This design comes from an exercise in tuning for small area on the open sky130 flow, not from production work.
Function was checked by simulation only, so behaviour that the tests miss may differ from the original.
Some runs may be left out. An edit can pass the tests and still lose a function that they never use.

File: flow/run.sh
#!/bin/bash
# synth_recipe.tcl (not shown) runs the flow's synth.tcl, then flattens the netlist and writes it again
# the make line also repeats each setting of config.mk as NAME=value (left out here)
make -C /OpenROAD-flow-scripts/flow DESIGN_CONFIG=/design/flow/config.mk WORK_HOME=/design/flow/orfs CLKGATE_MAP_FILE= SYNTH_SCRIPT=/design/flow/synth_recipe.tcl finish
File: flow/config.mk
export PLATFORM = sky130hd
export DESIGN_NAME = linked_list
export DESIGN_NICKNAME = linked_list
export VERILOG_FILES = /design/flow/design.v
export SDC_FILE = /design/flow/constraint.sdc
export NUM_CORES = 4
export LEC_CHECK = 0
export CAP_MARGIN = 20
export CORE_MARGIN = 2
export CORE_UTILIZATION = 30
export PLACE_DENSITY = 0.5
export SLEW_MARGIN = 20
File: flow/constraint.sdc
create_clock -name core_clock -period 8.0 [get_ports {clk}]
set_input_delay 1.6000 -clock core_clock [delete_from_list [all_inputs] [get_ports {clk}]]
set_output_delay 1.6000 -clock core_clock [all_outputs]
set_load 0.01 [all_outputs]
File: flow/design.v
`timescale 1ns / 1ps
module debounce #(
    parameter STABLE_CYCLE = 22   
)(
    input wire clk,
    input wire sw_in,
    output wire sw_out
);
    reg [STABLE_CYCLE-1:0] counter;
    reg sw_state;
    assign sw_out = sw_state;
    always @(posedge clk) begin
        if (sw_in != sw_state) begin
            counter <= counter + 1;
            if (&counter) begin
                sw_state <= sw_in;
                counter  <= 0;
            end
        end else begin
            counter <= 0;
        end
    end
endmodule
module seven_segment_display(
    input wire reset,
    input wire clk,
    input wire [7:0] value,
    input wire enable,
    output reg [3:0] an,
    output reg [6:0] seg
);
    function [6:0] hex2seg(input [3:0] h);
        case(h)
            4'h0: hex2seg = 7'b1000000;
            4'h1: hex2seg = 7'b1111001;
            4'h2: hex2seg = 7'b0100100;
            4'h3: hex2seg = 7'b0110000;
            4'h4: hex2seg = 7'b0011001;
            4'h5: hex2seg = 7'b0010010;
            4'h6: hex2seg = 7'b0000010;
            4'h7: hex2seg = 7'b1111000;
            4'h8: hex2seg = 7'b0000000;
            4'h9: hex2seg = 7'b0010000;
            4'hA: hex2seg = 7'b0001000;
            4'hB: hex2seg = 7'b0000011;
            4'hC: hex2seg = 7'b1000110;
            4'hD: hex2seg = 7'b0100001;
            4'hE: hex2seg = 7'b0000110;
            4'hF: hex2seg = 7'b0001110;
            default: hex2seg=7'b1111111;
        endcase
    endfunction
    reg reset_active;
    reg [29:0] reset_counter;
    reg [19:0] display_counter;
    reg [1:0] curr_digit;
    reg [6:0] dataout [3:0];
    always @(posedge clk or posedge reset) begin
        if (reset) begin
            reset_active <= 1'b1;
            reset_counter <= 30'd0;
            display_counter <= 20'd0;
            curr_digit <= 2'd0;
            an <= 4'b1111;
            seg <= 7'b1111111;
            dataout[0] <= 7'b0000111;
            dataout[1] <= 7'b0010010;
            dataout[2] <= 7'b0101111;
            dataout[3] <= 7'b0111111;
        end else begin
            if (reset_active) begin
                reset_counter <= reset_counter + 1;
                if (reset_counter == 30'd10) begin  
                    reset_active <= 1'b0;
                end
            end
            else begin
                if(enable) begin
                    dataout[0] <= hex2seg(value[3:0]);
                    dataout[1] <= hex2seg(value[7:4]);
                end else begin
                    dataout[0] <= 7'b1111111;
                    dataout[1] <= 7'b1111111;
                end
                dataout[2] <= 7'b1111111;
                dataout[3] <= 7'b1111111;
            end
            display_counter <= display_counter + 1;
            if (display_counter == 20'd1) begin  
                display_counter <= 20'd0;
                curr_digit <= curr_digit + 1;
                case (curr_digit)
                    2'd0: begin an <= 4'b1110; seg <= dataout[0]; end
                    2'd1: begin an <= 4'b1101; seg <= dataout[1]; end
                    2'd2: begin an <= 4'b1011; seg <= dataout[2]; end
                    2'd3: begin an <= 4'b0111; seg <= dataout[3]; end
                    default: begin an <= 4'b1111; seg <= 7'b1111111; end
                endcase
            end
        end
    end
endmodule
module linked_list #( parameter NUM_NODES = 32, width = 6 )(
    input wire clk,
    input wire btnC,
    input [15:0] sw,
    output [3:0] an,
    output [6:0] seg,
    output reg [1:0] led
    );
    localparam [width-1:0] NULL = NUM_NODES;
    reg [width-1:0] head, tail, next, curr, prev;
    reg [7:0] data_array [0:NUM_NODES-1];
    reg [width-1:0] next_array [0:NUM_NODES-1];
    reg [7:0] display_val;
    reg display_enable;
    wire [7:0] in_data = sw[7:0];
    wire [2:0] op = sw[15:13];
    reg [2:0] op_to_do;
    reg op_pending;
    reg search;
    reg traverse;
    reg [2:0] op_prev;
    wire op_new;
    always@(posedge clk)begin
        op_prev <= op;
    end
    assign op_new = (op&~ op_prev) && (op != 3'b000 && op != 3'b001 && op != 3'b010 && op != 3'b011);
    wire btnc_clean;
    reg  btnc_del;
    wire btnc_on_1_pulse;
    debounce #(.STABLE_CYCLE(4)) db_btnc (
        .clk(clk),
        .sw_in(btnC),
        .sw_out(btnc_clean)
    );
    always @(posedge clk) begin
        btnc_del <= btnc_clean;
    end
    assign btnc_on_1_pulse = btnc_clean & ~btnc_del;
    reg [29:0] delay_counter;
    integer i;
    always @(posedge clk) begin
        if(btnc_on_1_pulse) begin
            for (i = 0; i < NUM_NODES-1; i = i + 1) begin
                next_array[i] <= i + 1;
                data_array[i] <= 0;
            end
            next_array[NUM_NODES-1] <= NULL;
            data_array[NUM_NODES-1] <= 0;
            next <= 0;
            head <= NULL;
            tail <= NULL;
            led <= 2'b00;
            display_val <= 0;
            display_enable <= 0;
            delay_counter <= 0;
            op_pending <= 0;
            search <= 0;
            traverse <= 0;
        end else begin
            if(op_new && !op_pending && !search && !traverse) begin
                op_to_do <= op;
                op_pending <= 1;
            end
            if(op_pending)begin
                op_pending <= 0;
                case(op_to_do)
                    3'b100: begin
                        if(next == NULL)
                            led[0] <= 1;
                        else begin
                            led[0] <= 0;
                            led[1]<=0;
                            data_array[next] <= in_data;
                            next_array[next] <= head;
                            head <= next;
                            if(tail==NULL)
                                tail <= next;
                            next <= next_array[next];
                        end
                    end
                    3'b101: begin
                        if(next==NULL)
                            led[0] <= 1;
                        else begin
                            led[0] <= 0;
                                  led[1]<=0;
                            data_array[next] <= in_data;
                            next_array[next] <= NULL;
                            if(tail!=NULL)
                                next_array[tail] <= next;
                            else
                                head <= next;
                            tail <= next;
                            next <= next_array[next];
                        end
                    end
                    3'b110: begin
                        if(head==NULL)
                            led[1] <= 1;
                        else begin
                            curr <= head;
                            prev <= NULL;
                            led[1] <= 0;
                            search <= 1;
                        end
                    end
                    3'b111: begin
                        delay_counter <= 0;
                        if(head==NULL)
                            led[1] <= 1;
                        else begin
                            curr <= head;
                            traverse <= 1;
                            led[1] <= 0;
                        end
                    end
                endcase
            end
            if(search) begin
                if(curr==NULL) begin
                    search <= 0;
                end
                else if(data_array[curr] == in_data) begin
                    if(prev==NULL)
                        head <= next_array[curr];
                    else
                        next_array[prev] <= next_array[curr];
                    if(curr==tail)
                        tail <= prev;
                    next_array[curr] <= next;
                    next <= curr;
                    search <= 0;
                    data_array[curr] <= 0;
                    led[0] <= 0;
                end else begin
                    prev <= curr;
                    curr <= next_array[curr];
                end
            end
            if(traverse) begin
                if(delay_counter == 30'd10) begin
                    delay_counter <= 0;
                    if(curr==NULL) begin
                        display_enable <= 0;
                        traverse <= 0;
                    end else begin
                        display_val <= data_array[curr];
                        display_enable <= 1;
                        curr <= next_array[curr];
                    end
                end else
                    delay_counter <= delay_counter + 1;
            end
        end
    end
    seven_segment_display sseg_inst (
        .reset(btnC),
        .clk(clk),
        .value(display_val),
        .enable(display_enable),
        .an(an),
        .seg(seg)
    );
endmodule
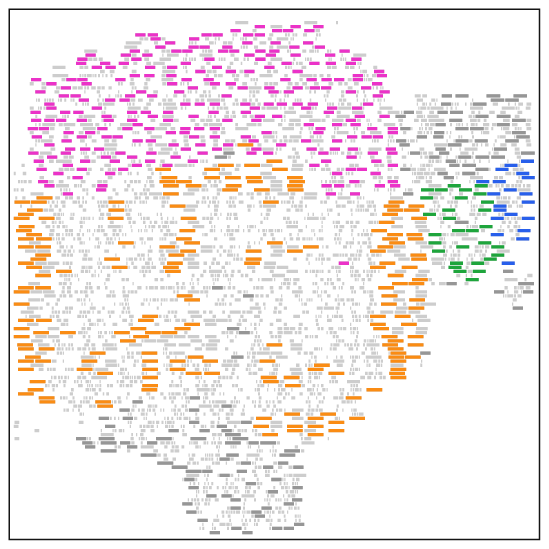
Fig. 1. Where the registers sit (run 1).
(1.5 px per um)
data_array -> magenta  # flops 256
sseg_inst.reset_counter -> green  # flops 30, where right middle
next_array -> orange  # flops 192
sseg_inst.display_counter -> blue  # flops 20
not colored = 134
FF/Latch Area: 15170 um^2
Finished Core Util: 0.3445
Seq area share: 0.3667

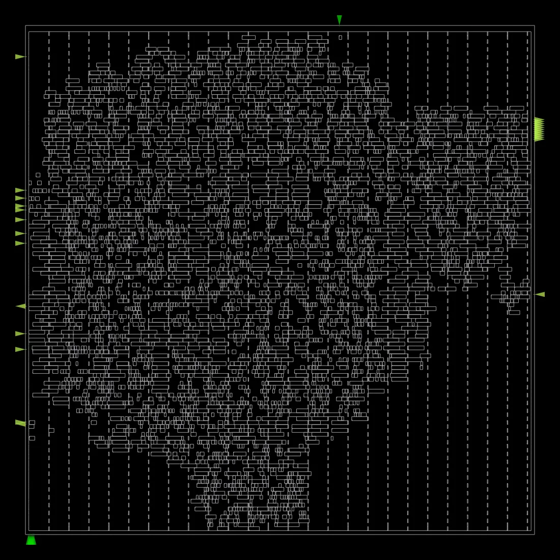
Fig. 2. Cell outlines without signal wires (run 1).
fin cells: 5402
number of fill cells: 12330
total core area: 120100 um^2
FFs & Latches: 632
num rows: 127

==> flow_summary.ini, run 1 <==
[hold_path]
hold_class = reg -> reg

[setup_path]
endpoint_kind = flop
crit_arrival_ns = 6.69
crit_slowest_cell = nor4_4
crit_fanout = 26
path_depth = 11
cp_slowest_stage_delay_ns = 1.10
startpoint_type = flop
endpoint = next_array[30][2]
crit_chain = and2_0 > a22oi_1 > a211oi_1 > nor4_1 > buf_4 > xnor2_1 > nand4_1 > buf_4 > nor4_4 > a22oi_1 > mux2i_1
cp_top_family = simple AND/OR/NAND/NOR gates
cp.required_ns = 8.52
r2r_cells = 11
worst-path-buf-inv = 2
crit_type = reg -> reg

[sta]
rsz0062_at_grt = false
fin_crit_ns = 6.172
setup_violations = 0
max_freq_ghz = 0.1620
setup_tns_ns = 0
timing.final.crit_share = 0.7715
whs_ns = 0.4284
final-hold-violation-count = 0

[clock_network]
cts-root-buf = clkbuf_16
cts_max_path_buffers = 3
cts_resized = 0
path_clk_slew_ns = 0.06
cts-htree-levels = 3
clkSinkCount = 632
cts_setup_buffers = 0
hold_buffers = 0
cts_inserted_buffers = 76
tritoncts = built

[die]
die_area_um2 = 124200
ios = 31
fp.dieW_um = 352.4
die_h_um = 352.4
start_util = 0.3032

[place]
globalplace.congestion = 1.006
numPortBuffers = 25
dp_hpwl_um = 112400

[synth]
syn_inst = 3808
ys_types = 76
syn_area_um2 = 36420
synth_compound_area_frac = 0.2014
async_flop_share = 0.1250
synth_top_family_by_area = compound AO/OA/AOI/OAI gates
synth_edf_count = 208
synth_xor_area_frac = 0.01611
seq_area_frac_synth = 0.4160
synthMuxAreaShare = 0.1428
synth_flop_cell = dfxtp_1
ys_ff_latch = 632
syn_area_per_cell_um2 = 9.565

[routing]
met3WireLength_um = 22570
wl_um = 169500
highest_layer = met5
wl_met2_um = 68070
drt_iter0_drc = 5200
routed_via_density = 6.395
vias = 34550
drt_drc_violations_left = 0
ant_nets = 0

[global_route]
antenna_found_initial = 7
grt_first_pass_wirelength_um = 237800
grt_overflow = 0
grt_pass1_vias = 31670

[flow_run]
cap_violations = 0

[final_layout]
area_delta_synth_final_pct = 13.61
drive_gt1_frac = 0.1463

[outcome]
status = timing/DRC/antenna clean
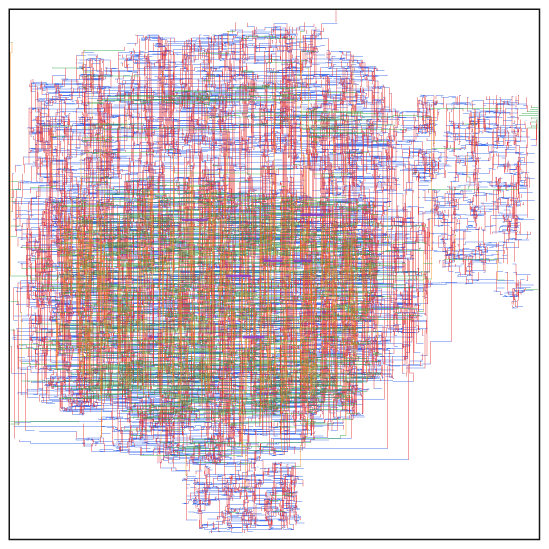
Fig. 3. Wiring by layer (run 1).
(1.5 px per um)
metal 1 -> blue  # wire length 67.1 mm
metal 2 -> red  # wire length 68.1 mm
metal 3 -> green  # wire length 22.6 mm
metal 5 -> purple  # wire length 78.2 um
metal 4 -> orange  # wire length 11700 um
Tot GR Track Use: 0.2626
wire length per cell: 31.38 um

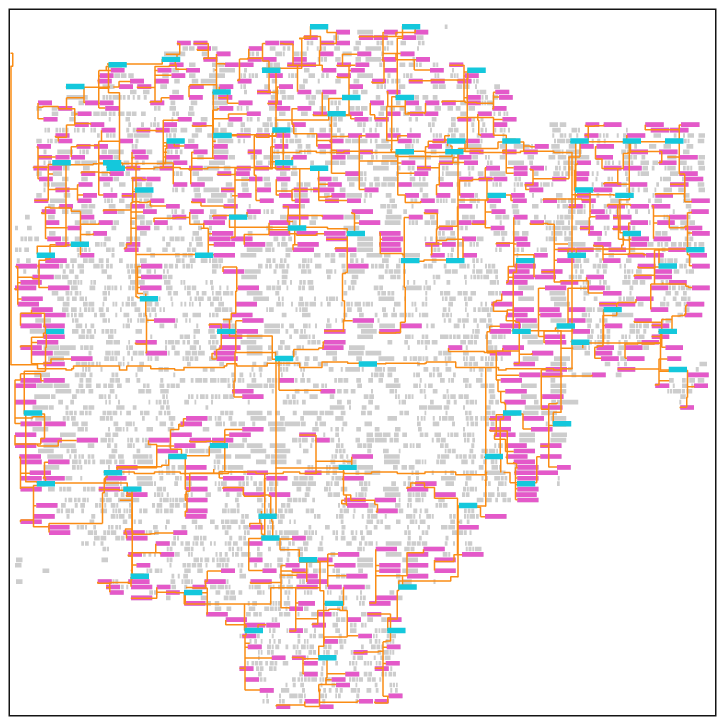
Fig. 4. Clock network drawn from the DEF (run 1).
(2 px per um)
flip-flops -> magenta  # count 632
clock wires -> orange  # length 9640 um
clock drivers -> cyan  # count 76
flops lie = widely spread
Skew-Pair Late Insertion Delay: 0.72 ns
Clock Skew: 0.05769 ns

-- run 1: layout make-up --
cell class	count	area, um^2
diodes	4	10.01
clock buffers	103	2171
clock inverters	33	416.7
fillers	12330	78750
inverters	51	195.2
multi-input cells	2768	19860
flip-flops and latches	632	15170
well taps	1612	2017
repair buffers	199	1543
-- run 1: tightest hold or removal path: cells and delay by family, from the launching register on --
family | cells | cell delay (ns)
AOI/OAI and AO/OA | 1 | 0.04
DFF | 1 | 0.29
and+or+nand+nor | 1 | 0.09
-- run 1: synth_stat cells, drive strengths merged, types with 12 or more instances --
master   number  area (um^2)
and2         13        81.33
nor3        106        545.5
a32o         71        710.7
o31ai        34        255.2
or3          19        118.9
a2bb2oi      21        183.9
nor3b        12        90.09
a221o        13        130.1
nand2       371         1393
nand4        52        325.3
o21ai       118        590.6
a311oi       12        105.1
nor4         67        534.3
o22ai        73        456.7
mux2i       163         1632
a211oi       37        282.8
dfstp        17        446.7
a222oi       15        150.1
ha           25        312.8
mux4        150         3378
dfrtp        62         1551
a31oi        60        375.4
mux2         17        191.4
nand3b       19        142.6
and3         33        206.5
buf          72        339.1
dfxtp       345         6907
nand3       219         1096
a221oi       37        324.1
clkbuf      285         1070
inv          48        180.2
o2bb2ai      15        131.4
xor2         17        148.9
a22o        106        928.4
xnor2        50        437.9
a22oi        97        728.2
a21oi       247         1236
edfxtp      208         6246
o32ai        12        105.1
nor2        331         1242
-- run 1: layout by cell type, fill, tap and decap left out, types with 17 or more instances in the layout --
cell type,count
nand2_1,370
dfxtp_1,336
nor2_1,327
a21oi_1,247
nand3_1,218
edfxtp_1,208
buf_4,170
mux2i_1,162
mux4_2,150
o21ai_0,116
a22o_1,106
nor3_1,99
a22oi_1,97
clkbuf_16,79
o22ai_1,73
a32o_1,71
dfrtp_1,62
a31oi_1,59
nand4_1,52
xnor2_1,50
inv_1,46
nor4_1,45
a221oi_1,37
a211oi_1,35
o31ai_1,34
and3_1,33
ha_1,25
a2bb2oi_1,21
nand3b_1,19
or3_1,19
mux2_2,17
xor2_1,17
clkdlybuf4s50_1,17
dfstp_2,17
-- run 1: metrics by stage --
stage          setup WS [ns]  utilization  instance area [um^2]  cells
5_1_grt                1.692       0.3444                 41370   5398
4_1_cts                1.942       0.3440                 41330   5396
6_report               1.828       0.3445                 41380   5402
2_1_floorplan          3.969            -                 36420   3808
3_3_place_gp           1.992       0.3224                 38730   5260
3_5_place_dp           2.007       0.3225                 38740   5260
-- run 1: worst min-delay path by stage --
stage	cells after the start	from	end
after floorplan	0	db_btnc.sw_state	btnc_del
after global placement	2	flop	sseg_inst.dataout[0][1]
after detailed placement	2	flop	sseg_inst.dataout[0][1]
after CTS	2	flop	sseg_inst.dataout[0][1]
after global routing	2	flop	sseg_inst.dataout[0][1]
final	2	flop	sseg_inst.dataout[0][1]
-- run 1: flip-flops by register name (all words and copies together), names as in the netlist, 6 cells and up, named ones only --
name and cells:
head 6, curr 6, delay_counter 30, tail 6, display_val 8, next_array 192, prev 6, next 6
sseg_inst.dataout 15, sseg_inst.reset_counter 30, data_array 256, sseg_inst.display_counter 20, sseg_inst.seg 7
-- run 1: kinds of logic after synthesis --
family / Yosys count
flip-flops: 632
AND/OR/NAND/NOR: 1303
adder cells (fa/ha/maj): 25
buffers and inverters: 408
AO/OA/AOI/OAI: 1043
XOR/XNOR: 67
multiplexers: 330
-- run 1: metal layers --
metal	global-route usage	vias to the layer above
li1	-	14510
met1	0.3457	16920
met2	0.3665	2412
met3	0.09925	696
met4	0.1475	12
met5	0	-
--- run 2 (changed files replaced; the others as in run 1) ---
==> flow/design.v <==
`timescale 1ns / 1ps
module linked_list (
    input wire clk,
    input wire btnC,
    input [15:0] sw,
    output [3:0] an,
    output [6:0] seg,
    output reg [1:0] led
    );
    localparam [1:0] S_IDLE = 2'd0, S_PEND = 2'd1, S_SRCH = 2'd2, S_TRAV = 2'd3;
    wire [7:0] in_data = sw[7:0];
    wire [2:0] op = sw[15:13];
    reg [3:0] db_cnt;
    reg db_state;
    reg btnc_del;
    reg [2:0] op_prev;
    always @(posedge clk) begin
        if (btnC != db_state) begin
            db_cnt <= db_cnt + 1'b1;
            if (&db_cnt) begin
                db_state <= btnC;
                db_cnt <= 4'd0;
            end
        end else begin
            db_cnt <= 4'd0;
        end
        btnc_del <= db_state;
        op_prev <= op;
    end
    wire clr = db_state & ~btnc_del;
    wire op_new = (|(op & ~op_prev)) & op[2];
    reg [1:0] st;
    reg [1:0] opd;           
    reg [4:0] h;             
    reg [5:0] len;           
    reg [5:0] k;             
    reg [3:0] dc;            
    reg en;                  
    reg en_d;                
    reg [7:0] R [0:31];
    wire full = len[5];
    wire empty = (len == 6'd0);
    wire [4:0] addr = h + k[4:0];
    wire [5:0] k1 = k + 1'b1;
    wire [31:0] a_ge, h_ge, a_eq;
    genvar gi;
    generate
        for (gi = 0; gi < 32; gi = gi + 1) begin : g_dec
            assign a_ge[gi] = (gi >= addr);
            assign h_ge[gi] = (gi >= h);
            assign a_eq[gi] = (gi == addr);
        end
    endgenerate
    reg [7:0] rd;
    integer j;
    always @(*) begin
        rd = 8'd0;
        for (j = 0; j < 32; j = j + 1)
            rd = rd | (R[j] & {8{a_eq[j]}});
    end
    wire kend = (k == len);
    wire match = (rd == in_data);
    wire ins_go = (st == S_PEND) & ~opd[1] & ~full;
    wire del_go = (st == S_SRCH) & ~kend & match;
    wire wrap = (addr < h);
    wire [31:0] prefix = wrap ? (h_ge | ~a_ge) : (h_ge & ~a_ge);
    generate
        for (gi = 0; gi < 32; gi = gi + 1) begin : g_slot
            wire we = ins_go & a_eq[gi];
            wire sh = del_go & ~prefix[gi];
            wire hd = ~we & ~sh;
            always @(posedge clk)
                R[gi] <= ({8{we}} & in_data) | ({8{sh}} & R[(gi + 1) % 32]) | ({8{hd}} & R[gi]);
        end
    endgenerate
    always @(posedge clk) begin
        en_d <= en;
        if (dc == 4'd0 && en)
            k <= k1;
        if (clr) begin
            len <= 6'd0;
            led <= 2'b00;
            en <= 1'b0;
            dc <= 4'd0;
            st <= S_IDLE;
        end else begin
            case (st)
                S_IDLE: begin
                    if (op_new) begin
                        st <= S_PEND;
                        opd <= op[1:0];
                        case (op[1:0])
                            2'b01: k <= len;
                            2'b10: k <= 6'd0;
                            default: k <= 6'h3f;
                        endcase
                    end
                end
                S_PEND: begin
                    st <= S_IDLE;
                    case (opd)
                        2'b00, 2'b01: begin
                            if (full)
                                led[0] <= 1'b1;
                            else begin
                                led <= 2'b00;
                                len <= len + 1'b1;
                                if (~opd[0])
                                    h <= addr;
                            end
                        end
                        2'b10: begin
                            if (empty)
                                led[1] <= 1'b1;
                            else begin
                                led[1] <= 1'b0;
                                st <= S_SRCH;
                            end
                        end
                        2'b11: begin
                            dc <= 4'd0;
                            if (empty)
                                led[1] <= 1'b1;
                            else begin
                                led[1] <= 1'b0;
                                st <= S_TRAV;
                            end
                        end
                    endcase
                end
                S_SRCH: begin
                    if (kend)
                        st <= S_IDLE;
                    else if (match) begin
                        st <= S_IDLE;
                        led[0] <= 1'b0;
                        len <= len - 1'b1;
                    end else
                        k <= k1;
                end
                S_TRAV: begin
                    if (dc == 4'd10) begin
                        dc <= 4'd0;
                        if (k1 == len) begin
                            en <= 1'b0;
                            st <= S_IDLE;
                        end else
                            en <= 1'b1;
                    end else
                        dc <= dc + 1'b1;
                end
            endcase
        end
    end
    function [6:0] hex2seg(input [3:0] x);
        case (x)
            4'h0: hex2seg = 7'b1000000;
            4'h1: hex2seg = 7'b1111001;
            4'h2: hex2seg = 7'b0100100;
            4'h3: hex2seg = 7'b0110000;
            4'h4: hex2seg = 7'b0011001;
            4'h5: hex2seg = 7'b0010010;
            4'h6: hex2seg = 7'b0000010;
            4'h7: hex2seg = 7'b1111000;
            4'h8: hex2seg = 7'b0000000;
            4'h9: hex2seg = 7'b0010000;
            4'hA: hex2seg = 7'b0001000;
            4'hB: hex2seg = 7'b0000011;
            4'hC: hex2seg = 7'b1000110;
            4'hD: hex2seg = 7'b0100001;
            4'hE: hex2seg = 7'b0000110;
            default: hex2seg = 7'b0001110;
        endcase
    endfunction
    reg [2:0] ph;            
    reg c3;                  
    reg done;                
    reg [6:0] seg_r;
    wire [1:0] digit = ph[2:1];
    always @(posedge clk or posedge btnC) begin
        if (btnC) begin
            ph <= 3'd0;
            c3 <= 1'b0;
            done <= 1'b0;
            seg_r <= 7'b1111111;
        end else begin
            ph <= ph + 1'b1;
            if (ph == 3'd7)
                c3 <= 1'b1;
            if (c3 && ph == 3'd3)
                done <= 1'b1;
            if (ph[0]) begin
                if (!done) begin
                    case (digit)
                        2'd0: seg_r <= 7'b0000111;
                        2'd1: seg_r <= 7'b0010010;
                        2'd2: seg_r <= 7'b0101111;
                        default: seg_r <= 7'b0111111;
                    endcase
                end else if (digit[1] | ~en_d)
                    seg_r <= 7'b1111111;
                else
                    seg_r <= hex2seg(digit[0] ? rd[7:4] : rd[3:0]);
            end
        end
    end
    wire started = c3 | ph[2] | ph[1];
    wire [1:0] shown = digit - 1'b1;
    assign an = started ? ~(4'b0001 << shown) : 4'b1111;
    assign seg = seg_r;
endmodule
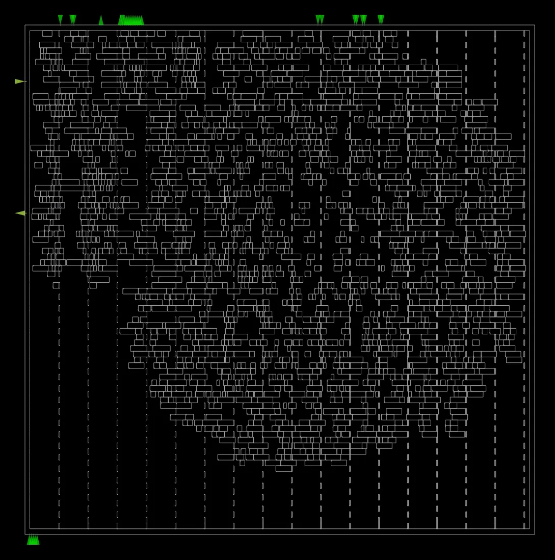
Fig. 5. Cell outlines without signal wires (run 2).
Finished Core Util: 0.3441
Tapcells: 756
total core area: 56170 um^2

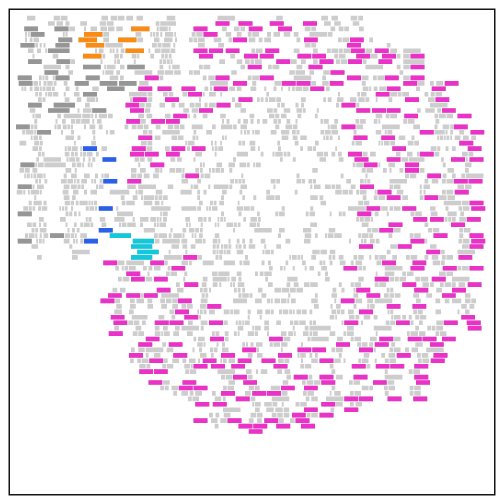
Fig. 6. Where the registers sit (run 2).
(2 px per um)
Seq area share: 0.3246
FF/Latch Area: 6275 um^2

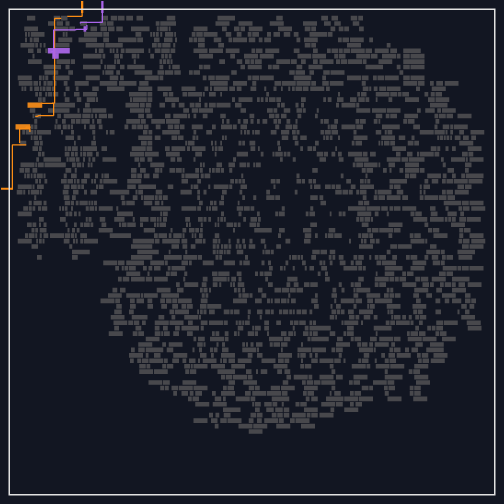
Fig. 7. Port wiring (run 2).
(2 px per um)
btnC -> purple  # bits 1, direction input, end cells 3, buffers 1, wire 50.7 um
led -> orange  # bits 2, direction output, end cells 2, buffers 2, wire 125 um
I/O Buffers: 25
number of I/O pins: 31

==> run 2 against run 1 <==
Compared with the run above:
- synthesized cell count decreased by 50%
- cell area decreased by 53%
- clock skew decreased by 0.031 ns
==> flow_summary.ini, run 2 <==
[outcome]
status = timing/DRC/antenna clean

[global_route]
grt_overflow = 0
grt_pass1_vias = 15370
grt_first_pass_wirelength_um = 106300
antenna_found_initial = 1
grt_use_total = 0.2406

[synth]
synth_fa_ha_area_frac = 0.02989
yosys.cell_count.top_type = dfxtp_1
synth_top_family_by_area = compound AO/OA/AOI/OAI gates
syn_area_per_cell_um2 = 9.003
synth_top_area_share = 0.3368
syn_inst = 1888
synth_compound_area_frac = 0.3202
synthTopCellsByArea = dfxtp_1, a221o_1, and2_1
ys_ff_latch = 306
synthMuxAreaShare = 0.03526
synth_commonest_cells = dfxtp_1, a221o_1, and2_1
synth_xor_area_frac = 0.01678
seq_area_frac_synth = 0.3692
synth_edf_count = 8
synth_flop_cell = dfxtp_1
netlist.top_cell.by_area = dfxtp_1
syn_area_um2 = 17000

[final_layout]
layout_common_cells = dfxtp_1, a221o_1, and2_1
regMostFlops = R
diodes = 0
area_delta_synth_final_pct = 13.72
final_common_cell = dfxtp_1
largest_reg_flops = 256
reg_top3 = R x256, seg_r x7
drive_gt1_frac = 0.09536

[clock_network]
cts_setup_buffers = 0
cts-root-buf = clkbuf_16
clock_latency_ns = 0.57
hold_buffers = 0
tritoncts = built
cts-htree-levels = 2
path_clk_slew_ns = 0.06
cts_inserted_buffers = 38
clkSinkCount = 306
cts_resized = 0
cts_max_path_buffers = 3

[sta]
fin_ws_ns = 1.316
finalMaxSlewViolations = 0
timing.clock.skew_ns = 0.02715
final-hold-violation-count = 0
max_freq_ghz = 0.1496
rsz0062_at_grt = false
timing.final.crit_share = 0.8355
fin_crit_ns = 6.684

[routing]
drt_iter0_drc = 1652
routed_via_density = 6.026
ant_nets = 0
wl_um = 72540
drt_drc_violations_left = 0
wl_per_cell_um = 27.33

[setup_path]
crit_arrival_ns = 7.12
crit_type = reg -> reg
endpoint_kind = flop
cp.required_ns = 8.43
r2r_cells = 15
startpoint_type = flop
crit_fanout = 34

[hold_path]
min_path_cells = 0
hold_class = reg -> reg

[die]
die_h_um = 242.0
fp.dieW_um = 242.0
fp-row-count = 87
die_area_um2 = 58580
start_util = 0.3026

[place]
globalplace.congestion = 1.005
dp_hpwl_um = 52290
pre_cts_slack_ns = 1.525

[flow_run]
cap_violations = 0
[run 2: stage by stage]
step | util | area (um^2) | cells | hold slack, ns
floorplan | - | 17000 | 1888 | 0.3512
global placement | 0.3214 | 18050 | 2587 | 0.3643
detailed placement | 0.3214 | 18050 | 2587 | 0.3662
CTS | 0.3440 | 19320 | 2654 | 0.3813
global route | 0.3441 | 19330 | 2654 | 0.3920
finish | 0.3441 | 19330 | 2654 | 0.3781
[run 2: layout make-up]
type                            count  area [um^2]
Clock buffer                       57         1135
Multi-Input combinational cell   1421        10120
Clock inverter                     10        138.9
Tap cell                          756        945.9
Inverter                           33        123.9
Sequential cell                   306         6275
Timing Repair Buffer               71        595.6
Fill cell                        5809        36840
[run 2: routing by layer]
| metal | routed length [um] | track usage |
|---|---|---|
| met1 | 30650 | 0.3150 |
| met2 | 32480 | 0.3784 |
| met3 | 6103 | 0.05395 |
| met4 | 3307 | 0.1068 |
| met5 | 0 | 0 |
[run 2: logic make-up after synthesis]
logic type | count (synthesis)
AO/OA/AOI/OAI | 685
AND/OR/NAND/NOR | 609
XOR/XNOR | 30
adder cells (fa/ha/maj) | 43
multiplexers | 54
buffers and inverters | 161
flip-flops | 306
[run 2: final timing paths]
| kind | end | start |
|---|---|---|
| setup / recovery | R[31][1] | h[2] |
| hold / removal | en_d | en |
| setup reg to reg | R[31][1] | h[2] |
| hold reg to reg | en_d | en |
| max in group asynchronous | seg_r[4] | btnC |
| min in group asynchronous | ph[0] | btnC |
[run 2: worst max-delay path, cell delays in order, from the launching register on]
cell	delay (ns)
edfxtp_1	0.65
ha_1	0.55
and3_1	0.28
or3_1	0.61
nand2_4	0.39
nand2_1	0.72
o22ai_1	0.25
a311oi_1	0.45
nand4_1	0.30
xnor2_1	0.20
nand4_1	0.12
buf_4	0.50
or2_1	0.24
buf_4	0.46
nor2_1	0.30
a221o_1	0.44
==> run 2 -> run 3 <==
--- a/flow/design.v
+++ b/flow/design.v
@@ -42,13 +42,12 @@
     wire empty = (len == 6'd0);
     wire [4:0] addr = h + k[4:0];
     wire [5:0] k1 = k + 1'b1;
-    wire [31:0] a_ge, h_ge, a_eq;
+    wire [31:0] a_eq, h_eq;
     genvar gi;
     generate
         for (gi = 0; gi < 32; gi = gi + 1) begin : g_dec
-            assign a_ge[gi] = (gi >= addr);
-            assign h_ge[gi] = (gi >= h);
             assign a_eq[gi] = (gi == addr);
+            assign h_eq[gi] = (gi == h);
         end
     endgenerate
     reg [7:0] rd;
@@ -62,8 +61,15 @@
     wire match = (rd == in_data);
     wire ins_go = (st == S_PEND) & ~opd[1] & ~full;
     wire del_go = (st == S_SRCH) & ~kend & match;
-    wire wrap = (addr < h);
-    wire [31:0] prefix = wrap ? (h_ge | ~a_ge) : (h_ge & ~a_ge);
+    wire wrap = ({1'b0, h} + {1'b0, k[4:0]}) >> 5;
+    wire [32:0] pchain;
+    assign pchain[0] = wrap;
+    generate
+        for (gi = 0; gi < 32; gi = gi + 1) begin : g_pre
+            assign pchain[gi + 1] = (pchain[gi] | h_eq[gi]) & ~a_eq[gi];
+        end
+    endgenerate
+    wire [31:0] prefix = pchain[32:1];
     generate
         for (gi = 0; gi < 32; gi = gi + 1) begin : g_slot
             wire we = ins_go & a_eq[gi];
--- a/flow/config.mk
+++ b/flow/config.mk
@@ -5,8 +5,10 @@
 export SDC_FILE = /design/flow/constraint.sdc
 export NUM_CORES = 4
 export LEC_CHECK = 0
+export ABC_AREA = 1
 export CAP_MARGIN = 20
 export CORE_MARGIN = 2
 export CORE_UTILIZATION = 30
+export CTS_BUF_LIST = sky130_fd_sc_hd__clkbuf_4
 export PLACE_DENSITY = 0.5
 export SLEW_MARGIN = 20
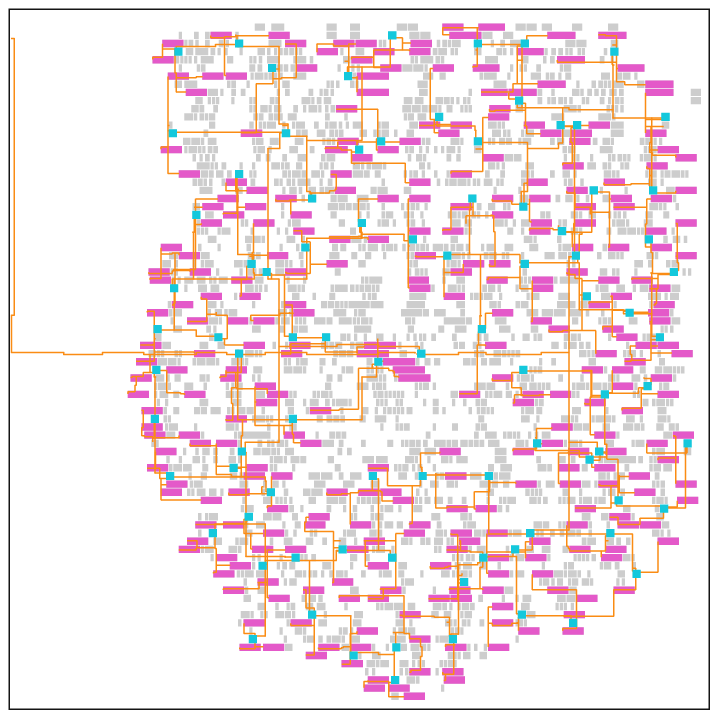
Fig. 8. Clock network drawn from the DEF (run 3).
(3 px per um)
clock wires -> orange  # length 5490 um
clock drivers -> cyan  # count 87
flip-flops -> magenta  # count 306
flops lie = widely spread
routed clock nets = 88
Clock Skew: 0.05425 ns
Skew-Pair Late Insertion Delay: 0.83 ns

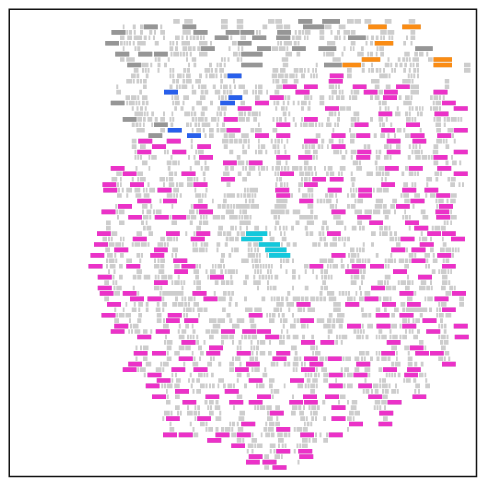
Fig. 9. Where the registers sit (run 3).
(2 px per um)
h -> cyan  # flops 5, where middle
k -> blue  # flops 6, where top middle
R -> magenta  # flops 256
seg_r -> orange  # flops 7, where top right
Finished Core Util: 0.3491
Seq area share: 0.3490
FF/Latch Area: 6276 um^2

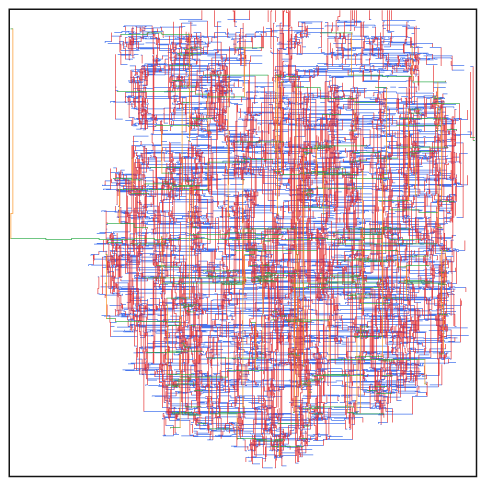
Fig. 10. Wiring by layer (run 3).
(2 px per um)
metal 4 -> orange  # wire length 2060 um
metal 2 -> red  # wire length 25.0 mm
metal 3 -> green  # wire length 2730 um
metal 1 -> blue  # wire length 25.1 mm
Tot GR Track Use: 0.2031
wire length per cell: 19.24 um
drt total wl: 54870 um
via count: 15300

==> run 3 against run 2 <==
Compared with the run above:
- setup slack got worse by 0.71 ns
- global-route usage fell by 3.7 points
- wire length fell by 24%
- synthesized cell count rose by 6.5%
- core utilization rose by 0.50 points
- sequential share of layout area rose by 2.4 points
==> flow_summary.ini, run 3 <==
[setup_path]
r2r_cells = 66
r2r_end = R[30][6]
cp_slowest_stage_delay_ns = 0.47
rr_startpoint = h[0]
crit_fanout = 10
crit_slowest_cell = edfxtp_1
endpoint_kind = flop
worst_path_most_repeated_cell = nand2_4
startpoint_type = flop
crit_arrival_ns = 8.08

[final_layout]
layout_common_cells = nand2_1, inv_1, dfxtp_1
reg_top3 = R x256, seg_r x7
instances_no_fill = 2852
regMostFlops = R
drive_gt1_frac = 0.1336
area_delta_synth_final_pct = 14.47
final_common_cell = nand2_1

[sta]
max_freq_ghz = 0.1353
rsz0062_at_grt = false
fin_crit_ns = 7.391

[hold_path]
hold_end = en_d
hold_class = reg -> reg

[outcome]
status = timing/DRC/antenna clean

[die]
fp.dieW_um = 232.8
die_h_um = 232.8
start_util = 0.3050
die_area_um2 = 54210
fp-row-count = 83
core_area_um2 = 51510

[global_route]
grt_pass1_vias = 14970
grt_overflow = 0
antenna_found_initial = 1
grt_first_pass_wirelength_um = 85860

[routing]
drt_drc_violations_left = 0
routed_via_density = 5.365
drt_iter0_drc = 1243

[flow_run]
cap_violations = 0

[place]
globalplace.congestion = 0.9011
dp.cells = 2696
numPortBuffers = 25

[synth]
ys_ff_latch = 306
synth_flop_cell = dfxtp_1
synth_top_area_share = 0.3644
syn_inst = 2011
synth_edf_count = 8
synthTopCellsByArea = dfxtp_1, nand2_1, o221ai_1
syn_area_um2 = 15710

[clock_network]
cts_inserted_buffers = 87
cts-root-buf = clkbuf_4
cts-htree-levels = 3
tritoncts = built
clkSinkCount = 306
==> run 3: critical path: cells and delay by family, from the launching register on <==
kind            cells  cell delay, ns
compound gates      1            0.25
buf+inv             1            0.07
fa+ha+maj           2            0.72
simple gates       62            5.71
flops               1            0.47
==> run 3: what timing repair did <==
action	in CTS	in global routing
hold endpoints to repair	0	0
resized for setup	0	5
endpoints found under the setup margin	0	13
==> run 3: metrics by stage <==
| step | instance area [um^2] | setup WS, ns | hold slack (ns) |
|---|---|---|---|
| after floorplan | 15710 | 1.941 | 0.3513 |
| after global placement | 16820 | 0.6786 | 0.4061 |
| after detailed placement | 16820 | 0.6186 | 0.4064 |
| after CTS | 17960 | 0.5795 | 0.4230 |
| after global routing | 17980 | 0.01434 | 0.4361 |
| final | 17980 | 0.6092 | 0.4251 |
==> run 3: cell families (layout without fill, tap and decap cells) <==
group,after synthesis,count (layout),share of synthesized area
DFF,306,306,0.3994
xor gates and xnor gates,28,28,0.01561
other,0,1,0
buffers and inverters,357,517,0.08896
adders and majority gates,27,27,0.02198
and+or+nand+nor,805,805,0.2412
AOI/OAI and AO/OA,488,488,0.2329
==> run 3: worst max path at each step <==
stage	from	endpoint	slack, ns	cells past startpoint
2_1_floorplan	h[0]	R[30][0]	1.94	66
3_3_place_gp	k[0]	len[3]	0.68	30
3_5_place_dp	k[0]	R[30][5]	0.62	67
4_1_cts	k[0]	R[30][6]	0.58	67
5_1_grt	h[0]	R[30][6]	0.01	72
6_report	h[0]	R[30][6]	0.61	66
==> run 3: layout make-up <==
cell class,instances,area (um^2)
Clock inverter,20,127.6
Sequential cell,306,6276
Clock buffer,135,1013
Multi-Input combinational cell,1348,8061
Antenna cell,1,2.502
Tap cell,680,850.8
Inverter,305,1145
Timing Repair Buffer,57,506.7
Fill cell,5576,33530
==> run 3: routing by layer <==
metal,part of all wire,track usage,vias up,wire (um)
li1,-,-,7355,-
met1,0.46,0.2686,7356,25080
met2,0.46,0.3247,459,25000
met3,0.050,0.03297,131,2731
met4,0.037,0.09037,0,2055
met5,0,0,-,0
==> run 3 -> run 4 <==
--- a/flow/config.mk
+++ b/flow/config.mk
@@ -9,6 +9,5 @@
 export CAP_MARGIN = 20
 export CORE_MARGIN = 2
 export CORE_UTILIZATION = 30
-export CTS_BUF_LIST = sky130_fd_sc_hd__clkbuf_4
 export PLACE_DENSITY = 0.5
 export SLEW_MARGIN = 20
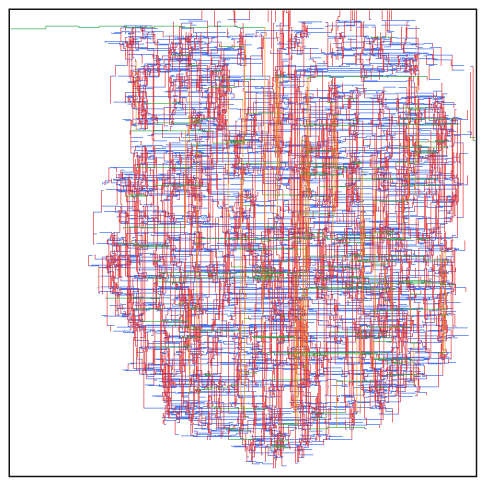
Fig. 11. Wiring by layer (run 4).
(2 px per um)
drt total wl: 53970 um
via count: 14880

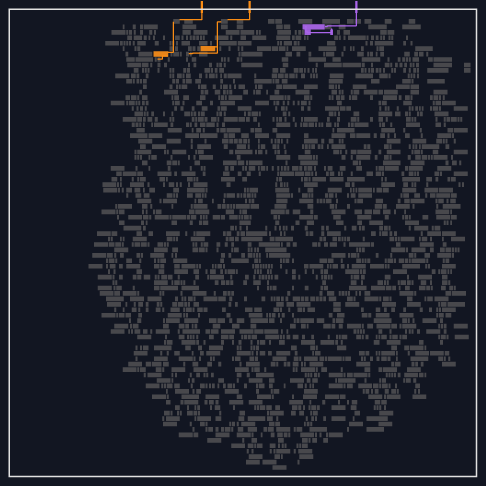
Fig. 12. Port wiring (run 4).
(2 px per um)
led -> orange  # bits 2, direction output, end cells 2, buffers 2, wire 89.6 um
btnC -> purple  # bits 1, direction input, end cells 3, buffers 1, wire 41.8 um

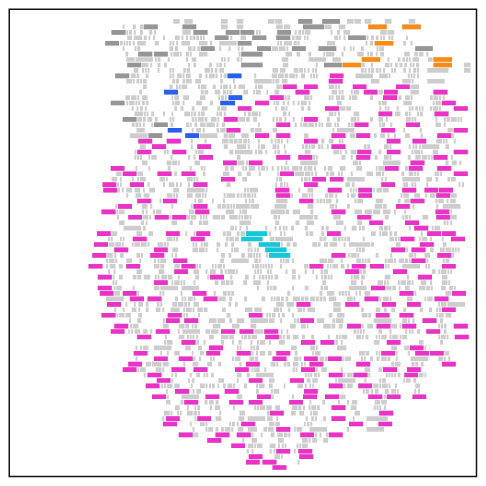
Fig. 13. Where the registers sit (run 4).
(2 px per um)
R -> magenta  # flops 256
h -> cyan  # flops 5, where middle
seg_r -> orange  # flops 7, where top right
k -> blue  # flops 6, where top middle
Finished Core Util: 0.3504
Seq area share: 0.3477

==> run 4 against run 3 <==
Compared with the run above:
- highest routed layer unchanged
- still clean on timing, DRC and antenna
- critical path type unchanged
- flip-flop and latch count unchanged
- largest cell class unchanged
- non-clock buffer count did not move
- global-route usage down 0.38 points
==> flow_summary.ini, run 4 <==
[clock_network]
cts_setup_buffers = 0
clkSinkCount = 306
clock_latency_ns = 0.55
cts-htree-levels = 2
cts_resized = 0
cts_max_path_buffers = 3
cts-root-buf = clkbuf_16
cts_inserted_buffers = 37
hold_buffers = 0
path_clk_slew_ns = 0.06
tritoncts = built

[hold_path]
hold_class = reg -> reg
hold_end = en_d
min_path_cells = 0
min_from = en

[global_route]
grt_first_pass_wirelength_um = 84590
met3_usage = 0.03100
grt_overflow = 0
met2_usage = 0.3159
grt_max_degree = 60
busiest_layer = met2
grtUsageMet1 = 0.2655
grt_use_total = 0.1994
antenna_found_initial = 2
grt_pass1_vias = 14560

[sta]
final-hold-violation-count = 0
timing.final.crit_share = 0.9248
fin_crit_ns = 7.398
timing.clock.skew_ns = 0.01226
relSlewSlack = 0.06624
finalMaxSlewViolations = 0
setup_violations = 0
max_freq_ghz = 0.1352
rsz0062_at_grt = false
fin_ws_ns = 0.6019

[synth]
synth_top_family_by_area = simple AND/OR/NAND/NOR gates
synth_top_area_share = 0.3644
synth_edf_count = 8
async_flop_share = 0.03922
seq_area_frac_synth = 0.3994
synth_compound_area_frac = 0.2329
synth_xor_area_frac = 0.01561
synthMuxAreaShare = 0
ys_ff_latch = 306
synthTopCellsByArea = dfxtp_1, nand2_1, o221ai_1
syn_area_um2 = 15710
synth_fa_ha_area_frac = 0.02198
netlist.top_cell.by_area = dfxtp_1
syn-num-nets = 2056
syn_area_per_cell_um2 = 7.812
synth_flop_cell = dfxtp_1
yosys.area_share.simple = 0.2412
synth_commonest_cells = nand2_1, inv_1, dfxtp_1
syn_inst = 2011
yosys_warnings = 2

[die]
die_area_um2 = 54210
ios = 31
start_util = 0.3050
fp.dieW_um = 232.8
core_area_um2 = 51510
fp-row-count = 83
die_h_um = 232.8

[place]
pre_cts_slack_ns = 0.6186
dp.cells = 2696
globalplace.congestion = 0.9011
dp_hpwl_um = 39620
numPortBuffers = 25

[setup_path]
crit_slowest_cell = a2111oi_0
crit_type = reg -> reg
worst-r2r-setup-slack_ns = 0.60
r2r_cells = 30
worst_path_most_repeated_cell = nand2_1
cp_slowest_stage_delay_ns = 0.85
r2r_end = len[3]
crit_fanout = 19
startpoint_type = flop
crit_arrival_ns = 7.78
endpoint_kind = flop
rr_startpoint = h[0]

[routing]
drtPass1Iterations = 5
drt_iter0_drc = 1121
drt_drc_violations_left = 0
wl_per_cell_um = 19.53
routed_via_density = 5.384

[final_layout]
final_common_cell = nand2_1
reg_top3 = R x256, seg_r x7
regMostFlops = R
final_nets = 2100
drive_gt1_frac = 0.1009
instances_no_fill = 2764
area_delta_synth_final_pct = 14.89
nFillCells = 5517
largest_reg_flops = 256
layout_common_cells = nand2_1, inv_1, dfxtp_1

[flow_run]
cap_violations = 0

[outcome]
status = timing/DRC/antenna clean
-- run 4: cell counts after synthesis --
No cell type changed its count.
-- run 4: metrics by stage --
step,instance area [um^2],hold WS [ns]
floorplan,15710,0.3513
global placement,16820,0.4061
detailed placement,16820,0.4064
CTS,18030,0.4165
global route,18040,0.4334
finish,18050,0.4232
-- run 4: metal layers --
metal | part of all wire | vias to the layer above
met4 | 0.044 | 0
met3 | 0.049 | 118
met2 | 0.45 | 431
met1 | 0.46 | 7126
li1 | - | 7207
met5 | 0 | -
-- run 4: worst max path at each step --
stage / slack, ns / depth (start not counted) / from / endpoint
after floorplan: 1.94 / 66 / h[0] / R[30][0]
after global placement: 0.68 / 30 / k[0] / len[3]
after detailed placement: 0.62 / 67 / k[0] / R[30][5]
after CTS: 0.57 / 67 / k[0] / R[30][5]
after global routing: 0.003 / 66 / h[0] / R[30][6]
final: 0.60 / 30 / h[0] / len[3]
-- run 4: worst max-delay path, delay by kind of cell (launching register included) --
kind,cells,cell delay [ns]
buf+inv,8,1.62
simple gates,12,1.96
xor+xnor,1,0.24
fa+ha+maj,2,0.61
flops,1,0.44
compound gates,7,2.35
-- run 4: logic make-up after synthesis --
kind of cell             Yosys count
AND/OR/NAND/NOR                  805
buffers and inverters            357
flip-flops                       306
adder cells (fa/ha/maj)           27
AO/OA/AOI/OAI                    488
XOR/XNOR                          28
-- run 4: cell type report --
| cell class | count | area (um^2) | share of cell area |
|---|---|---|---|
| antenna | 2 | 5.005 | 0.0002773 |
| sequential | 306 | 6276 | 0.3477 |
| tap | 680 | 850.8 | 0.04714 |
| timing repair buffer | 57 | 503.0 | 0.02787 |
| multi-input combinational | 1348 | 8054 | 0.4462 |
| clock inverter | 15 | 166.4 | 0.009220 |
| clock buffer | 51 | 1049 | 0.05809 |
| inverter | 305 | 1145 | 0.06343 |
==> run 4 -> run 5 <==
==> flow/flow/run.sh (new file) <==
#!/bin/bash
# The standard flow, except that ABC maps the logic with the area-oriented
# script flow/abc_area_min.script. Every Yosys step before ABC, and so every
# register, is the standard synthesis's.
set -euo pipefail
W=$(pwd)
sed "s|source \$::env(SCRIPTS_DIR)/synth.tcl|source $W/my_synth.tcl|" synth_recipe.tcl > my_synth_recipe.tcl
grep -q "my_synth.tcl" my_synth_recipe.tcl
sed "s|log_cmd abc {\*}\$abc_args|log_cmd abc -script $W/flow/abc_area_min.script {*}\$lib_args {*}\$lib_dont_use_args|" "$FLOW_HOME/scripts/synth.tcl" > my_synth.tcl
grep -q "abc_area_min" my_synth.tcl
sed "s|SYNTH_SCRIPT=[^ ]*|SYNTH_SCRIPT=$W/my_synth_recipe.tcl|" standard.sh > my_standard.sh
grep -q "my_synth_recipe" my_standard.sh
bash my_standard.sh > flow_make.log 2>&1
==> flow/flow/abc_area_min.script (new file) <==
&get -n
&st
&dch
&nf -R 1000 -p
&st
&syn2
&dch
&nf -R 1000 -p
&st
&dch -f
&nf -R 1000 -p
&put
==> flow/standard.sh (new file) <==
#!/bin/bash
# synth_recipe.tcl (not shown) runs the flow's synth.tcl, then flattens the netlist and writes it again
# the make line also repeats each setting of config.mk as NAME=value (left out here)
make -C /OpenROAD-flow-scripts/flow DESIGN_CONFIG=/design/flow/config.mk WORK_HOME=/design/flow/orfs CLKGATE_MAP_FILE= SYNTH_SCRIPT=/design/flow/synth_recipe.tcl "${@:-finish}"
--- a/flow/config.mk
+++ b/flow/config.mk
@@ -5,7 +5,6 @@
 export SDC_FILE = /design/flow/constraint.sdc
 export NUM_CORES = 4
 export LEC_CHECK = 0
-export ABC_AREA = 1
 export CAP_MARGIN = 20
 export CORE_MARGIN = 2
 export CORE_UTILIZATION = 30
removed: flow/run.sh
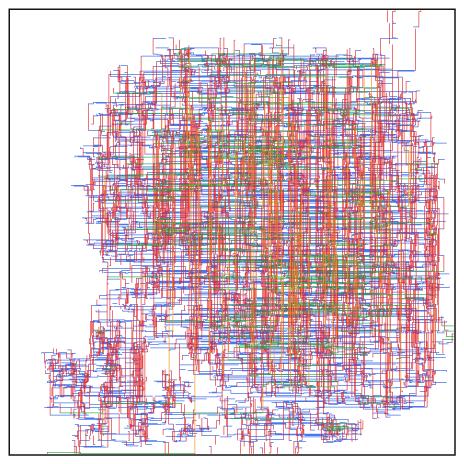
Fig. 14. Wiring by layer (run 5).
(2 px per um)
via count: 15210
Tot GR Track Use: 0.2647
wire length per cell: 26.07 um
drt total wl: 66710 um

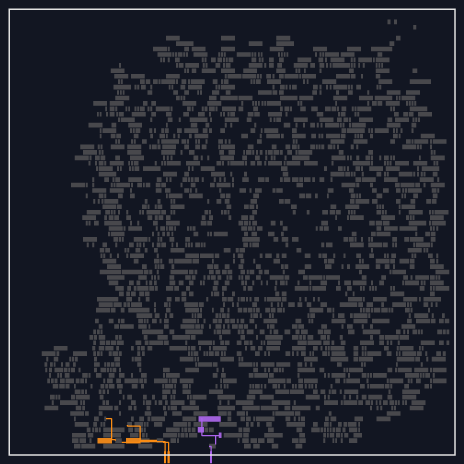
Fig. 15. Port wiring (run 5).
(2 px per um)
btnC -> purple  # bits 1, direction input, end cells 3, buffers 1, wire 26.8 um
led -> orange  # bits 2, direction output, end cells 2, buffers 2, wire 74.0 um

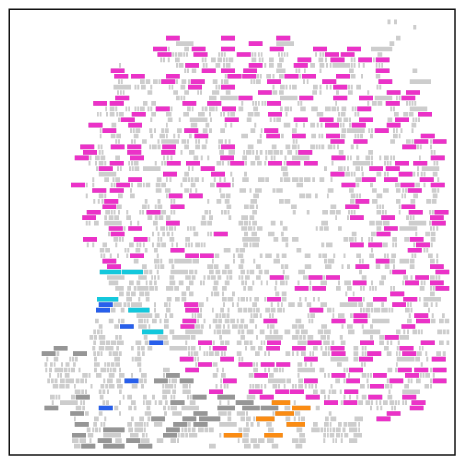
Fig. 16. Where the registers sit (run 5).
(2 px per um)
k -> blue  # flops 6, where bottom left
h -> cyan  # flops 5
R -> magenta  # flops 256, where widely spread
seg_r -> orange  # flops 7, where bottom middle
Seq area share: 0.3619

==> run 5 against run 4 <==
Compared with the run above:
- cell count down 7.4%
- area after synthesis shrank 9.1%
- cell area fell by 3.9%
- critical path type unchanged
==> flow_summary.ini, run 5 <==
[outcome]
status = timing/DRC/antenna clean

[clock_network]
clock_latency_ns = 0.56
path_clk_slew_ns = 0.06
tritoncts = built
clkSinkCount = 306
cts_inserted_buffers = 37
cts-htree-levels = 2

[synth]
synth_flop_cell = dfxtp_1
synth_top_family_by_area = simple AND/OR/NAND/NOR gates
syn_inst = 1763
yosys_warnings = 2
async_flop_share = 0.03922
synthTopCellsByArea = dfxtp_1, nand2_1, a22oi_1
syn_area_per_cell_um2 = 8.098
ys_ff_latch = 306
syn_area_um2 = 14280
netlist.top_cell.by_area = dfxtp_1
synth_commonest_cells = nand2_1, dfxtp_1, a22oi_1
synth_top_area_share = 0.4011
synth_compound_area_frac = 0.2498
synth_fa_ha_area_frac = 0.02419

[sta]
max_freq_ghz = 0.1298
fin_crit_ns = 7.707
whs_ns = 0.3755
final-hold-violation-count = 0
timing.final.crit_share = 0.9633
fin_ws_ns = 0.2932
finalMaxSlewViolations = 0
setup_violations = 0

[final_layout]
reg_top3 = R x256, seg_r x7
area_delta_synth_final_pct = 21.44
layout_common_cells = nand2_1, dfxtp_1, a22oi_1
nFillCells = 4869
diodes = 0
final_core_util = 0.3708
final_common_cell = nand2_1

[global_route]
antenna_found_initial = 0
grt_pass1_vias = 14010
grt_overflow = 0

[die]
die_area_um2 = 49350
core_area_um2 = 46750
fp-row-count = 79
start_util = 0.3053
fp.dieW_um = 222.1
die_h_um = 222.1

[routing]
drt_iter0_drc = 2316
drt_drc_violations_left = 0
routed_via_density = 5.945
drtPass1Iterations = 8

[place]
numPortBuffers = 25
globalplace.congestion = 1.044
pre_cts_slack_ns = 0.1688

[setup_path]
cp_slowest_stage_delay_ns = 0.38
worst-r2r-setup-slack_ns = 0.29
endpoint_kind = flop
crit_type = reg -> reg
crit_arrival_ns = 8.13

[flow_run]
cap_violations = 0
==> run 5: cell count changes after synthesis, sizes merged, moves of 43 or more <==
cell | previous run | this run
inv | 301 | 0
a22oi | 0 | 283
o221ai | 190 | 1
nand3 | 154 | 34
o211ai | 81 | 4
nor2 | 83 | 149
nand2 | 527 | 583
clkbuf | 45 | 0
a222oi | 0 | 43
==> run 5: stage by stage <==
| step | area, um^2 | std cells | TNS [ns] |
|---|---|---|---|
| CTS | 17120 | 2544 | 0 |
| global placement | 15880 | 2479 | 0 |
| global route | 17340 | 2559 | -5.491 |
| floorplan | 14280 | 1763 | 0 |
| finish | 17340 | 2559 | 0 |
| detailed placement | 15880 | 2479 | 0 |
==> run 5: worst paths after layout <==
check,endpoint,start,cells past startpoint
max in group asynchronous,seg_r[1],btnC,2
setup / recovery,R[31][5],h[0],61
setup reg to reg,R[31][5],h[0],61
min in group asynchronous,ph[2],btnC,2
hold / removal,en_d,en,0
hold reg to reg,en_d,en,0
==> run 5: kinds of logic (layout without fill, tap and decap cells) <==
group	after synthesis	in the layout
AOI/OAI and AO/OA	480	480
xor gates and xnor gates	33	33
adders and majority gates	27	27
buffers and inverters	26	215
DFF	306	306
muxes	7	7
and+or+nand+nor	884	884
==> run 5: cell type report <==
cell class	count	area, um^2	share of cell area
Clock buffer	54	1114	0.06423
Clock inverter	11	120.1	0.006928
Inverter	26	97.59	0.005629
Timing Repair Buffer	124	957.2	0.05521
Multi-Input combinational cell	1431	8014	0.4623
Tap cell	607	759.5	0.04381
Sequential cell	306	6275	0.3619
==> run 5: critical path: cells and delay by family (launching register included) <==
family                     cells  cell delay, ns
adders and majority gates      2            0.58
and+or+nand+nor               28            3.80
AOI/OAI and AO/OA             28            2.54
buffers and inverters          2            0.20
xor gates and xnor gates       1            0.10
DFF                            1            0.35
==> run 5: timing repair <==
action	4_1_cts	5_1_grt
gates resized for setup	0	32
endpoints found under the setup margin	0	56
hold endpoints to repair	0	0
buffers inserted	0	15
==> run 5: per-layer routing <==
layer | GRT usage | vias up | wire (um)
met5 | 0 | - | 0
met4 | 0.1548 | 0 | 4399
met3 | 0.05049 | 196 | 6513
met2 | 0.3917 | 796 | 27860
met1 | 0.3581 | 7383 | 27940
li1 | - | 6838 | -
==> run 6: a larger rewrite; changed files in full <==
==> flow/design.v <==
`timescale 1ns / 1ps
module linked_list (
    input wire clk,
    input wire btnC,
    input [15:0] sw,
    output [3:0] an,
    output [6:0] seg,
    output reg [1:0] led
    );
    localparam [1:0] S_IDLE = 2'd0, S_PEND = 2'd1, S_SRCH = 2'd2, S_TRAV = 2'd3;
    wire [7:0] in_data = sw[7:0];
    wire [2:0] op = sw[15:13];
    reg [3:0] db_cnt;
    reg db_state;
    reg btnc_del;
    reg [2:0] op_prev;
    always @(posedge clk) begin
        if (btnC != db_state) begin
            db_cnt <= db_cnt + 1'b1;
            if (&db_cnt) begin
                db_state <= btnC;
                db_cnt <= 4'd0;
            end
        end else begin
            db_cnt <= 4'd0;
        end
        btnc_del <= db_state;
        op_prev <= op;
    end
    wire clr = db_state & ~btnc_del;
    wire op_new = (|(op & ~op_prev)) & op[2];
    reg [1:0] st;
    reg [1:0] opd;           
    reg [4:0] h;             
    reg [4:0] t;             
    reg full;                
    reg [4:0] p;             
    reg [3:0] dc;            
    reg en;                  
    reg en_d;                
    reg [7:0] c;             
    reg [7:0] R [0:31];
    wire empty = (h == t) & ~full;
    wire [4:0] addr = p;
    wire [4:0] p1 = p + 1'b1;
    wire [31:0] a_eq;
    genvar gi;
    generate
        for (gi = 0; gi < 32; gi = gi + 1) begin : g_dec
            assign a_eq[gi] = (gi == addr);
        end
    endgenerate
    reg [7:0] rd;
    integer j;
    always @(*) begin
        rd = 8'd0;
        for (j = 0; j < 32; j = j + 1)
            rd = rd | (R[j] & {8{a_eq[j]}});
    end
    wire kend = (p == t) & ~(full & dc[0]);
    wire match = (rd == in_data);
    wire ins_go = (st == S_PEND) & ~opd[1] & ~full;
    wire srch = (st == S_SRCH);
    wire [7:0] wbus = srch ? c : in_data;
    generate
        for (gi = 0; gi < 32; gi = gi + 1) begin : g_slot
            always @(posedge clk)
                if ((ins_go | srch) & a_eq[gi])
                    R[gi] <= wbus;
        end
    endgenerate
    always @(posedge clk) begin
        en_d <= en;
        c <= rd;
        if (dc == 4'd0 && en)
            p <= p1;
        if (clr) begin
            t <= h;
            full <= 1'b0;
            led <= 2'b00;
            en <= 1'b0;
            dc <= 4'd0;
            st <= S_IDLE;
        end else begin
            case (st)
                S_IDLE: begin
                    if (op_new) begin
                        st <= S_PEND;
                        opd <= op[1:0];
                        case (op[1:0])
                            2'b01: p <= t;
                            2'b10: p <= h;
                            default: p <= h - 1'b1;
                        endcase
                    end
                end
                S_PEND: begin
                    st <= S_IDLE;
                    case (opd)
                        2'b00, 2'b01: begin
                            if (full)
                                led[0] <= 1'b1;
                            else begin
                                led <= 2'b00;
                                if (~opd[0]) begin
                                    h <= p;
                                    full <= (p == t);
                                end else begin
                                    t <= p1;
                                    full <= (p1 == h);
                                end
                            end
                        end
                        2'b10: begin
                            dc[0] <= 1'b1;
                            if (empty)
                                led[1] <= 1'b1;
                            else begin
                                led[1] <= 1'b0;
                                st <= S_SRCH;
                            end
                        end
                        2'b11: begin
                            dc <= 4'd0;
                            if (empty)
                                led[1] <= 1'b1;
                            else begin
                                led[1] <= 1'b0;
                                st <= S_TRAV;
                            end
                        end
                    endcase
                end
                S_SRCH: begin
                    if (kend) begin
                        st <= S_IDLE;
                        h <= h + 1'b1;
                        t <= p1;
                    end else if (match) begin
                        st <= S_IDLE;
                        led[0] <= 1'b0;
                        h <= h + 1'b1;
                        full <= 1'b0;
                    end else begin
                        p <= p1;
                        dc[0] <= 1'b0;
                    end
                end
                S_TRAV: begin
                    if (dc == 4'd10) begin
                        dc <= 4'd0;
                        if (p1 == t && (en || !full)) begin
                            en <= 1'b0;
                            st <= S_IDLE;
                        end else
                            en <= 1'b1;
                    end else
                        dc <= dc + 1'b1;
                end
            endcase
        end
    end
    function [6:0] hex2seg(input [3:0] x);
        case (x)
            4'h0: hex2seg = 7'b1000000;
            4'h1: hex2seg = 7'b1111001;
            4'h2: hex2seg = 7'b0100100;
            4'h3: hex2seg = 7'b0110000;
            4'h4: hex2seg = 7'b0011001;
            4'h5: hex2seg = 7'b0010010;
            4'h6: hex2seg = 7'b0000010;
            4'h7: hex2seg = 7'b1111000;
            4'h8: hex2seg = 7'b0000000;
            4'h9: hex2seg = 7'b0010000;
            4'hA: hex2seg = 7'b0001000;
            4'hB: hex2seg = 7'b0000011;
            4'hC: hex2seg = 7'b1000110;
            4'hD: hex2seg = 7'b0100001;
            4'hE: hex2seg = 7'b0000110;
            default: hex2seg = 7'b0001110;
        endcase
    endfunction
    reg [2:0] ph;            
    reg c3;                  
    reg done;                
    reg [6:0] seg_r;
    wire [1:0] digit = ph[2:1];
    always @(posedge clk or posedge btnC) begin
        if (btnC) begin
            ph <= 3'd0;
            c3 <= 1'b0;
            done <= 1'b0;
            seg_r <= 7'b1111111;
        end else begin
            ph <= ph + 1'b1;
            if (ph == 3'd7)
                c3 <= 1'b1;
            if (c3 && ph == 3'd3)
                done <= 1'b1;
            if (ph[0]) begin
                if (!done) begin
                    case (digit)
                        2'd0: seg_r <= 7'b0000111;
                        2'd1: seg_r <= 7'b0010010;
                        2'd2: seg_r <= 7'b0101111;
                        default: seg_r <= 7'b0111111;
                    endcase
                end else if (digit[1] | ~en_d)
                    seg_r <= 7'b1111111;
                else
                    seg_r <= hex2seg(digit[0] ? rd[7:4] : rd[3:0]);
            end
        end
    end
    wire started = c3 | ph[2] | ph[1];
    wire [1:0] shown = digit - 1'b1;
    assign an = started ? ~(4'b0001 << shown) : 4'b1111;
    assign seg = seg_r;
endmodule
==> flow/flow/run.sh <==
#!/bin/bash
# The standard flow (standard.sh), with these changes:
#  - ABC maps the logic with the area-oriented script flow/abc_area_min.script
#    in place of ORFS's abc script; every Yosys step before ABC, and so every
#    register, is the standard synthesis's;
#  - clock tree synthesis uses clkbuf_8 buffers, sink clusters of at most 16
#    flip-flops and no dummy loads.
# Each tool's output is in orfs/logs/ (ORFS's own per-step logs) and make's in
# flow_make.log.
set -euo pipefail
W=$(pwd)
sed "s|source \$::env(SCRIPTS_DIR)/synth.tcl|source $W/my_synth.tcl|" synth_recipe.tcl > my_synth_recipe.tcl
grep -q "my_synth.tcl" my_synth_recipe.tcl
sed "s|^  log_cmd abc {\*}\$abc_args$|  log_cmd abc -script $W/flow/abc_area_min.script {*}\$lib_args {*}\$lib_dont_use_args|" "$FLOW_HOME/scripts/synth.tcl" > my_synth.tcl
grep -q "abc_area_min" my_synth.tcl
sed "s|SYNTH_SCRIPT=[^ ]*|SYNTH_SCRIPT=$W/my_synth_recipe.tcl|" standard.sh > my_standard.sh
grep -q "my_synth_recipe" my_standard.sh
export CTS_ARGS="-sink_clustering_enable -repair_clock_nets -dont_use_dummy_load -buf_list sky130_fd_sc_hd__clkbuf_8 -sink_clustering_size 16 -sink_clustering_max_diameter 60"
bash my_standard.sh > flow_make.log 2>&1
==> flow/config.mk <==
export PLATFORM = sky130hd
export DESIGN_NAME = linked_list
export DESIGN_NICKNAME = linked_list
export VERILOG_FILES = /design/flow/design.v
export SDC_FILE = /design/flow/constraint.sdc
export NUM_CORES = 4
export LEC_CHECK = 0
export CAP_MARGIN = 20
export CORE_MARGIN = 2
export CORE_UTILIZATION = 50
export GPL_TIMING_DRIVEN = 0
export PLACE_DENSITY = 0.6
export SLEW_MARGIN = 20
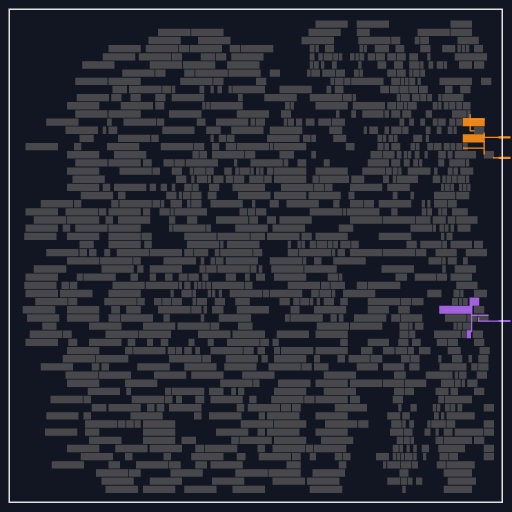
Fig. 17. Port wiring (run 6).
(3 px per um)
led -> orange  # bits 2, direction output, end cells 2, buffers 2, wire 31.8 um
btnC -> purple  # bits 1, direction input, end cells 3, buffers 1, wire 34.0 um

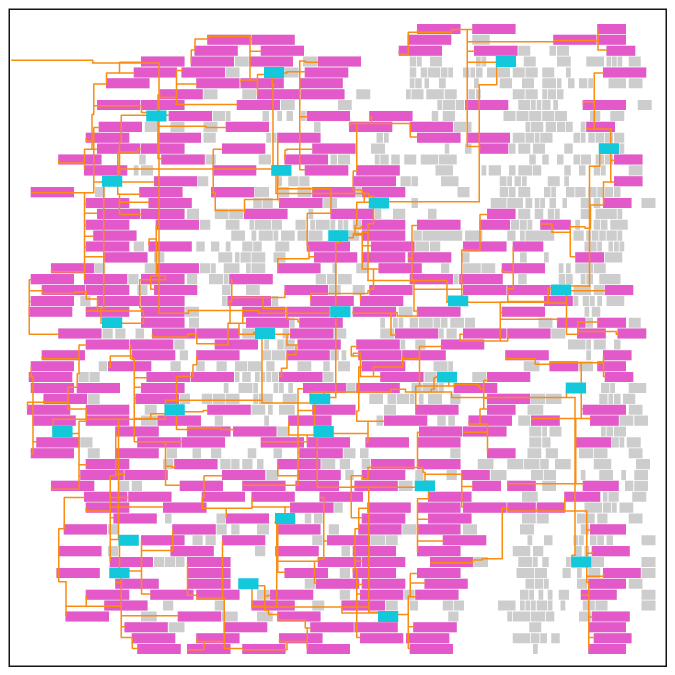
Fig. 18. Clock network drawn from the DEF (run 6).
(4 px per um)
clock drivers -> cyan  # count 26
flip-flops -> magenta  # count 313
clock wires -> orange  # length 3460 um
routed clock nets = 27
Skew-Pair Late Insertion Delay: 0.61 ns
Clock Skew: 0.06899 ns

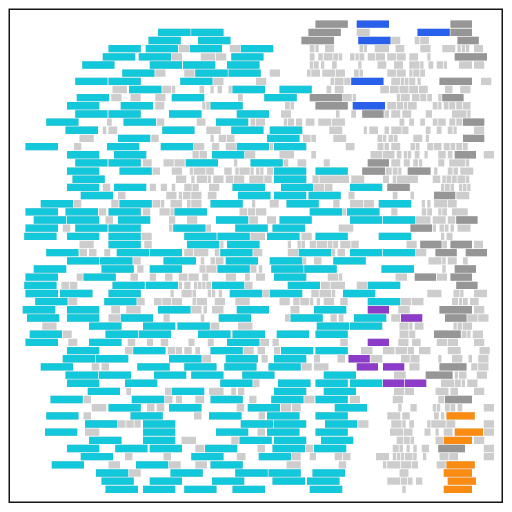
Fig. 19. Where the registers sit (run 6).
(3 px per um)
R -> cyan  # flops 256
t -> blue  # flops 5, where top right
c -> purple  # flops 8, where bottom right
seg_r -> orange  # flops 7, where bottom right
Seq area share: 0.6371
FF/Latch Area: 9031 um^2

==> run 6 against run 5 <==
Compared with the run above:
- cell count is 50% lower
- non-clock buffer count is 77 lower
- cell area decreased by 18%
- synthesized cell count down 50%
- hold slack better by 0.0044 ns
- maximum frequency is 32% higher
- largest cell class is now sequential cells
- area after synthesis down 11%
- setup slack better by 1.9 ns
- still clean
==> flow_summary.ini, run 6 <==
[sta]
finalMaxSlewViolations = 0
max_freq_ghz = 0.1715
setup_violations = 0
setup_tns_ns = 0
fin_crit_ns = 5.832
final-hold-violation-count = 0

[global_route]
grt_use_total = 0.2713
grt_pass1_vias = 8320
grt_overflow = 0
antenna_found_initial = 0

[place]
dp.cells = 1254
globalplace.congestion = 0.9221

[die]
die_h_um = 163.9
core_area_um2 = 25110
die_area_um2 = 26850
fp.dieW_um = 163.9
start_util = 0.5088
fp-row-count = 58

[synth]
netlist.top_cell.by_area = edfxtp_1
async_flop_share = 0.03834
synthTopCellsByArea = edfxtp_1, dfxtp_1, a22oi_1
synth_fa_ha_area_frac = 0.02546
syn_area_um2 = 12780
syn_inst = 877
yosys_warnings = 2
ys_ff_latch = 313
synth_commonest_cells = edfxtp_1, nor2_1, a22oi_1
synth_compound_area_frac = 0.1160
synth_top_area_share = 0.6323

[routing]
routed_via_density = 6.537
wl_um = 35730
vias = 8367
wl_per_cell_um = 27.91

[setup_path]
cp_top_family = simple AND/OR/NAND/NOR gates
cp_slowest_stage_delay_ns = 0.91
endpoint_kind = flop

[outcome]
status = timing/DRC/antenna clean

[final_layout]
area_delta_synth_final_pct = 10.96
final_common_cell = edfxtp_1
layout_common_cells = edfxtp_1, nor2_1, a22oi_1
instances_no_fill = 1280
diodes = 0

[clock_network]
cts_setup_buffers = 0
cts-htree-levels = 1
path_clk_slew_ns = 0.08
cts_resized = 0
cts_inserted_buffers = 26
clkSinkCount = 313
tritoncts = built

[flow_run]
cap_violations = 0
run 6: area by class of cell:
| class | instances | area [um^2] |
|---|---|---|
| Fill cell | 2027 | 10930 |
| Sequential cell | 313 | 9031 |
| Multi-Input combinational cell | 533 | 3787 |
| Timing Repair Buffer | 47 | 470.5 |
| Tap cell | 330 | 412.9 |
| Clock buffer | 26 | 357.8 |
| Inverter | 31 | 116.4 |
run 6: worst paths after layout:
kind                            start        to  cells past startpoint
worst max-delay path             p[2]      h[0]                     10
worst min-delay path               en      en_d                      0
worst max register to register   p[2]      h[0]                     10
worst min register to register     en      en_d                      0
max in group asynchronous        btnC  seg_r[3]                      2
min in group asynchronous        btnC     ph[1]                      2
run 6: per-layer routing:
| layer | track usage | share of wire | vias up |
|---|---|---|---|
| met3 | 0.05530 | 0.089 | 82 |
| met2 | 0.4442 | 0.48 | 432 |
| met1 | 0.3543 | 0.39 | 4222 |
| li1 | - | - | 3631 |
| met4 | 0.1148 | 0.045 | 0 |
| met5 | 0 | 0 | - |
run 6: logic make-up after synthesis:
logic type                 Yosys count
buffers and inverters               31
xor gates and xnor gates            33
AOI/OAI and AO/OA                  202
adders and majority gates           26
DFF                                313
muxes                               39
and+or+nand+nor                    233
run 6: metrics by stage:
step / utilization / cell area (um^2) / hold slack [ns] / setup WS (ns)
3_5_place_dp: 0.5500 / 13810 / 0.4038 / 2.301
3_3_place_gp: 0.5352 / 13440 / 0.4051 / 1.722
2_1_floorplan: - / 12780 / 0.3677 / 3.993
5_1_grt: 0.5646 / 14180 / 0.3983 / 1.999
6_report: 0.5646 / 14180 / 0.3799 / 2.168
4_1_cts: 0.5643 / 14170 / 0.3842 / 2.286
==> run 6 -> run 7 <==
==> flow/flow/run.sh (replaced) <==
#!/bin/bash
# The standard flow (standard.sh), with these changes:
#  - ABC maps the logic with the area-oriented script flow/abc_area_min.script
#    in place of ORFS's abc script, and adders are left to ABC too (no
#    ADDER_MAP_FILE); every Yosys step that maps registers is the standard
#    synthesis's, so the registers are the same;
#  - the port buffers are buf_1 cells;
#  - clock tree synthesis uses clkbuf_4 buffers, sink clusters of at most 12
#    flip-flops and no dummy loads.
# Each tool's output is in orfs/logs/ (ORFS's own per-step logs) and make's in
# flow_make.log.
set -euo pipefail
W=$(pwd)
sed "s|source \$::env(SCRIPTS_DIR)/synth.tcl|source $W/my_synth.tcl|" synth_recipe.tcl > my_synth_recipe.tcl
grep -q "my_synth.tcl" my_synth_recipe.tcl
sed "s|^  log_cmd abc {\*}\$abc_args$|  log_cmd abc -script $W/flow/abc_area_min.script {*}\$lib_args {*}\$lib_dont_use_args|" "$FLOW_HOME/scripts/synth.tcl" > my_synth.tcl
grep -q "abc_area_min" my_synth.tcl
sed "s|SYNTH_SCRIPT=[^ ]*|SYNTH_SCRIPT=$W/my_synth_recipe.tcl ADDER_MAP_FILE=|" standard.sh > my_standard.sh
grep -q "my_synth_recipe" my_standard.sh
export BUFFER_PORTS_ARGS="-buffer_cell sky130_fd_sc_hd__buf_1"
export CTS_ARGS="-sink_clustering_enable -repair_clock_nets -dont_use_dummy_load -buf_list sky130_fd_sc_hd__clkbuf_4 -sink_clustering_size 9 -sink_clustering_max_diameter 40"
bash my_standard.sh > flow_make.log 2>&1
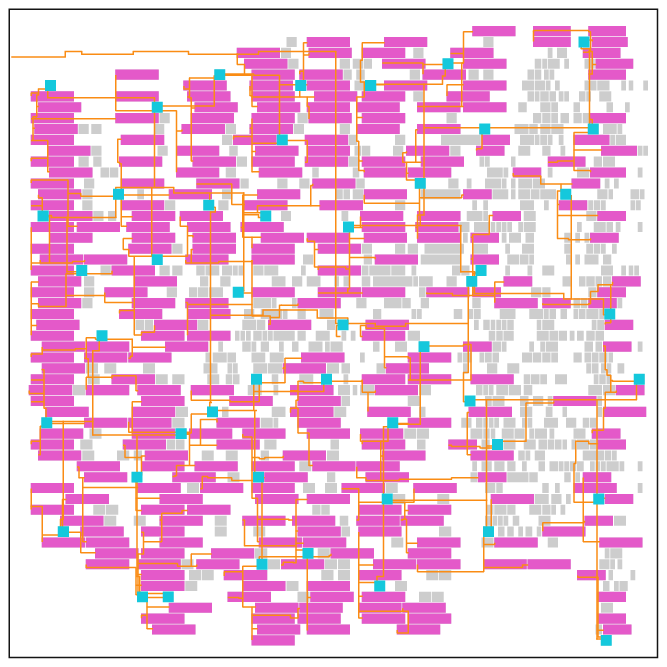
Fig. 20. Clock network drawn from the DEF (run 7).
(4 px per um)
flip-flops -> magenta  # count 313
clock wires -> orange  # length 3530 um
clock drivers -> cyan  # count 47
flops lie = widely spread
routed clock nets = 48
Clock Skew: 0.07335 ns
Skew-Pair Late Insertion Delay: 0.69 ns

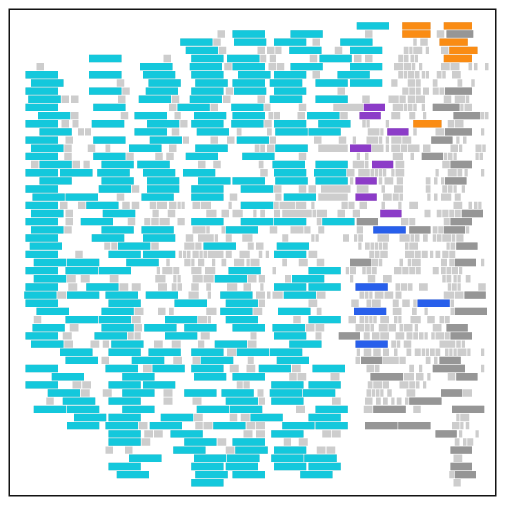
Fig. 21. Where the registers sit (run 7).
(3 px per um)
seg_r -> orange  # flops 7, where top right
R -> cyan  # flops 256
t -> blue  # flops 5, where right middle
c -> purple  # flops 8
Seq area share: 0.6600
Finished Core Util: 0.5607

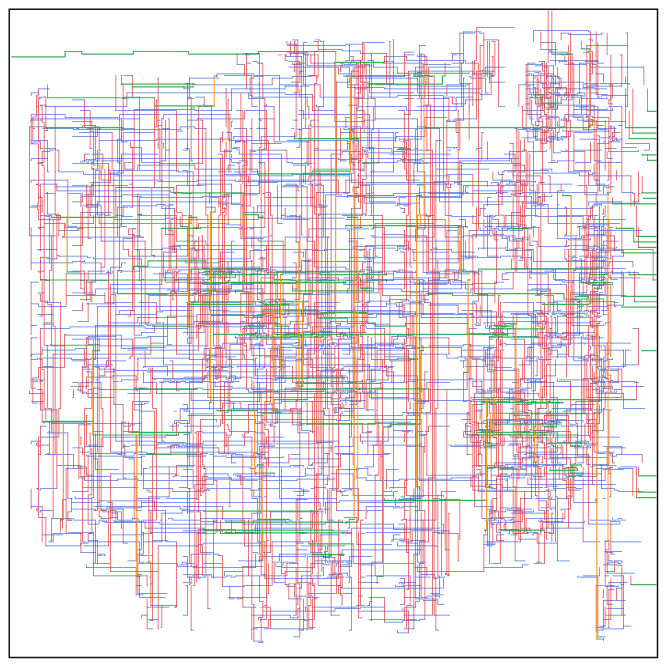
Fig. 22. Wiring by layer (run 7).
(4 px per um)
metal 3 -> green  # wire length 1960 um
metal 2 -> red  # wire length 14300 um
metal 4 -> orange  # wire length 1120 um
metal 1 -> blue  # wire length 12500 um
wire length per cell: 23.35 um
via count: 8022
drt total wl: 29840 um

==> run 7 against run 6 <==
Compared with the run above:
- cell area fell by 3.5%
- critical path depth is 1 higher
- sequential share of layout area up 2.3 points
- non-clock buffer count shrank 12
- first-iteration DRC count shrank 11%
- cell count is 0.16% lower
==> flow_summary.ini, run 7 <==
[synth]
ys_ff_latch = 313
syn-num-nets = 889
syn_area_um2 = 12430
synth_top_area_share = 0.6498
synthTopCellsByArea = edfxtp_1, dfxtp_1, a22oi_1
synth_flop_cell = edfxtp_1
seq_area_frac_synth = 0.7262
yosys.cell_count.top_type = edfxtp_1
synth_commonest_cells = edfxtp_1, nor2_1, a22oi_1
yosys_warnings = 2
netlist.top_cell.by_area = edfxtp_1
syn_inst = 871
async_flop_share = 0.03834

[die]
fp-row-count = 57
ios = 31
fp.dieW_um = 161.7
core_area_um2 = 24390
start_util = 0.5096
die_area_um2 = 26140
die_h_um = 161.7

[routing]
ant_nets = 0
wl_met1_um = 12490
routed_via_density = 6.277
met3WireLength_um = 1955
drt_drc_violations_left = 0
drtPass1Iterations = 7
drt_iter0_drc = 808
wl_met2_um = 14280
highest_layer = met4

[setup_path]
crit_slowest_cell = dfxtp_1
crit_arrival_ns = 5.58
endpoint_kind = flop
cp_slowest_stage_delay_ns = 0.97
r2r_cells = 11

[sta]
relSlewSlack = 0.2510
timing.final.crit_share = 0.6631
rsz0062_at_grt = false
max_freq_ghz = 0.1885
final-hold-violation-count = 0
setup_violations = 0
finalMaxSlewViolations = 0
fin_crit_ns = 5.305
setup_tns_ns = 0

[flow_run]
cap_violations = 0

[global_route]
antenna_found_initial = 1
grt_use_total = 0.2327
grt_overflow = 0
grt_first_pass_wirelength_um = 46040
grt_pass1_vias = 8024

[hold_path]
min_path_cells = 0
hold_class = reg -> reg

[outcome]
status = timing/DRC/antenna clean

[clock_network]
cts_setup_buffers = 0
clkSinkCount = 313
cts_inserted_buffers = 47
cts_resized = 0
cts-htree-levels = 2
cts-root-buf = clkbuf_4
tritoncts = built
path_clk_slew_ns = 0.07

[final_layout]
drive_gt1_frac = 0.1060
final_nets = 973
area_delta_synth_final_pct = 10.03
final_common_cell = edfxtp_1
nFillCells = 2010
layout_common_cells = edfxtp_1, nor2_1, a22oi_1

[place]
globalplace.congestion = 0.8786
==> run 7: cell count changes in the layout (fill, tap and decap cells not counted), moves of 10 or more <==
cell             delta
a222oi_1           -11
nor2_1             +23
buf_1              +25
clkdlybuf4s50_1    -25
a22oi_1            +12
ha_1               -25
a22o_1             +21
buf_4              -13
clkbuf_8           -26
mux2i_1            -20
nand2b_1           +10
clkbuf_4           +47
==> run 7: cells by family after synthesis <==
logic type / after synthesis / synth area share
AND/OR/NAND/NOR: 279 / 0.1104
XOR/XNOR: 28 / 0.01973
AO/OA/AOI/OAI: 223 / 0.1327
multiplexers: 5 / 0.004026
flip-flops: 313 / 0.7262
buffers and inverters: 23 / 0.006945
==> run 7: critical path, delay by kind of cell (launching register included) <==
kind | cells | cell delay [ns]
XOR/XNOR | 1 | 0.19
flip-flops | 1 | 0.97
AND/OR/NAND/NOR | 6 | 1.97
AO/OA/AOI/OAI | 4 | 1.80
==> run 7: area by class of cell <==
| type | count | area (um^2) | area share |
|---|---|---|---|
| diodes | 1 | 2.502 | 0.0001830 |
| multi-input cells | 535 | 3521 | 0.2574 |
| clock buffers | 47 | 352.8 | 0.02580 |
| repair buffers | 35 | 281.5 | 0.02058 |
| well taps | 324 | 405.4 | 0.02964 |
| inverters | 23 | 86.33 | 0.006312 |
| flip-flops and latches | 313 | 9027 | 0.6600 |
==> run 7: per-stage QoR <==
step                  util  cells  instance area, um^2  setup slack (ns)  hold slack [ns]
floorplan                -    871                12430             3.972           0.3553
global placement    0.5301   1220                12930             2.219           0.3713
detailed placement  0.5448   1230                13290             2.728           0.3705
CTS                 0.5593   1277                13640             2.708           0.3794
global route        0.5607   1278                13680             2.362           0.3866
finish              0.5607   1278                13680             2.695           0.3781
==> run 7: worst paths after layout <==
path                            endpoint  start  slack, ns
worst min-delay path                en_d     en       0.38
worst max register to register      h[0]   p[0]       2.70
min in group asynchronous          ph[0]   btnC       1.01
worst min register to register      en_d     en       0.38
worst max-delay path                h[0]   p[0]       2.70
max in group asynchronous       seg_r[1]   btnC       6.72
==> run 7: routing by layer <==
layer  vias up  GRT usage
li1       3648          -
met1      3984     0.3091
met2       304     0.3866
met3        86    0.04035
met4         0    0.09131
met5         -          0
==> run 7 -> run 8 <==
--- a/flow/flow/run.sh
+++ b/flow/flow/run.sh
@@ -18,5 +18,5 @@
 sed "s|SYNTH_SCRIPT=[^ ]*|SYNTH_SCRIPT=$W/my_synth_recipe.tcl ADDER_MAP_FILE=|" standard.sh > my_standard.sh
 grep -q "my_synth_recipe" my_standard.sh
 export BUFFER_PORTS_ARGS="-buffer_cell sky130_fd_sc_hd__buf_1"
-export CTS_ARGS="-sink_clustering_enable -repair_clock_nets -dont_use_dummy_load -buf_list sky130_fd_sc_hd__clkbuf_4 -sink_clustering_size 9 -sink_clustering_max_diameter 40"
+export CTS_ARGS="-sink_clustering_enable -repair_clock_nets -dont_use_dummy_load -buf_list sky130_fd_sc_hd__clkbuf_8 -sink_clustering_size 20 -sink_clustering_max_diameter 60"
 bash my_standard.sh > flow_make.log 2>&1
--- a/flow/config.mk
+++ b/flow/config.mk
@@ -5,9 +5,9 @@
 export SDC_FILE = /design/flow/constraint.sdc
 export NUM_CORES = 4
 export LEC_CHECK = 0
-export CAP_MARGIN = 20
+export CAP_MARGIN = 5
 export CORE_MARGIN = 2
 export CORE_UTILIZATION = 50
 export GPL_TIMING_DRIVEN = 0
 export PLACE_DENSITY = 0.6
-export SLEW_MARGIN = 20
+export SLEW_MARGIN = 5
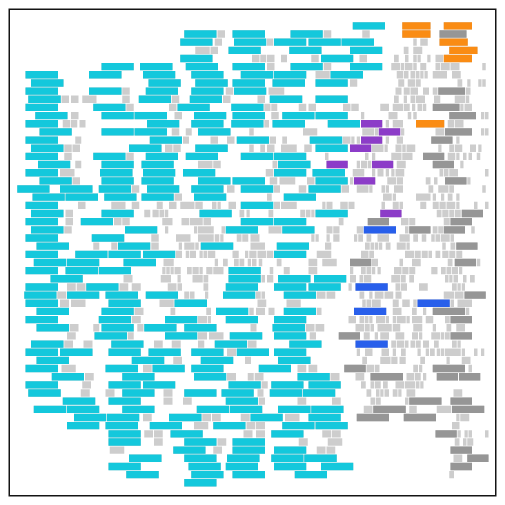
Fig. 23. Where the registers sit (run 8).
(3 px per um)
R -> cyan  # flops 256
t -> blue  # flops 5, where right middle
c -> purple  # flops 8
seg_r -> orange  # flops 7, where top right
Finished Core Util: 0.5542
FF/Latch Area: 9027 um^2

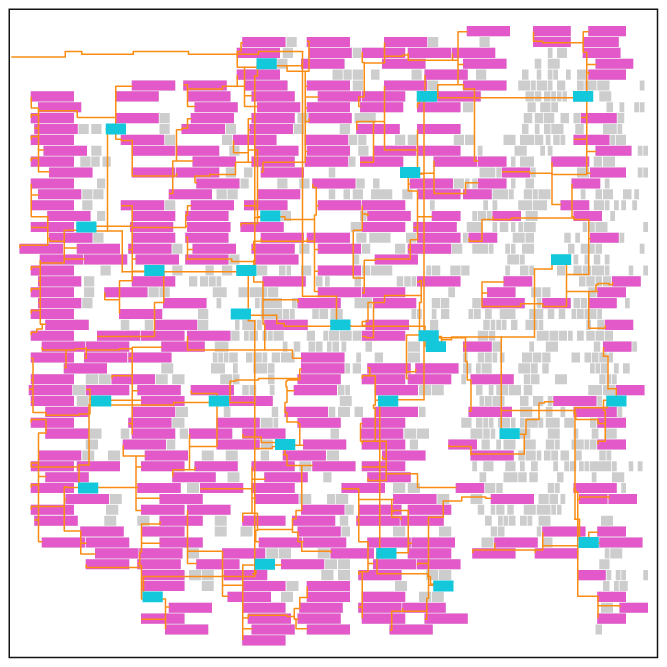
Fig. 24. Clock network drawn from the DEF (run 8).
(4 px per um)
clock wires -> orange  # length 3250 um
flip-flops -> magenta  # count 313
clock drivers -> cyan  # count 26
routed clock nets = 27
flops lie = widely spread
Clock Skew: 0.06601 ns
Skew-Pair Late Insertion Delay: 0.59 ns

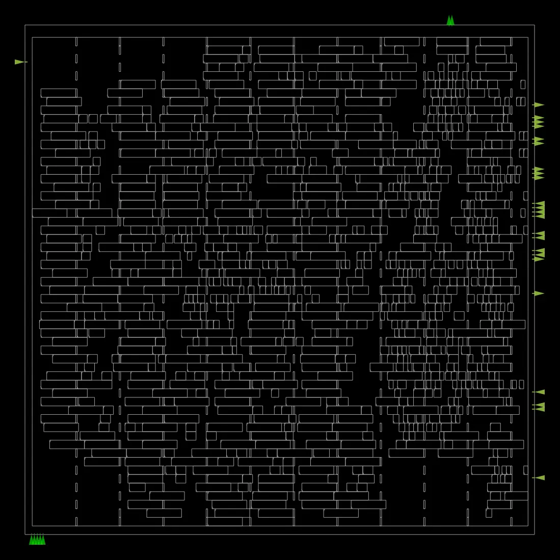
Fig. 25. Cell outlines without signal wires (run 8).
FFs & Latches: 313
number of fill cells: 1998
Seq area share: 0.6679
num rows: 57

==> run 8 against run 7 <==
Compared with the run above:
- critical path type unchanged
- wire length is 0.78% lower
- via count is 1.3% lower
- non-clock buffer count is 2 higher
- first-iteration DRC count is 12% higher
- largest cell class unchanged
- still clean
==> flow_summary.ini, run 8 <==
[outcome]
status = timing/DRC/antenna clean

[clock_network]
cts_setup_buffers = 0
tritoncts = built
cts-htree-levels = 1
cts_inserted_buffers = 26
cts_resized = 0

[routing]
wl_per_cell_um = 23.54
drt_iter0_drc = 907
vias = 7920
ant_nets = 0
drtPass1Iterations = 6

[synth]
syn_inst = 871
seq_area_frac_synth = 0.7262
syn-num-nets = 889
synth_top_area_share = 0.6498
synth_commonest_cells = edfxtp_1, nor2_1, a22oi_1
yosys.cell_count.top_type = edfxtp_1
syn_area_um2 = 12430
async_flop_share = 0.03834

[sta]
finalMaxSlewViolations = 0
fin_ws_ns = 2.609
relSlewSlack = 0.1145

[setup_path]
endpoint_kind = flop
crit_arrival_ns = 5.63

[final_layout]
diodes = 0
area_delta_synth_final_pct = 8.737
drive_gt1_frac = 0.06959
final_nets = 954

[global_route]
grt_use_total = 0.2304
busiest_layer = met2
met2_usage = 0.3943
grt_overflow = 0
grt_pass1_vias = 7937
grt_first_pass_wirelength_um = 46120

[die]
ios = 31
die_area_um2 = 26140
core_area_um2 = 24390

[flow_run]
cap_violations = 0

[place]
postPlaceCellArea_um2 = 13120
globalplace.congestion = 0.8786

[power_and_ir_drop]
run 8: cell counts after synthesis:
No cell type changed its count.
run 8: worst max-delay path, stage by stage (launching register included):
cell       delay (ns)
dfxtp_1          0.94
nand2b_1         0.38
nor2_1           0.26
a22o_1           0.29
a221oi_1         0.52
nand4_1          0.35
nor3_1           0.67
xor2_1           0.20
nand4_1          0.14
o21bai_1         0.21
nor2_1           0.19
a2111oi_1        0.68
buf_2            0.27
run 8: layout make-up:
type	instances	area, um^2	share of cell area
inverters	23	86.33	0.006387
well taps	324	405.4	0.02999
multi-input cells	535	3423	0.2533
flip-flops and latches	313	9027	0.6679
repair buffers	37	216.5	0.01601
clock buffers	26	357.8	0.02647
run 8: routing by layer:
metal	up-vias	share of wire
li1	3598	-
met1	4028	0.43
met2	241	0.49
met3	53	0.053
met4	0	0.029
met5	-	0
run 8: stage by stage:
step,std cells,hold slack (ns)
6_report,1258,0.3737
5_1_grt,1258,0.3898
4_1_cts,1255,0.3797
3_5_place_dp,1229,0.3721
3_3_place_gp,1220,0.3713
2_1_floorplan,871,0.3553
run 8: final timing paths:
check / startpoint / end / slack, ns / depth (start not counted)
hold / removal: en / en_d / 0.37 / 0
min in group asynchronous: btnC / ph[1] / 1.07 / 2
setup reg to reg: p[0] / h[3] / 2.61 / 12
hold reg to reg: en / en_d / 0.37 / 0
setup / recovery: p[0] / h[3] / 2.61 / 12
max in group asynchronous: btnC / seg_r[3] / 6.66 / 2
run 8: logic make-up after synthesis:
family / count (synthesis) / share of synthesized area
AOI/OAI and AO/OA: 223 / 0.1327
xor gates and xnor gates: 28 / 0.01973
muxes: 5 / 0.004026
DFF: 313 / 0.7262
and+or+nand+nor: 279 / 0.1104
buffers and inverters: 23 / 0.006945
==> run 8 -> run 9 <==
--- a/flow/flow/run.sh
+++ b/flow/flow/run.sh
@@ -5,7 +5,7 @@
 #    ADDER_MAP_FILE); every Yosys step that maps registers is the standard
 #    synthesis's, so the registers are the same;
 #  - the port buffers are buf_1 cells;
-#  - clock tree synthesis uses clkbuf_4 buffers, sink clusters of at most 12
+#  - clock tree synthesis uses clkbuf_8 buffers, sink clusters of at most 20
 #    flip-flops and no dummy loads.
 # Each tool's output is in orfs/logs/ (ORFS's own per-step logs) and make's in
 # flow_make.log.
==> flow/flow/abc_area_min.script (replaced) <==
&get -n
&st
&deepsyn -T 60
&st
&dch
&nf -R 1000 -p
&st
&dch -f
&nf -R 1000 -p
&put
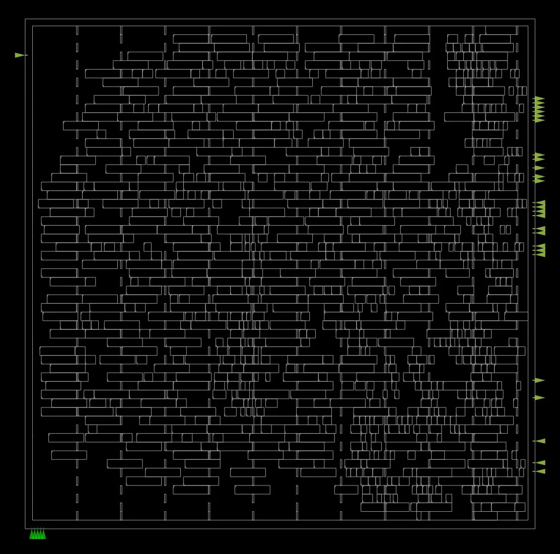
Fig. 26. Cell outlines without signal wires (run 9).
fin cells: 1219
Seq area share: 0.6690

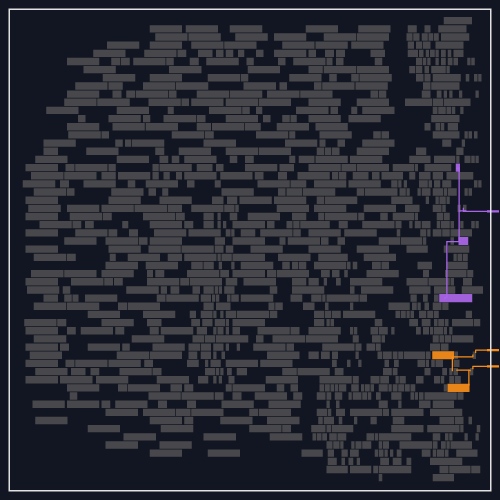
Fig. 27. Port wiring (run 9).
(3 px per um)
btnC -> purple  # bits 1, direction input, end cells 3, buffers 1, wire 61.9 um
led -> orange  # bits 2, direction output, end cells 2, buffers 2, wire 33.7 um

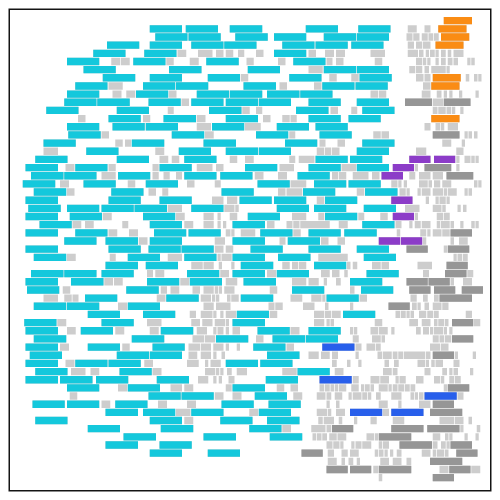
Fig. 28. Where the registers sit (run 9).
(3 px per um)
t -> blue  # flops 5, where bottom right
seg_r -> orange  # flops 7, where top right
R -> cyan  # flops 256
c -> purple  # flops 8
Finished Core Util: 0.5598

==> run 9 against run 8 <==
Compared with the run above:
- cell area is 0.17% lower
- synthesized cell count decreased by 5.9%
- non-clock buffer count up 13
- die area fell by 2.1%
- wire length is 15% higher
- highest routed layer unchanged
- first-iteration DRC count grew 19%
- setup slack lost 0.71 ns
- cell count down 3.1%
==> flow_summary.ini, run 9 <==
[synth]
seq_area_frac_synth = 0.7423
synth_commonest_cells = edfxtp_1, nor2_1, a22oi_1
synth_top_area_share = 0.6642
syn-num-nets = 838
yosys.cell_count.top_type = edfxtp_1
syn_area_um2 = 12160
async_flop_share = 0.03834
syn_inst = 820

[setup_path]
endpoint_kind = flop
crit_slowest_cell = or2_0
worst-r2r-setup-slack_ns = 1.90
crit_type = reg -> reg
worst_path_most_repeated_cell = nand4_1
rr_startpoint = p[0]
cp_slowest_stage_delay_ns = 1.04
crit_chain = or2_0 > nor2_1 > a221oi_1 > nand4_1 > or3_1 > xor2_1 > nor4_1 > nand4_1 > and2_0 > a2bb2oi_1 > o21ba_1 > nor3_1 > a221o_1
cp.required_ns = 8.45
worst-path-buf-inv = 0
r2r_cells = 13
r2r_end = p[2]
crit_arrival_ns = 6.55
cp_top_family = simple AND/OR/NAND/NOR gates

[hold_path]
min_from = en
hold_end = en_d
min_path_cells = 0

[flow_run]
cap_violations = 0

[routing]
wl_per_cell_um = 27.98
vias = 7905
drt_iter0_drc = 1076
ant_nets = 0
drtPass1Iterations = 5

[die]
fp-row-count = 57
die_area_um2 = 25590
core_area_um2 = 24110
start_util = 0.5045

[global_route]
antenna_found_initial = 1
grt_pass1_vias = 7626
grt_overflow = 0
grt_first_pass_wirelength_um = 50050
grt_use_total = 0.2664

[sta]
relSlewSlack = 0.1088
timing.clock.skew_ns = 0.04449
final-hold-violation-count = 0
max_freq_ghz = 0.1638
finalMaxSlewViolations = 0

[outcome]
status = timing/DRC/antenna clean

[final_layout]
drive_gt1_frac = 0.1050
area_delta_synth_final_pct = 10.96
diodes = 0
nFillCells = 1978
final_nets = 915

[clock_network]
cts_setup_buffers = 0
cts_resized = 0
cts-htree-levels = 1
tritoncts = built
clock_latency_ns = 0.58
cts_inserted_buffers = 25

[place]
globalplace.congestion = 0.8862
==> run 9: cell types whose count changed in the layout (fill, tap and decap cells not counted), moves of 5 or more <==
cell,delta
clkinv_1,-10
nand2b_1,-9
a21o_1,-5
nand2_1,-5
nor2b_1,-10
or3_1,+9
nor3_1,-23
o21ai_0,-6
buf_6,+10
nor3_2,+22
nand3_1,-9
==> run 9: per-stage QoR <==
step	instances	instance area (um^2)	worst slack (ns)	hold slack, ns
after floorplan	820	12160	3.636	0.3547
after global placement	1169	12660	1.742	0.3760
after detailed placement	1193	13120	2.146	0.3769
after CTS	1218	13470	2.073	0.3685
after global routing	1219	13490	1.597	0.3818
final	1219	13490	1.895	0.3559
==> run 9: worst max path at each step <==
stage               startpoint   end  slack, ns  cells after the start
floorplan                 p[0]  h[0]       3.64                     11
global placement          p[0]  h[3]       1.74                     10
detailed placement        p[0]  h[3]       2.15                     11
CTS                       p[0]  h[3]       2.07                     11
global route              p[0]  p[2]       1.60                     13
finish                    p[0]  p[2]       1.90                     13
==> run 9: kinds of logic (layout without fill, tap and decap cells) <==
kind of cell | count (synthesis) | after routing | synth area share
DFF | 313 | 313 | 0.7423
AOI/OAI and AO/OA | 202 | 202 | 0.1245
buffers and inverters | 13 | 88 | 0.004013
xor gates and xnor gates | 31 | 31 | 0.02233
and+or+nand+nor | 255 | 255 | 0.1019
muxes | 6 | 6 | 0.005041
==> run 9: layout make-up <==
| cell class | count | area [um^2] | share of cell area |
|---|---|---|---|
| Timing Repair Buffer | 50 | 414.1 | 0.03069 |
| Clock buffer | 25 | 344.1 | 0.02550 |
| Tap cell | 324 | 405.4 | 0.03004 |
| Multi-Input combinational cell | 494 | 3254 | 0.2412 |
| Sequential cell | 313 | 9027 | 0.6690 |
| Inverter | 13 | 48.80 | 0.003616 |
==> run 9: layer usage <==
metal / track usage / wire length (um) / up-vias
met5: 0 / 0 / -
met4: 0.08518 / 1240 / 0
met3: 0.04649 / 3245 / 70
met2: 0.4359 / 16140 / 410
met1: 0.3676 / 13480 / 3988
li1: - / - / 3437
==> run 9 -> run 10 <==
==> flow/flow/abc_area_min.script (replaced) <==
&get -n
&st
&dch
&nf -R 1000 -p
&st
&syn2
&dch
&nf -R 1000 -p
&st
&dch -f
&nf -R 1000 -p
&put
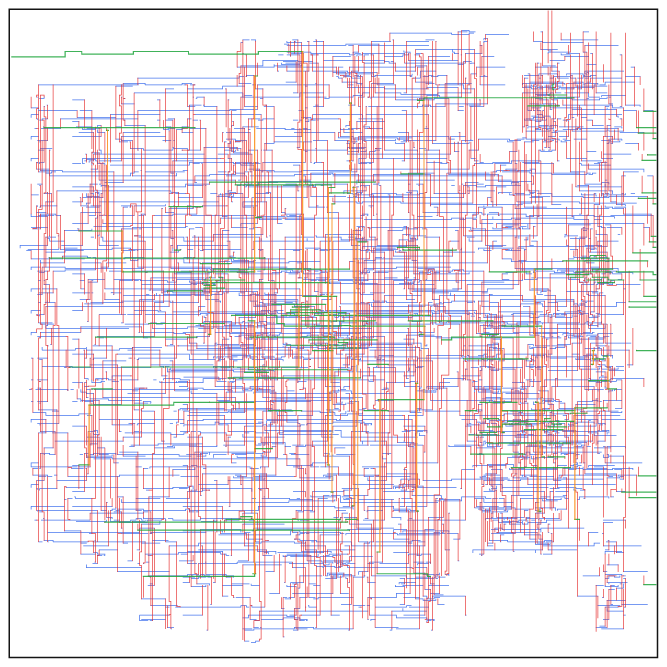
Fig. 29. Wiring by layer (run 10).
(4 px per um)
metal 1 -> blue  # wire length 12700 um
metal 3 -> green  # wire length 1570 um
metal 2 -> red  # wire length 14500 um
metal 4 -> orange  # wire length 851 um
wire length per cell: 23.54 um
Tot GR Track Use: 0.2304

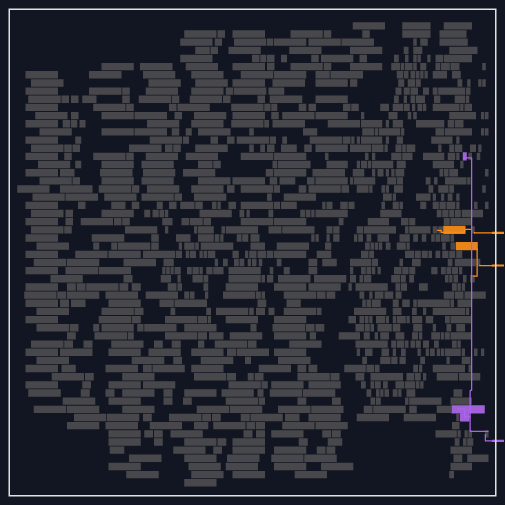
Fig. 30. Port wiring (run 10).
(3 px per um)
btnC -> purple  # bits 1, direction input, end cells 3, buffers 1, wire 113 um
led -> orange  # bits 2, direction output, end cells 2, buffers 2, wire 35.6 um

==> run 10 against run 9 <==
Compared with the run above:
- hold slack gained 0.018 ns
- die area grew 2.2%
- global-route usage shrank 3.6 points
- largest cell class unchanged
- critical endpoint is now h[3]
- clock-buffer cell count grew 1
- setup slack gained 0.71 ns
- register-to-register slack gained 0.71 ns
- via count grew 0.19%
- flip-flop and latch count is the same
- still clean on timing, DRC and antenna
==> flow_summary.ini, run 10 <==
[outcome]
status = timing/DRC/antenna clean

[hold_path]
min_from = en
min_path_cells = 0
hold_end = en_d

[sta]
relSlewSlack = 0.1145
setup_violations = 0
finalMaxSlewViolations = 0
timing.clock.skew_ns = 0.06601
final-hold-violation-count = 0
max_freq_ghz = 0.1855

[setup_path]
rr_startpoint = p[0]
crit_arrival_ns = 5.63
worst-r2r-setup-slack_ns = 2.61
crit_type = reg -> reg
r2r_end = h[3]
cp.required_ns = 8.24
endpoint_kind = flop
startpoint_type = flop
r2r_cells = 12

[routing]
drtPass1Iterations = 6
drt_iter0_drc = 907
vias = 7920
ant_nets = 0
highest_layer = met4
wl_met2_um = 14490
routed_via_density = 6.296
wl_met1_um = 12700
met3WireLength_um = 1565

[global_route]
antenna_found_initial = 0
grt_pass1_vias = 7937
grt_overflow = 0
grt_first_pass_wirelength_um = 46120

[flow_run]
cap_violations = 0

[final_layout]
fin_area_um2 = 13520
diodes = 0
area_delta_synth_final_pct = 8.737
largest_reg_flops = 256
drive_gt1_frac = 0.06959
final_nets = 954

[die]
core_area_um2 = 24390
start_util = 0.5096
ios = 31
fp-row-count = 57
die_area_um2 = 26140

[place]
postPlaceCellArea_um2 = 13120
globalplace.congestion = 0.8786

[clock_network]
clock_latency_ns = 0.59
cts_setup_buffers = 0
cts_resized = 0
tritoncts = built
cts-htree-levels = 1
cts_inserted_buffers = 26
cts_max_path_buffers = 3

[synth]
synth_top_area_share = 0.6498
yosys.cell_count.top_type = edfxtp_1
syn_inst = 871
async_flop_share = 0.03834
syn_area_um2 = 12430
seq_area_frac_synth = 0.7262
synth_edf_count = 269
synth_commonest_cells = edfxtp_1, nor2_1, a22oi_1
syn-num-nets = 889

[power_and_ir_drop]
run 10: cell types whose count changed after synthesis, moves of 4 or more:
cell	before	now
and2_0	7	3
or3_1	10	1
nand3_1	5	14
o21ai_0	18	24
a21o_1	0	5
clkinv_1	13	23
o2bb2ai_1	0	4
nand2b_1	11	20
nor2b_1	11	22
nand2_1	28	33
run 10: worst max path at each step:
stage          startpoint  slack, ns   end  depth (start not counted)
3_5_place_dp         p[0]       2.80  h[0]                         12
2_1_floorplan        p[0]       3.97  h[0]                         12
6_report             p[0]       2.61  h[3]                         12
4_1_cts              p[0]       2.74  h[3]                         12
5_1_grt              p[1]       2.31  h[3]                         11
3_3_place_gp         p[0]       2.22  h[1]                         11
run 10: logic make-up (layout without fill, tap and decap cells):
kind of cell | Yosys count | in the layout | synth area share
AOI/OAI and AO/OA | 223 | 223 | 0.1327
xor gates and xnor gates | 28 | 28 | 0.01973
buffers and inverters | 23 | 86 | 0.006945
DFF | 313 | 313 | 0.7262
muxes | 5 | 5 | 0.004026
and+or+nand+nor | 279 | 279 | 0.1104
run 10: final cells by class:
| cell class | instances | area [um^2] |
|---|---|---|
| multi-input combinational | 535 | 3423 |
| clock buffer | 26 | 357.8 |
| sequential | 313 | 9027 |
| fill | 1998 | 10870 |
| inverter | 23 | 86.33 |
| timing repair buffer | 37 | 216.5 |
| tap | 324 | 405.4 |
run 10: routing by layer:
metal  GRT usage  up-vias
met5           0        -
met4     0.06476        0
met3     0.03294       53
met2      0.3943      241
met1      0.3116     4028
li1            -     3598
run 10: critical path, cell delays in order, from the launching register on:
cell and delay [ns]:
dfxtp_1 0.94, nand2b_1 0.38, nor2_1 0.26, a22o_1 0.29, a221oi_1 0.52, nand4_1 0.35, nor3_1 0.67, xor2_1 0.20
nand4_1 0.14, o21bai_1 0.21, nor2_1 0.19, a2111oi_1 0.68, buf_2 0.27
run 10: through the flow:
stage	instances	util	hold slack (ns)	worst slack, ns
floorplan	871	-	0.3553	3.972
global placement	1220	0.5301	0.3713	2.219
detailed placement	1229	0.5381	0.3721	2.799
CTS	1255	0.5527	0.3797	2.741
global route	1258	0.5542	0.3898	2.312
finish	1258	0.5542	0.3737	2.609
==> run 10 -> run 11 <==
==> flow/flow/abc_area_min.script (replaced) <==
&get -n
&st
&deepsyn -T 60
&st
&dch
&nf -R 1000 -p
&st
&dch -f
&nf -R 1000 -p
&put
--- a/flow/config.mk
+++ b/flow/config.mk
@@ -7,7 +7,7 @@
 export LEC_CHECK = 0
 export CAP_MARGIN = 5
 export CORE_MARGIN = 2
-export CORE_UTILIZATION = 50
+export CORE_UTILIZATION = 65
 export GPL_TIMING_DRIVEN = 0
-export PLACE_DENSITY = 0.6
+export PLACE_DENSITY = 0.75
 export SLEW_MARGIN = 5
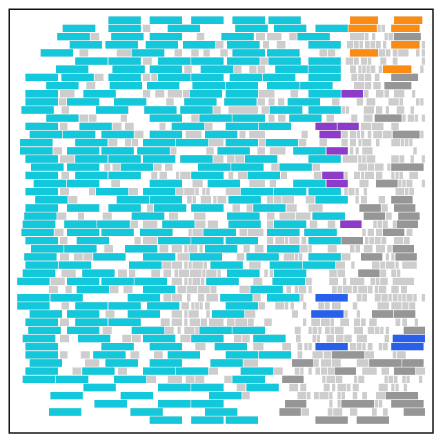
Fig. 31. Where the registers sit (run 11).
(3 px per um)
Finished Core Util: 0.7182
Seq area share: 0.6787

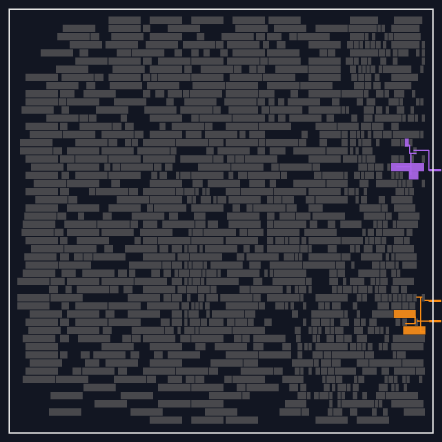
Fig. 32. Port wiring (run 11).
(3 px per um)

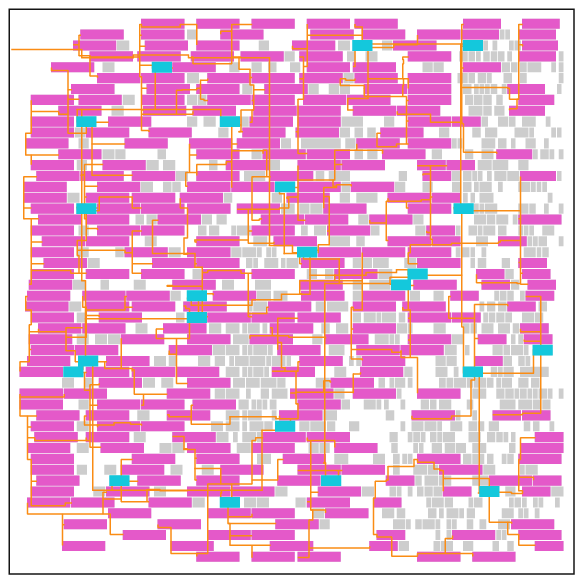
Fig. 33. Clock network drawn from the DEF (run 11).
(4 px per um)
flip-flops -> magenta  # count 313
clock drivers -> cyan  # count 22
clock wires -> orange  # length 3140 um
routed clock nets = 23
Skew-Pair Late Insertion Delay: 0.57 ns
Clock Skew: 0.05949 ns

==> run 11 against run 10 <==
Compared with the run above:
- still clean
- synthesized cell count fell by 5.9%
- die area fell by 24%
- via count is 0.74% higher
- clock skew decreased by 0.0065 ns
- clock-buffer cell count shrank 4
- setup slack worse by 0.60 ns
- flip-flop and latch count did not move
- non-clock buffer count up 10
==> flow_summary.ini, run 11 <==
[outcome]
status = timing/DRC/antenna clean

[synth]
synth_top_area_share = 0.6642
syn_area_um2 = 12160
yosys_warnings = 2
netlist.top_cell.by_area = edfxtp_1
syn_area_per_cell_um2 = 14.83
async_flop_share = 0.03834
ys_ff_latch = 313
synthTopCellsByArea = edfxtp_1, dfxtp_1, a22oi_1
syn-num-nets = 838
synth_flop_cell = edfxtp_1
syn_inst = 820
synth_commonest_cells = edfxtp_1, nor2_1, a22oi_1
ys_types = 49
seq_area_frac_synth = 0.7423
synth_edf_count = 269
yosys.cell_count.top_type = edfxtp_1

[place]
numPortBuffers = 25
globalplace.congestion = 0.9312
dp_hpwl_um = 21820
pre_cts_slack_ns = 2.121
postPlaceCellArea_um2 = 12960

[routing]
routed_via_density = 7.105
vias = 7979
drt_iter0_drc = 1116
drt_drc_violations_left = 0
wl_um = 32280
wl_per_cell_um = 28.74
ant_nets = 0
drtPass1Iterations = 5

[clock_network]
tritoncts = built
cts_setup_buffers = 0
cts-htree-levels = 1
cts_resized = 0
clkSinkCount = 313
path_clk_slew_ns = 0.12
cts_inserted_buffers = 22
cts-root-buf = clkbuf_8
cts_max_path_buffers = 3
hold_buffers = 0

[setup_path]
crit_arrival_ns = 6.28
crit_fanout = 17
cp.required_ns = 8.29
crit_type = reg -> reg
worst-r2r-setup-slack_ns = 2.01
endpoint_kind = flop
startpoint_type = flop

[final_layout]
final_common_cell = edfxtp_1
drive_gt1_frac = 0.1001
area_delta_synth_final_pct = 9.363
reg_top3 = R x256, c x8, seg_r x7
final_nets = 909
fin_area_um2 = 13300
layout_common_cells = edfxtp_1, nor2_1, a22oi_1
regMostFlops = R
nFillCells = 1198
largest_reg_flops = 256
diodes = 0

[global_route]
grt_use_total = 0.3296
grt_overflow = 0
grt_pass1_vias = 7685
grt_first_pass_wirelength_um = 47680
antenna_found_initial = 0
grt_max_degree = 33

[sta]
max_freq_ghz = 0.1669
relSlewSlack = 0.08744
final-hold-violation-count = 0
fin_crit_ns = 5.993
fin_ws_ns = 2.007
finalMaxSlewViolations = 0
setup_violations = 0
timing.final.crit_share = 0.7491
setup_tns_ns = 0
tightest_slew_ns = 1.358
rsz0062_at_grt = false

[hold_path]
hold_class = reg -> reg

[flow_run]
cap_violations = 0

[die]
start_util = 0.6568
fp-row-count = 50
fp.dieW_um = 140.8
ios = 31
core_area_um2 = 18520
die_h_um = 140.8
die_area_um2 = 19820
[run 11: worst paths after layout]
| check | from | end | depth (start not counted) |
|---|---|---|---|
| min in group asynchronous | btnC | c3 | 2 |
| max in group asynchronous | btnC | seg_r[0] | 2 |
| max reg2reg | p[0] | h[3] | 12 |
| min | en | en_d | 0 |
| max | p[0] | h[3] | 12 |
| min reg2reg | en | en_d | 0 |
[run 11: logic make-up (layout without fill, tap and decap cells)]
group | count (synthesis) | in the layout | synth area share
AOI/OAI and AO/OA | 202 | 202 | 0.1245
and+or+nand+nor | 255 | 255 | 0.1019
DFF | 313 | 313 | 0.7423
buffers and inverters | 13 | 82 | 0.004013
muxes | 6 | 6 | 0.005041
xor gates and xnor gates | 31 | 31 | 0.02233
[run 11: worst max-delay path: stages, from the launching register on]
cell and delay (ns):
dfxtp_1 0.59, or2_0 1.06, nor2_1 0.61, a22o_1 0.39, a221oi_1 0.35, nand4_1 0.30, or3_1 0.54, xor2_1 0.17
nor4_1 0.30, nand4_1 0.21, and2_0 0.28, a2111oi_1 0.65, buf_2 0.29
[run 11: area by class of cell]
class / count / area [um^2] / share of cell area
sequential: 313 / 9027 / 0.6787
inverter: 13 / 48.80 / 0.003669
clock buffer: 22 / 302.8 / 0.02277
timing repair buffer: 47 / 369.1 / 0.02775
tap: 234 / 292.8 / 0.02201
multi-input combinational: 494 / 3259 / 0.2451
[run 11: stage by stage]
stage,hold WS [ns],std cells
floorplan,0.3547,820
global placement,0.3711,1079
detailed placement,0.3683,1100
CTS,0.3140,1122
global route,0.3287,1123
finish,0.3127,1123
[run 11: metal layers]
layer	GRT usage	share of wire
met5	0	0
met4	0.1263	0.049
met3	0.05469	0.11
met2	0.5451	0.48
met1	0.4479	0.36

==> notes/layouts.md <==
Pictures saved along the way, in no particular order.

Port wiring.
panel A
(1.5 px per um)
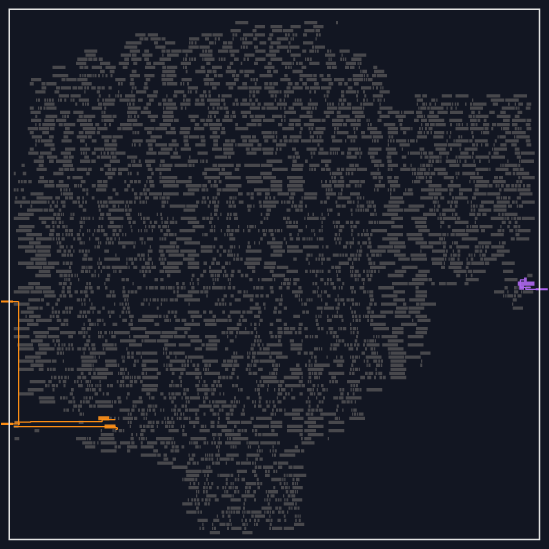
panel B
(3 px per um)
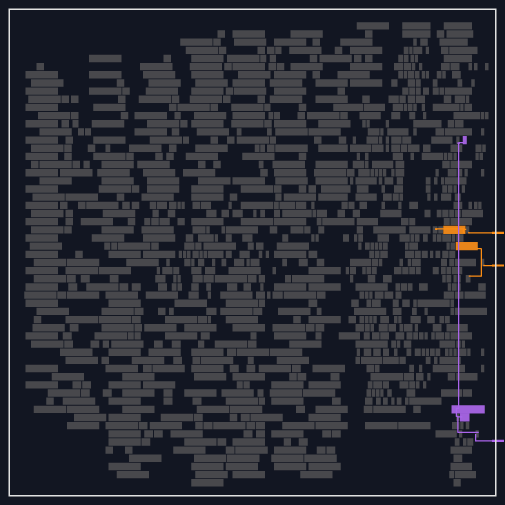
panel C
(2 px per um)
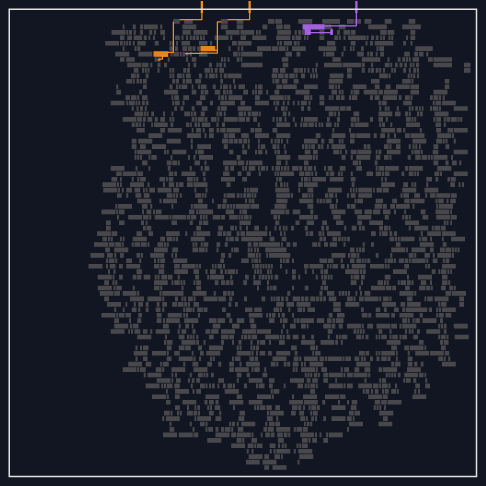
Panel C is run 3.
Panel A is run 1.
Panel B is run 7.
The one with the largest die is panel A.
The one with the most cells is panel A.


==> screenshots <==
Clock network drawn from the DEF.
image #1
(3 px per um)
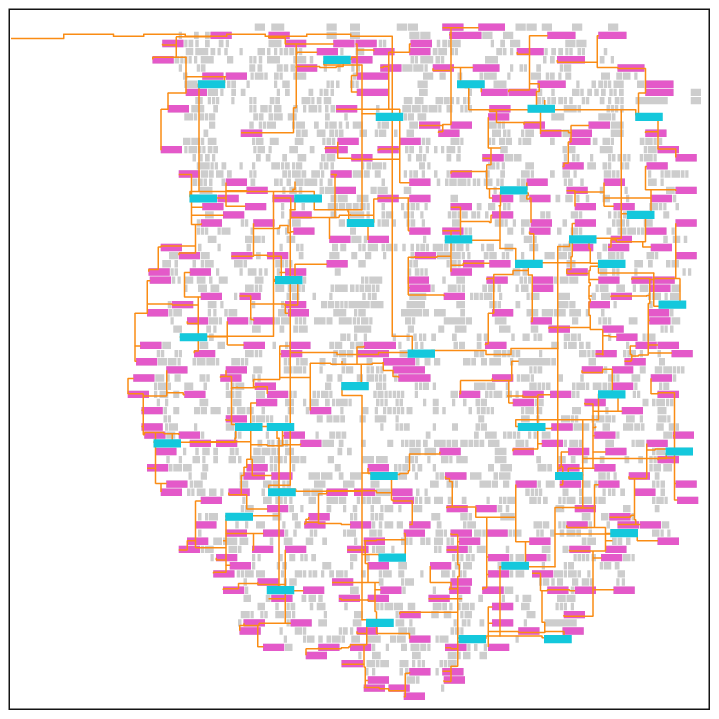
image #2
(3 px per um)
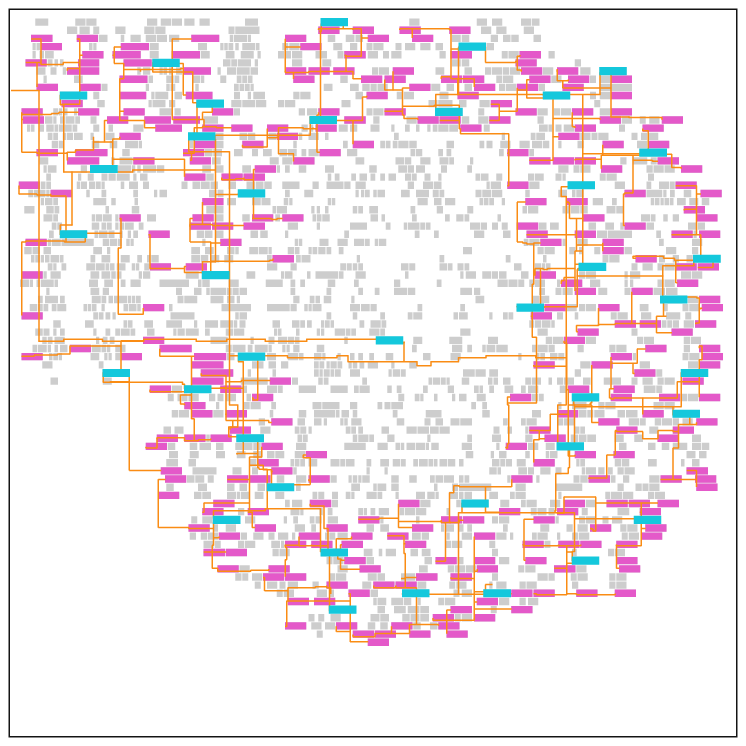
image #3
(4 px per um)
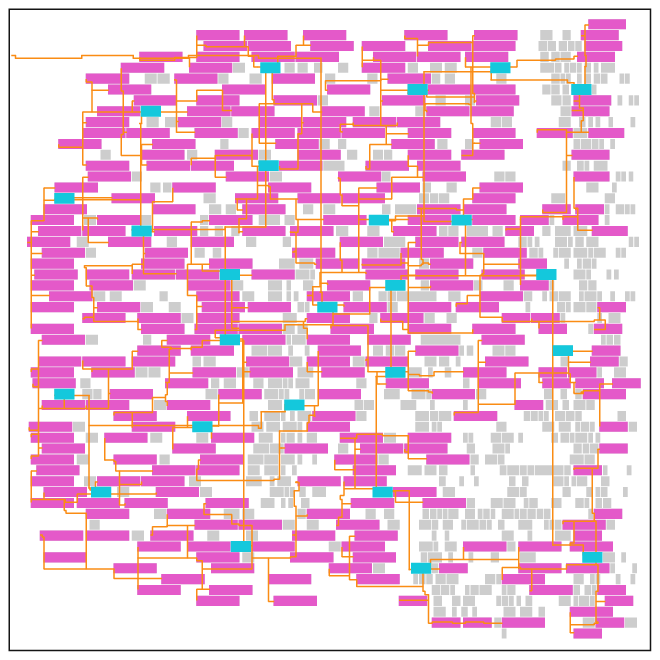
image #4
(3 px per um)
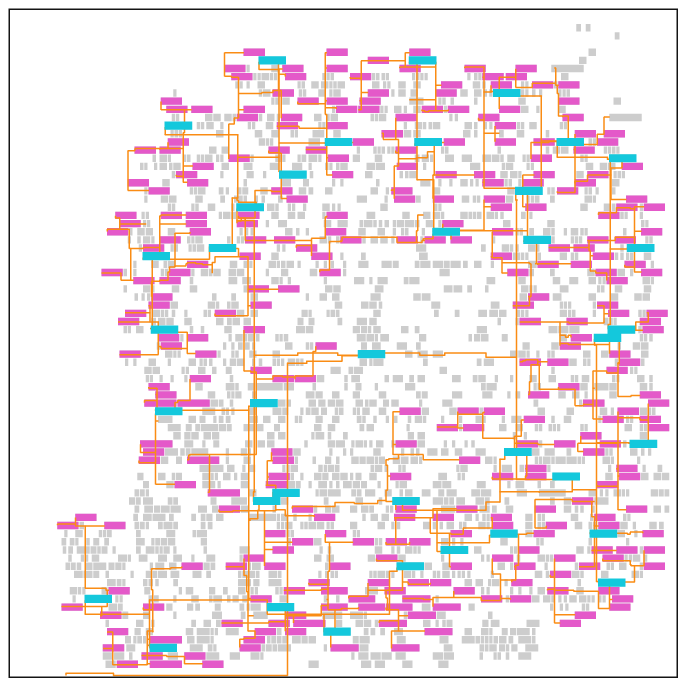
Of these, smallest die: image #3
image #4 -> run 5
image #1 -> run 4
image #3 -> run 9
image #2 -> run 2

-- static timing again, ports no longer ideal --
How much do the figures lean on ideal ports? The routed layouts below were timed once more, with nothing changed but the port constraints.
Step 1: set_driving_cell puts a clkbuf_16 on clk and a buf_2 on each other input, an assumption about the parent block.
Step 2, shift: input delay + t, output delay - t, t = (earliest + latest rising clock arrival at the registers) / 2. This alone moves slack from input paths to output paths.
a / b / c = ideal ports / drivers / drivers and shift; a / b = the first two.
| run | shift t [ns] | setup slack, ns | hold WS [ns] | slew at the worst register clock pin (ns) |
|---|---|---|---|---|
| run 1 | 0.766 | 1.828 / 1.828 / 1.828 | 0.428 / 0.428 / 0.428 | 0.07 / 0.07 |
| run 2 | 0.615 | 1.316 / 1.316 / 1.316 | 0.378 / 0.378 / 0.378 | 0.06 / 0.06 |
| run 3 | 0.851 | 0.609 / 0.609 / 0.609 | 0.425 / 0.425 / 0.425 | 0.07 / 0.07 |
| run 4 | 0.601 | 0.602 / 0.602 / 0.602 | 0.423 / 0.423 / 0.423 | 0.06 / 0.06 |
| run 5 | 0.603 | 0.293 / 0.293 / 0.293 | 0.376 / 0.376 / 0.376 | 0.06 / 0.06 |
| run 6 | 0.615 | 2.168 / 2.168 / 2.168 | 0.380 / 0.380 / 0.380 | 0.10 / 0.10 |
| run 7 | 0.693 | 2.695 / 2.695 / 2.695 | 0.378 / 0.378 / 0.378 | 0.11 / 0.11 |
| run 8 | 0.597 | 2.609 / 2.609 / 2.609 | 0.374 / 0.374 / 0.374 | 0.12 / 0.12 |
| run 9 | 0.599 | 1.895 / 1.895 / 1.895 | 0.356 / 0.356 / 0.356 | 0.12 / 0.12 |
| run 10 | 0.597 | 2.609 / 2.609 / 2.609 | 0.374 / 0.374 / 0.374 | 0.12 / 0.12 |
| run 11 | 0.586 | 2.007 / 2.007 / 2.007 | 0.313 / 0.313 / 0.313 | 0.12 / 0.12 |
After both steps every run listed still meets setup and hold.
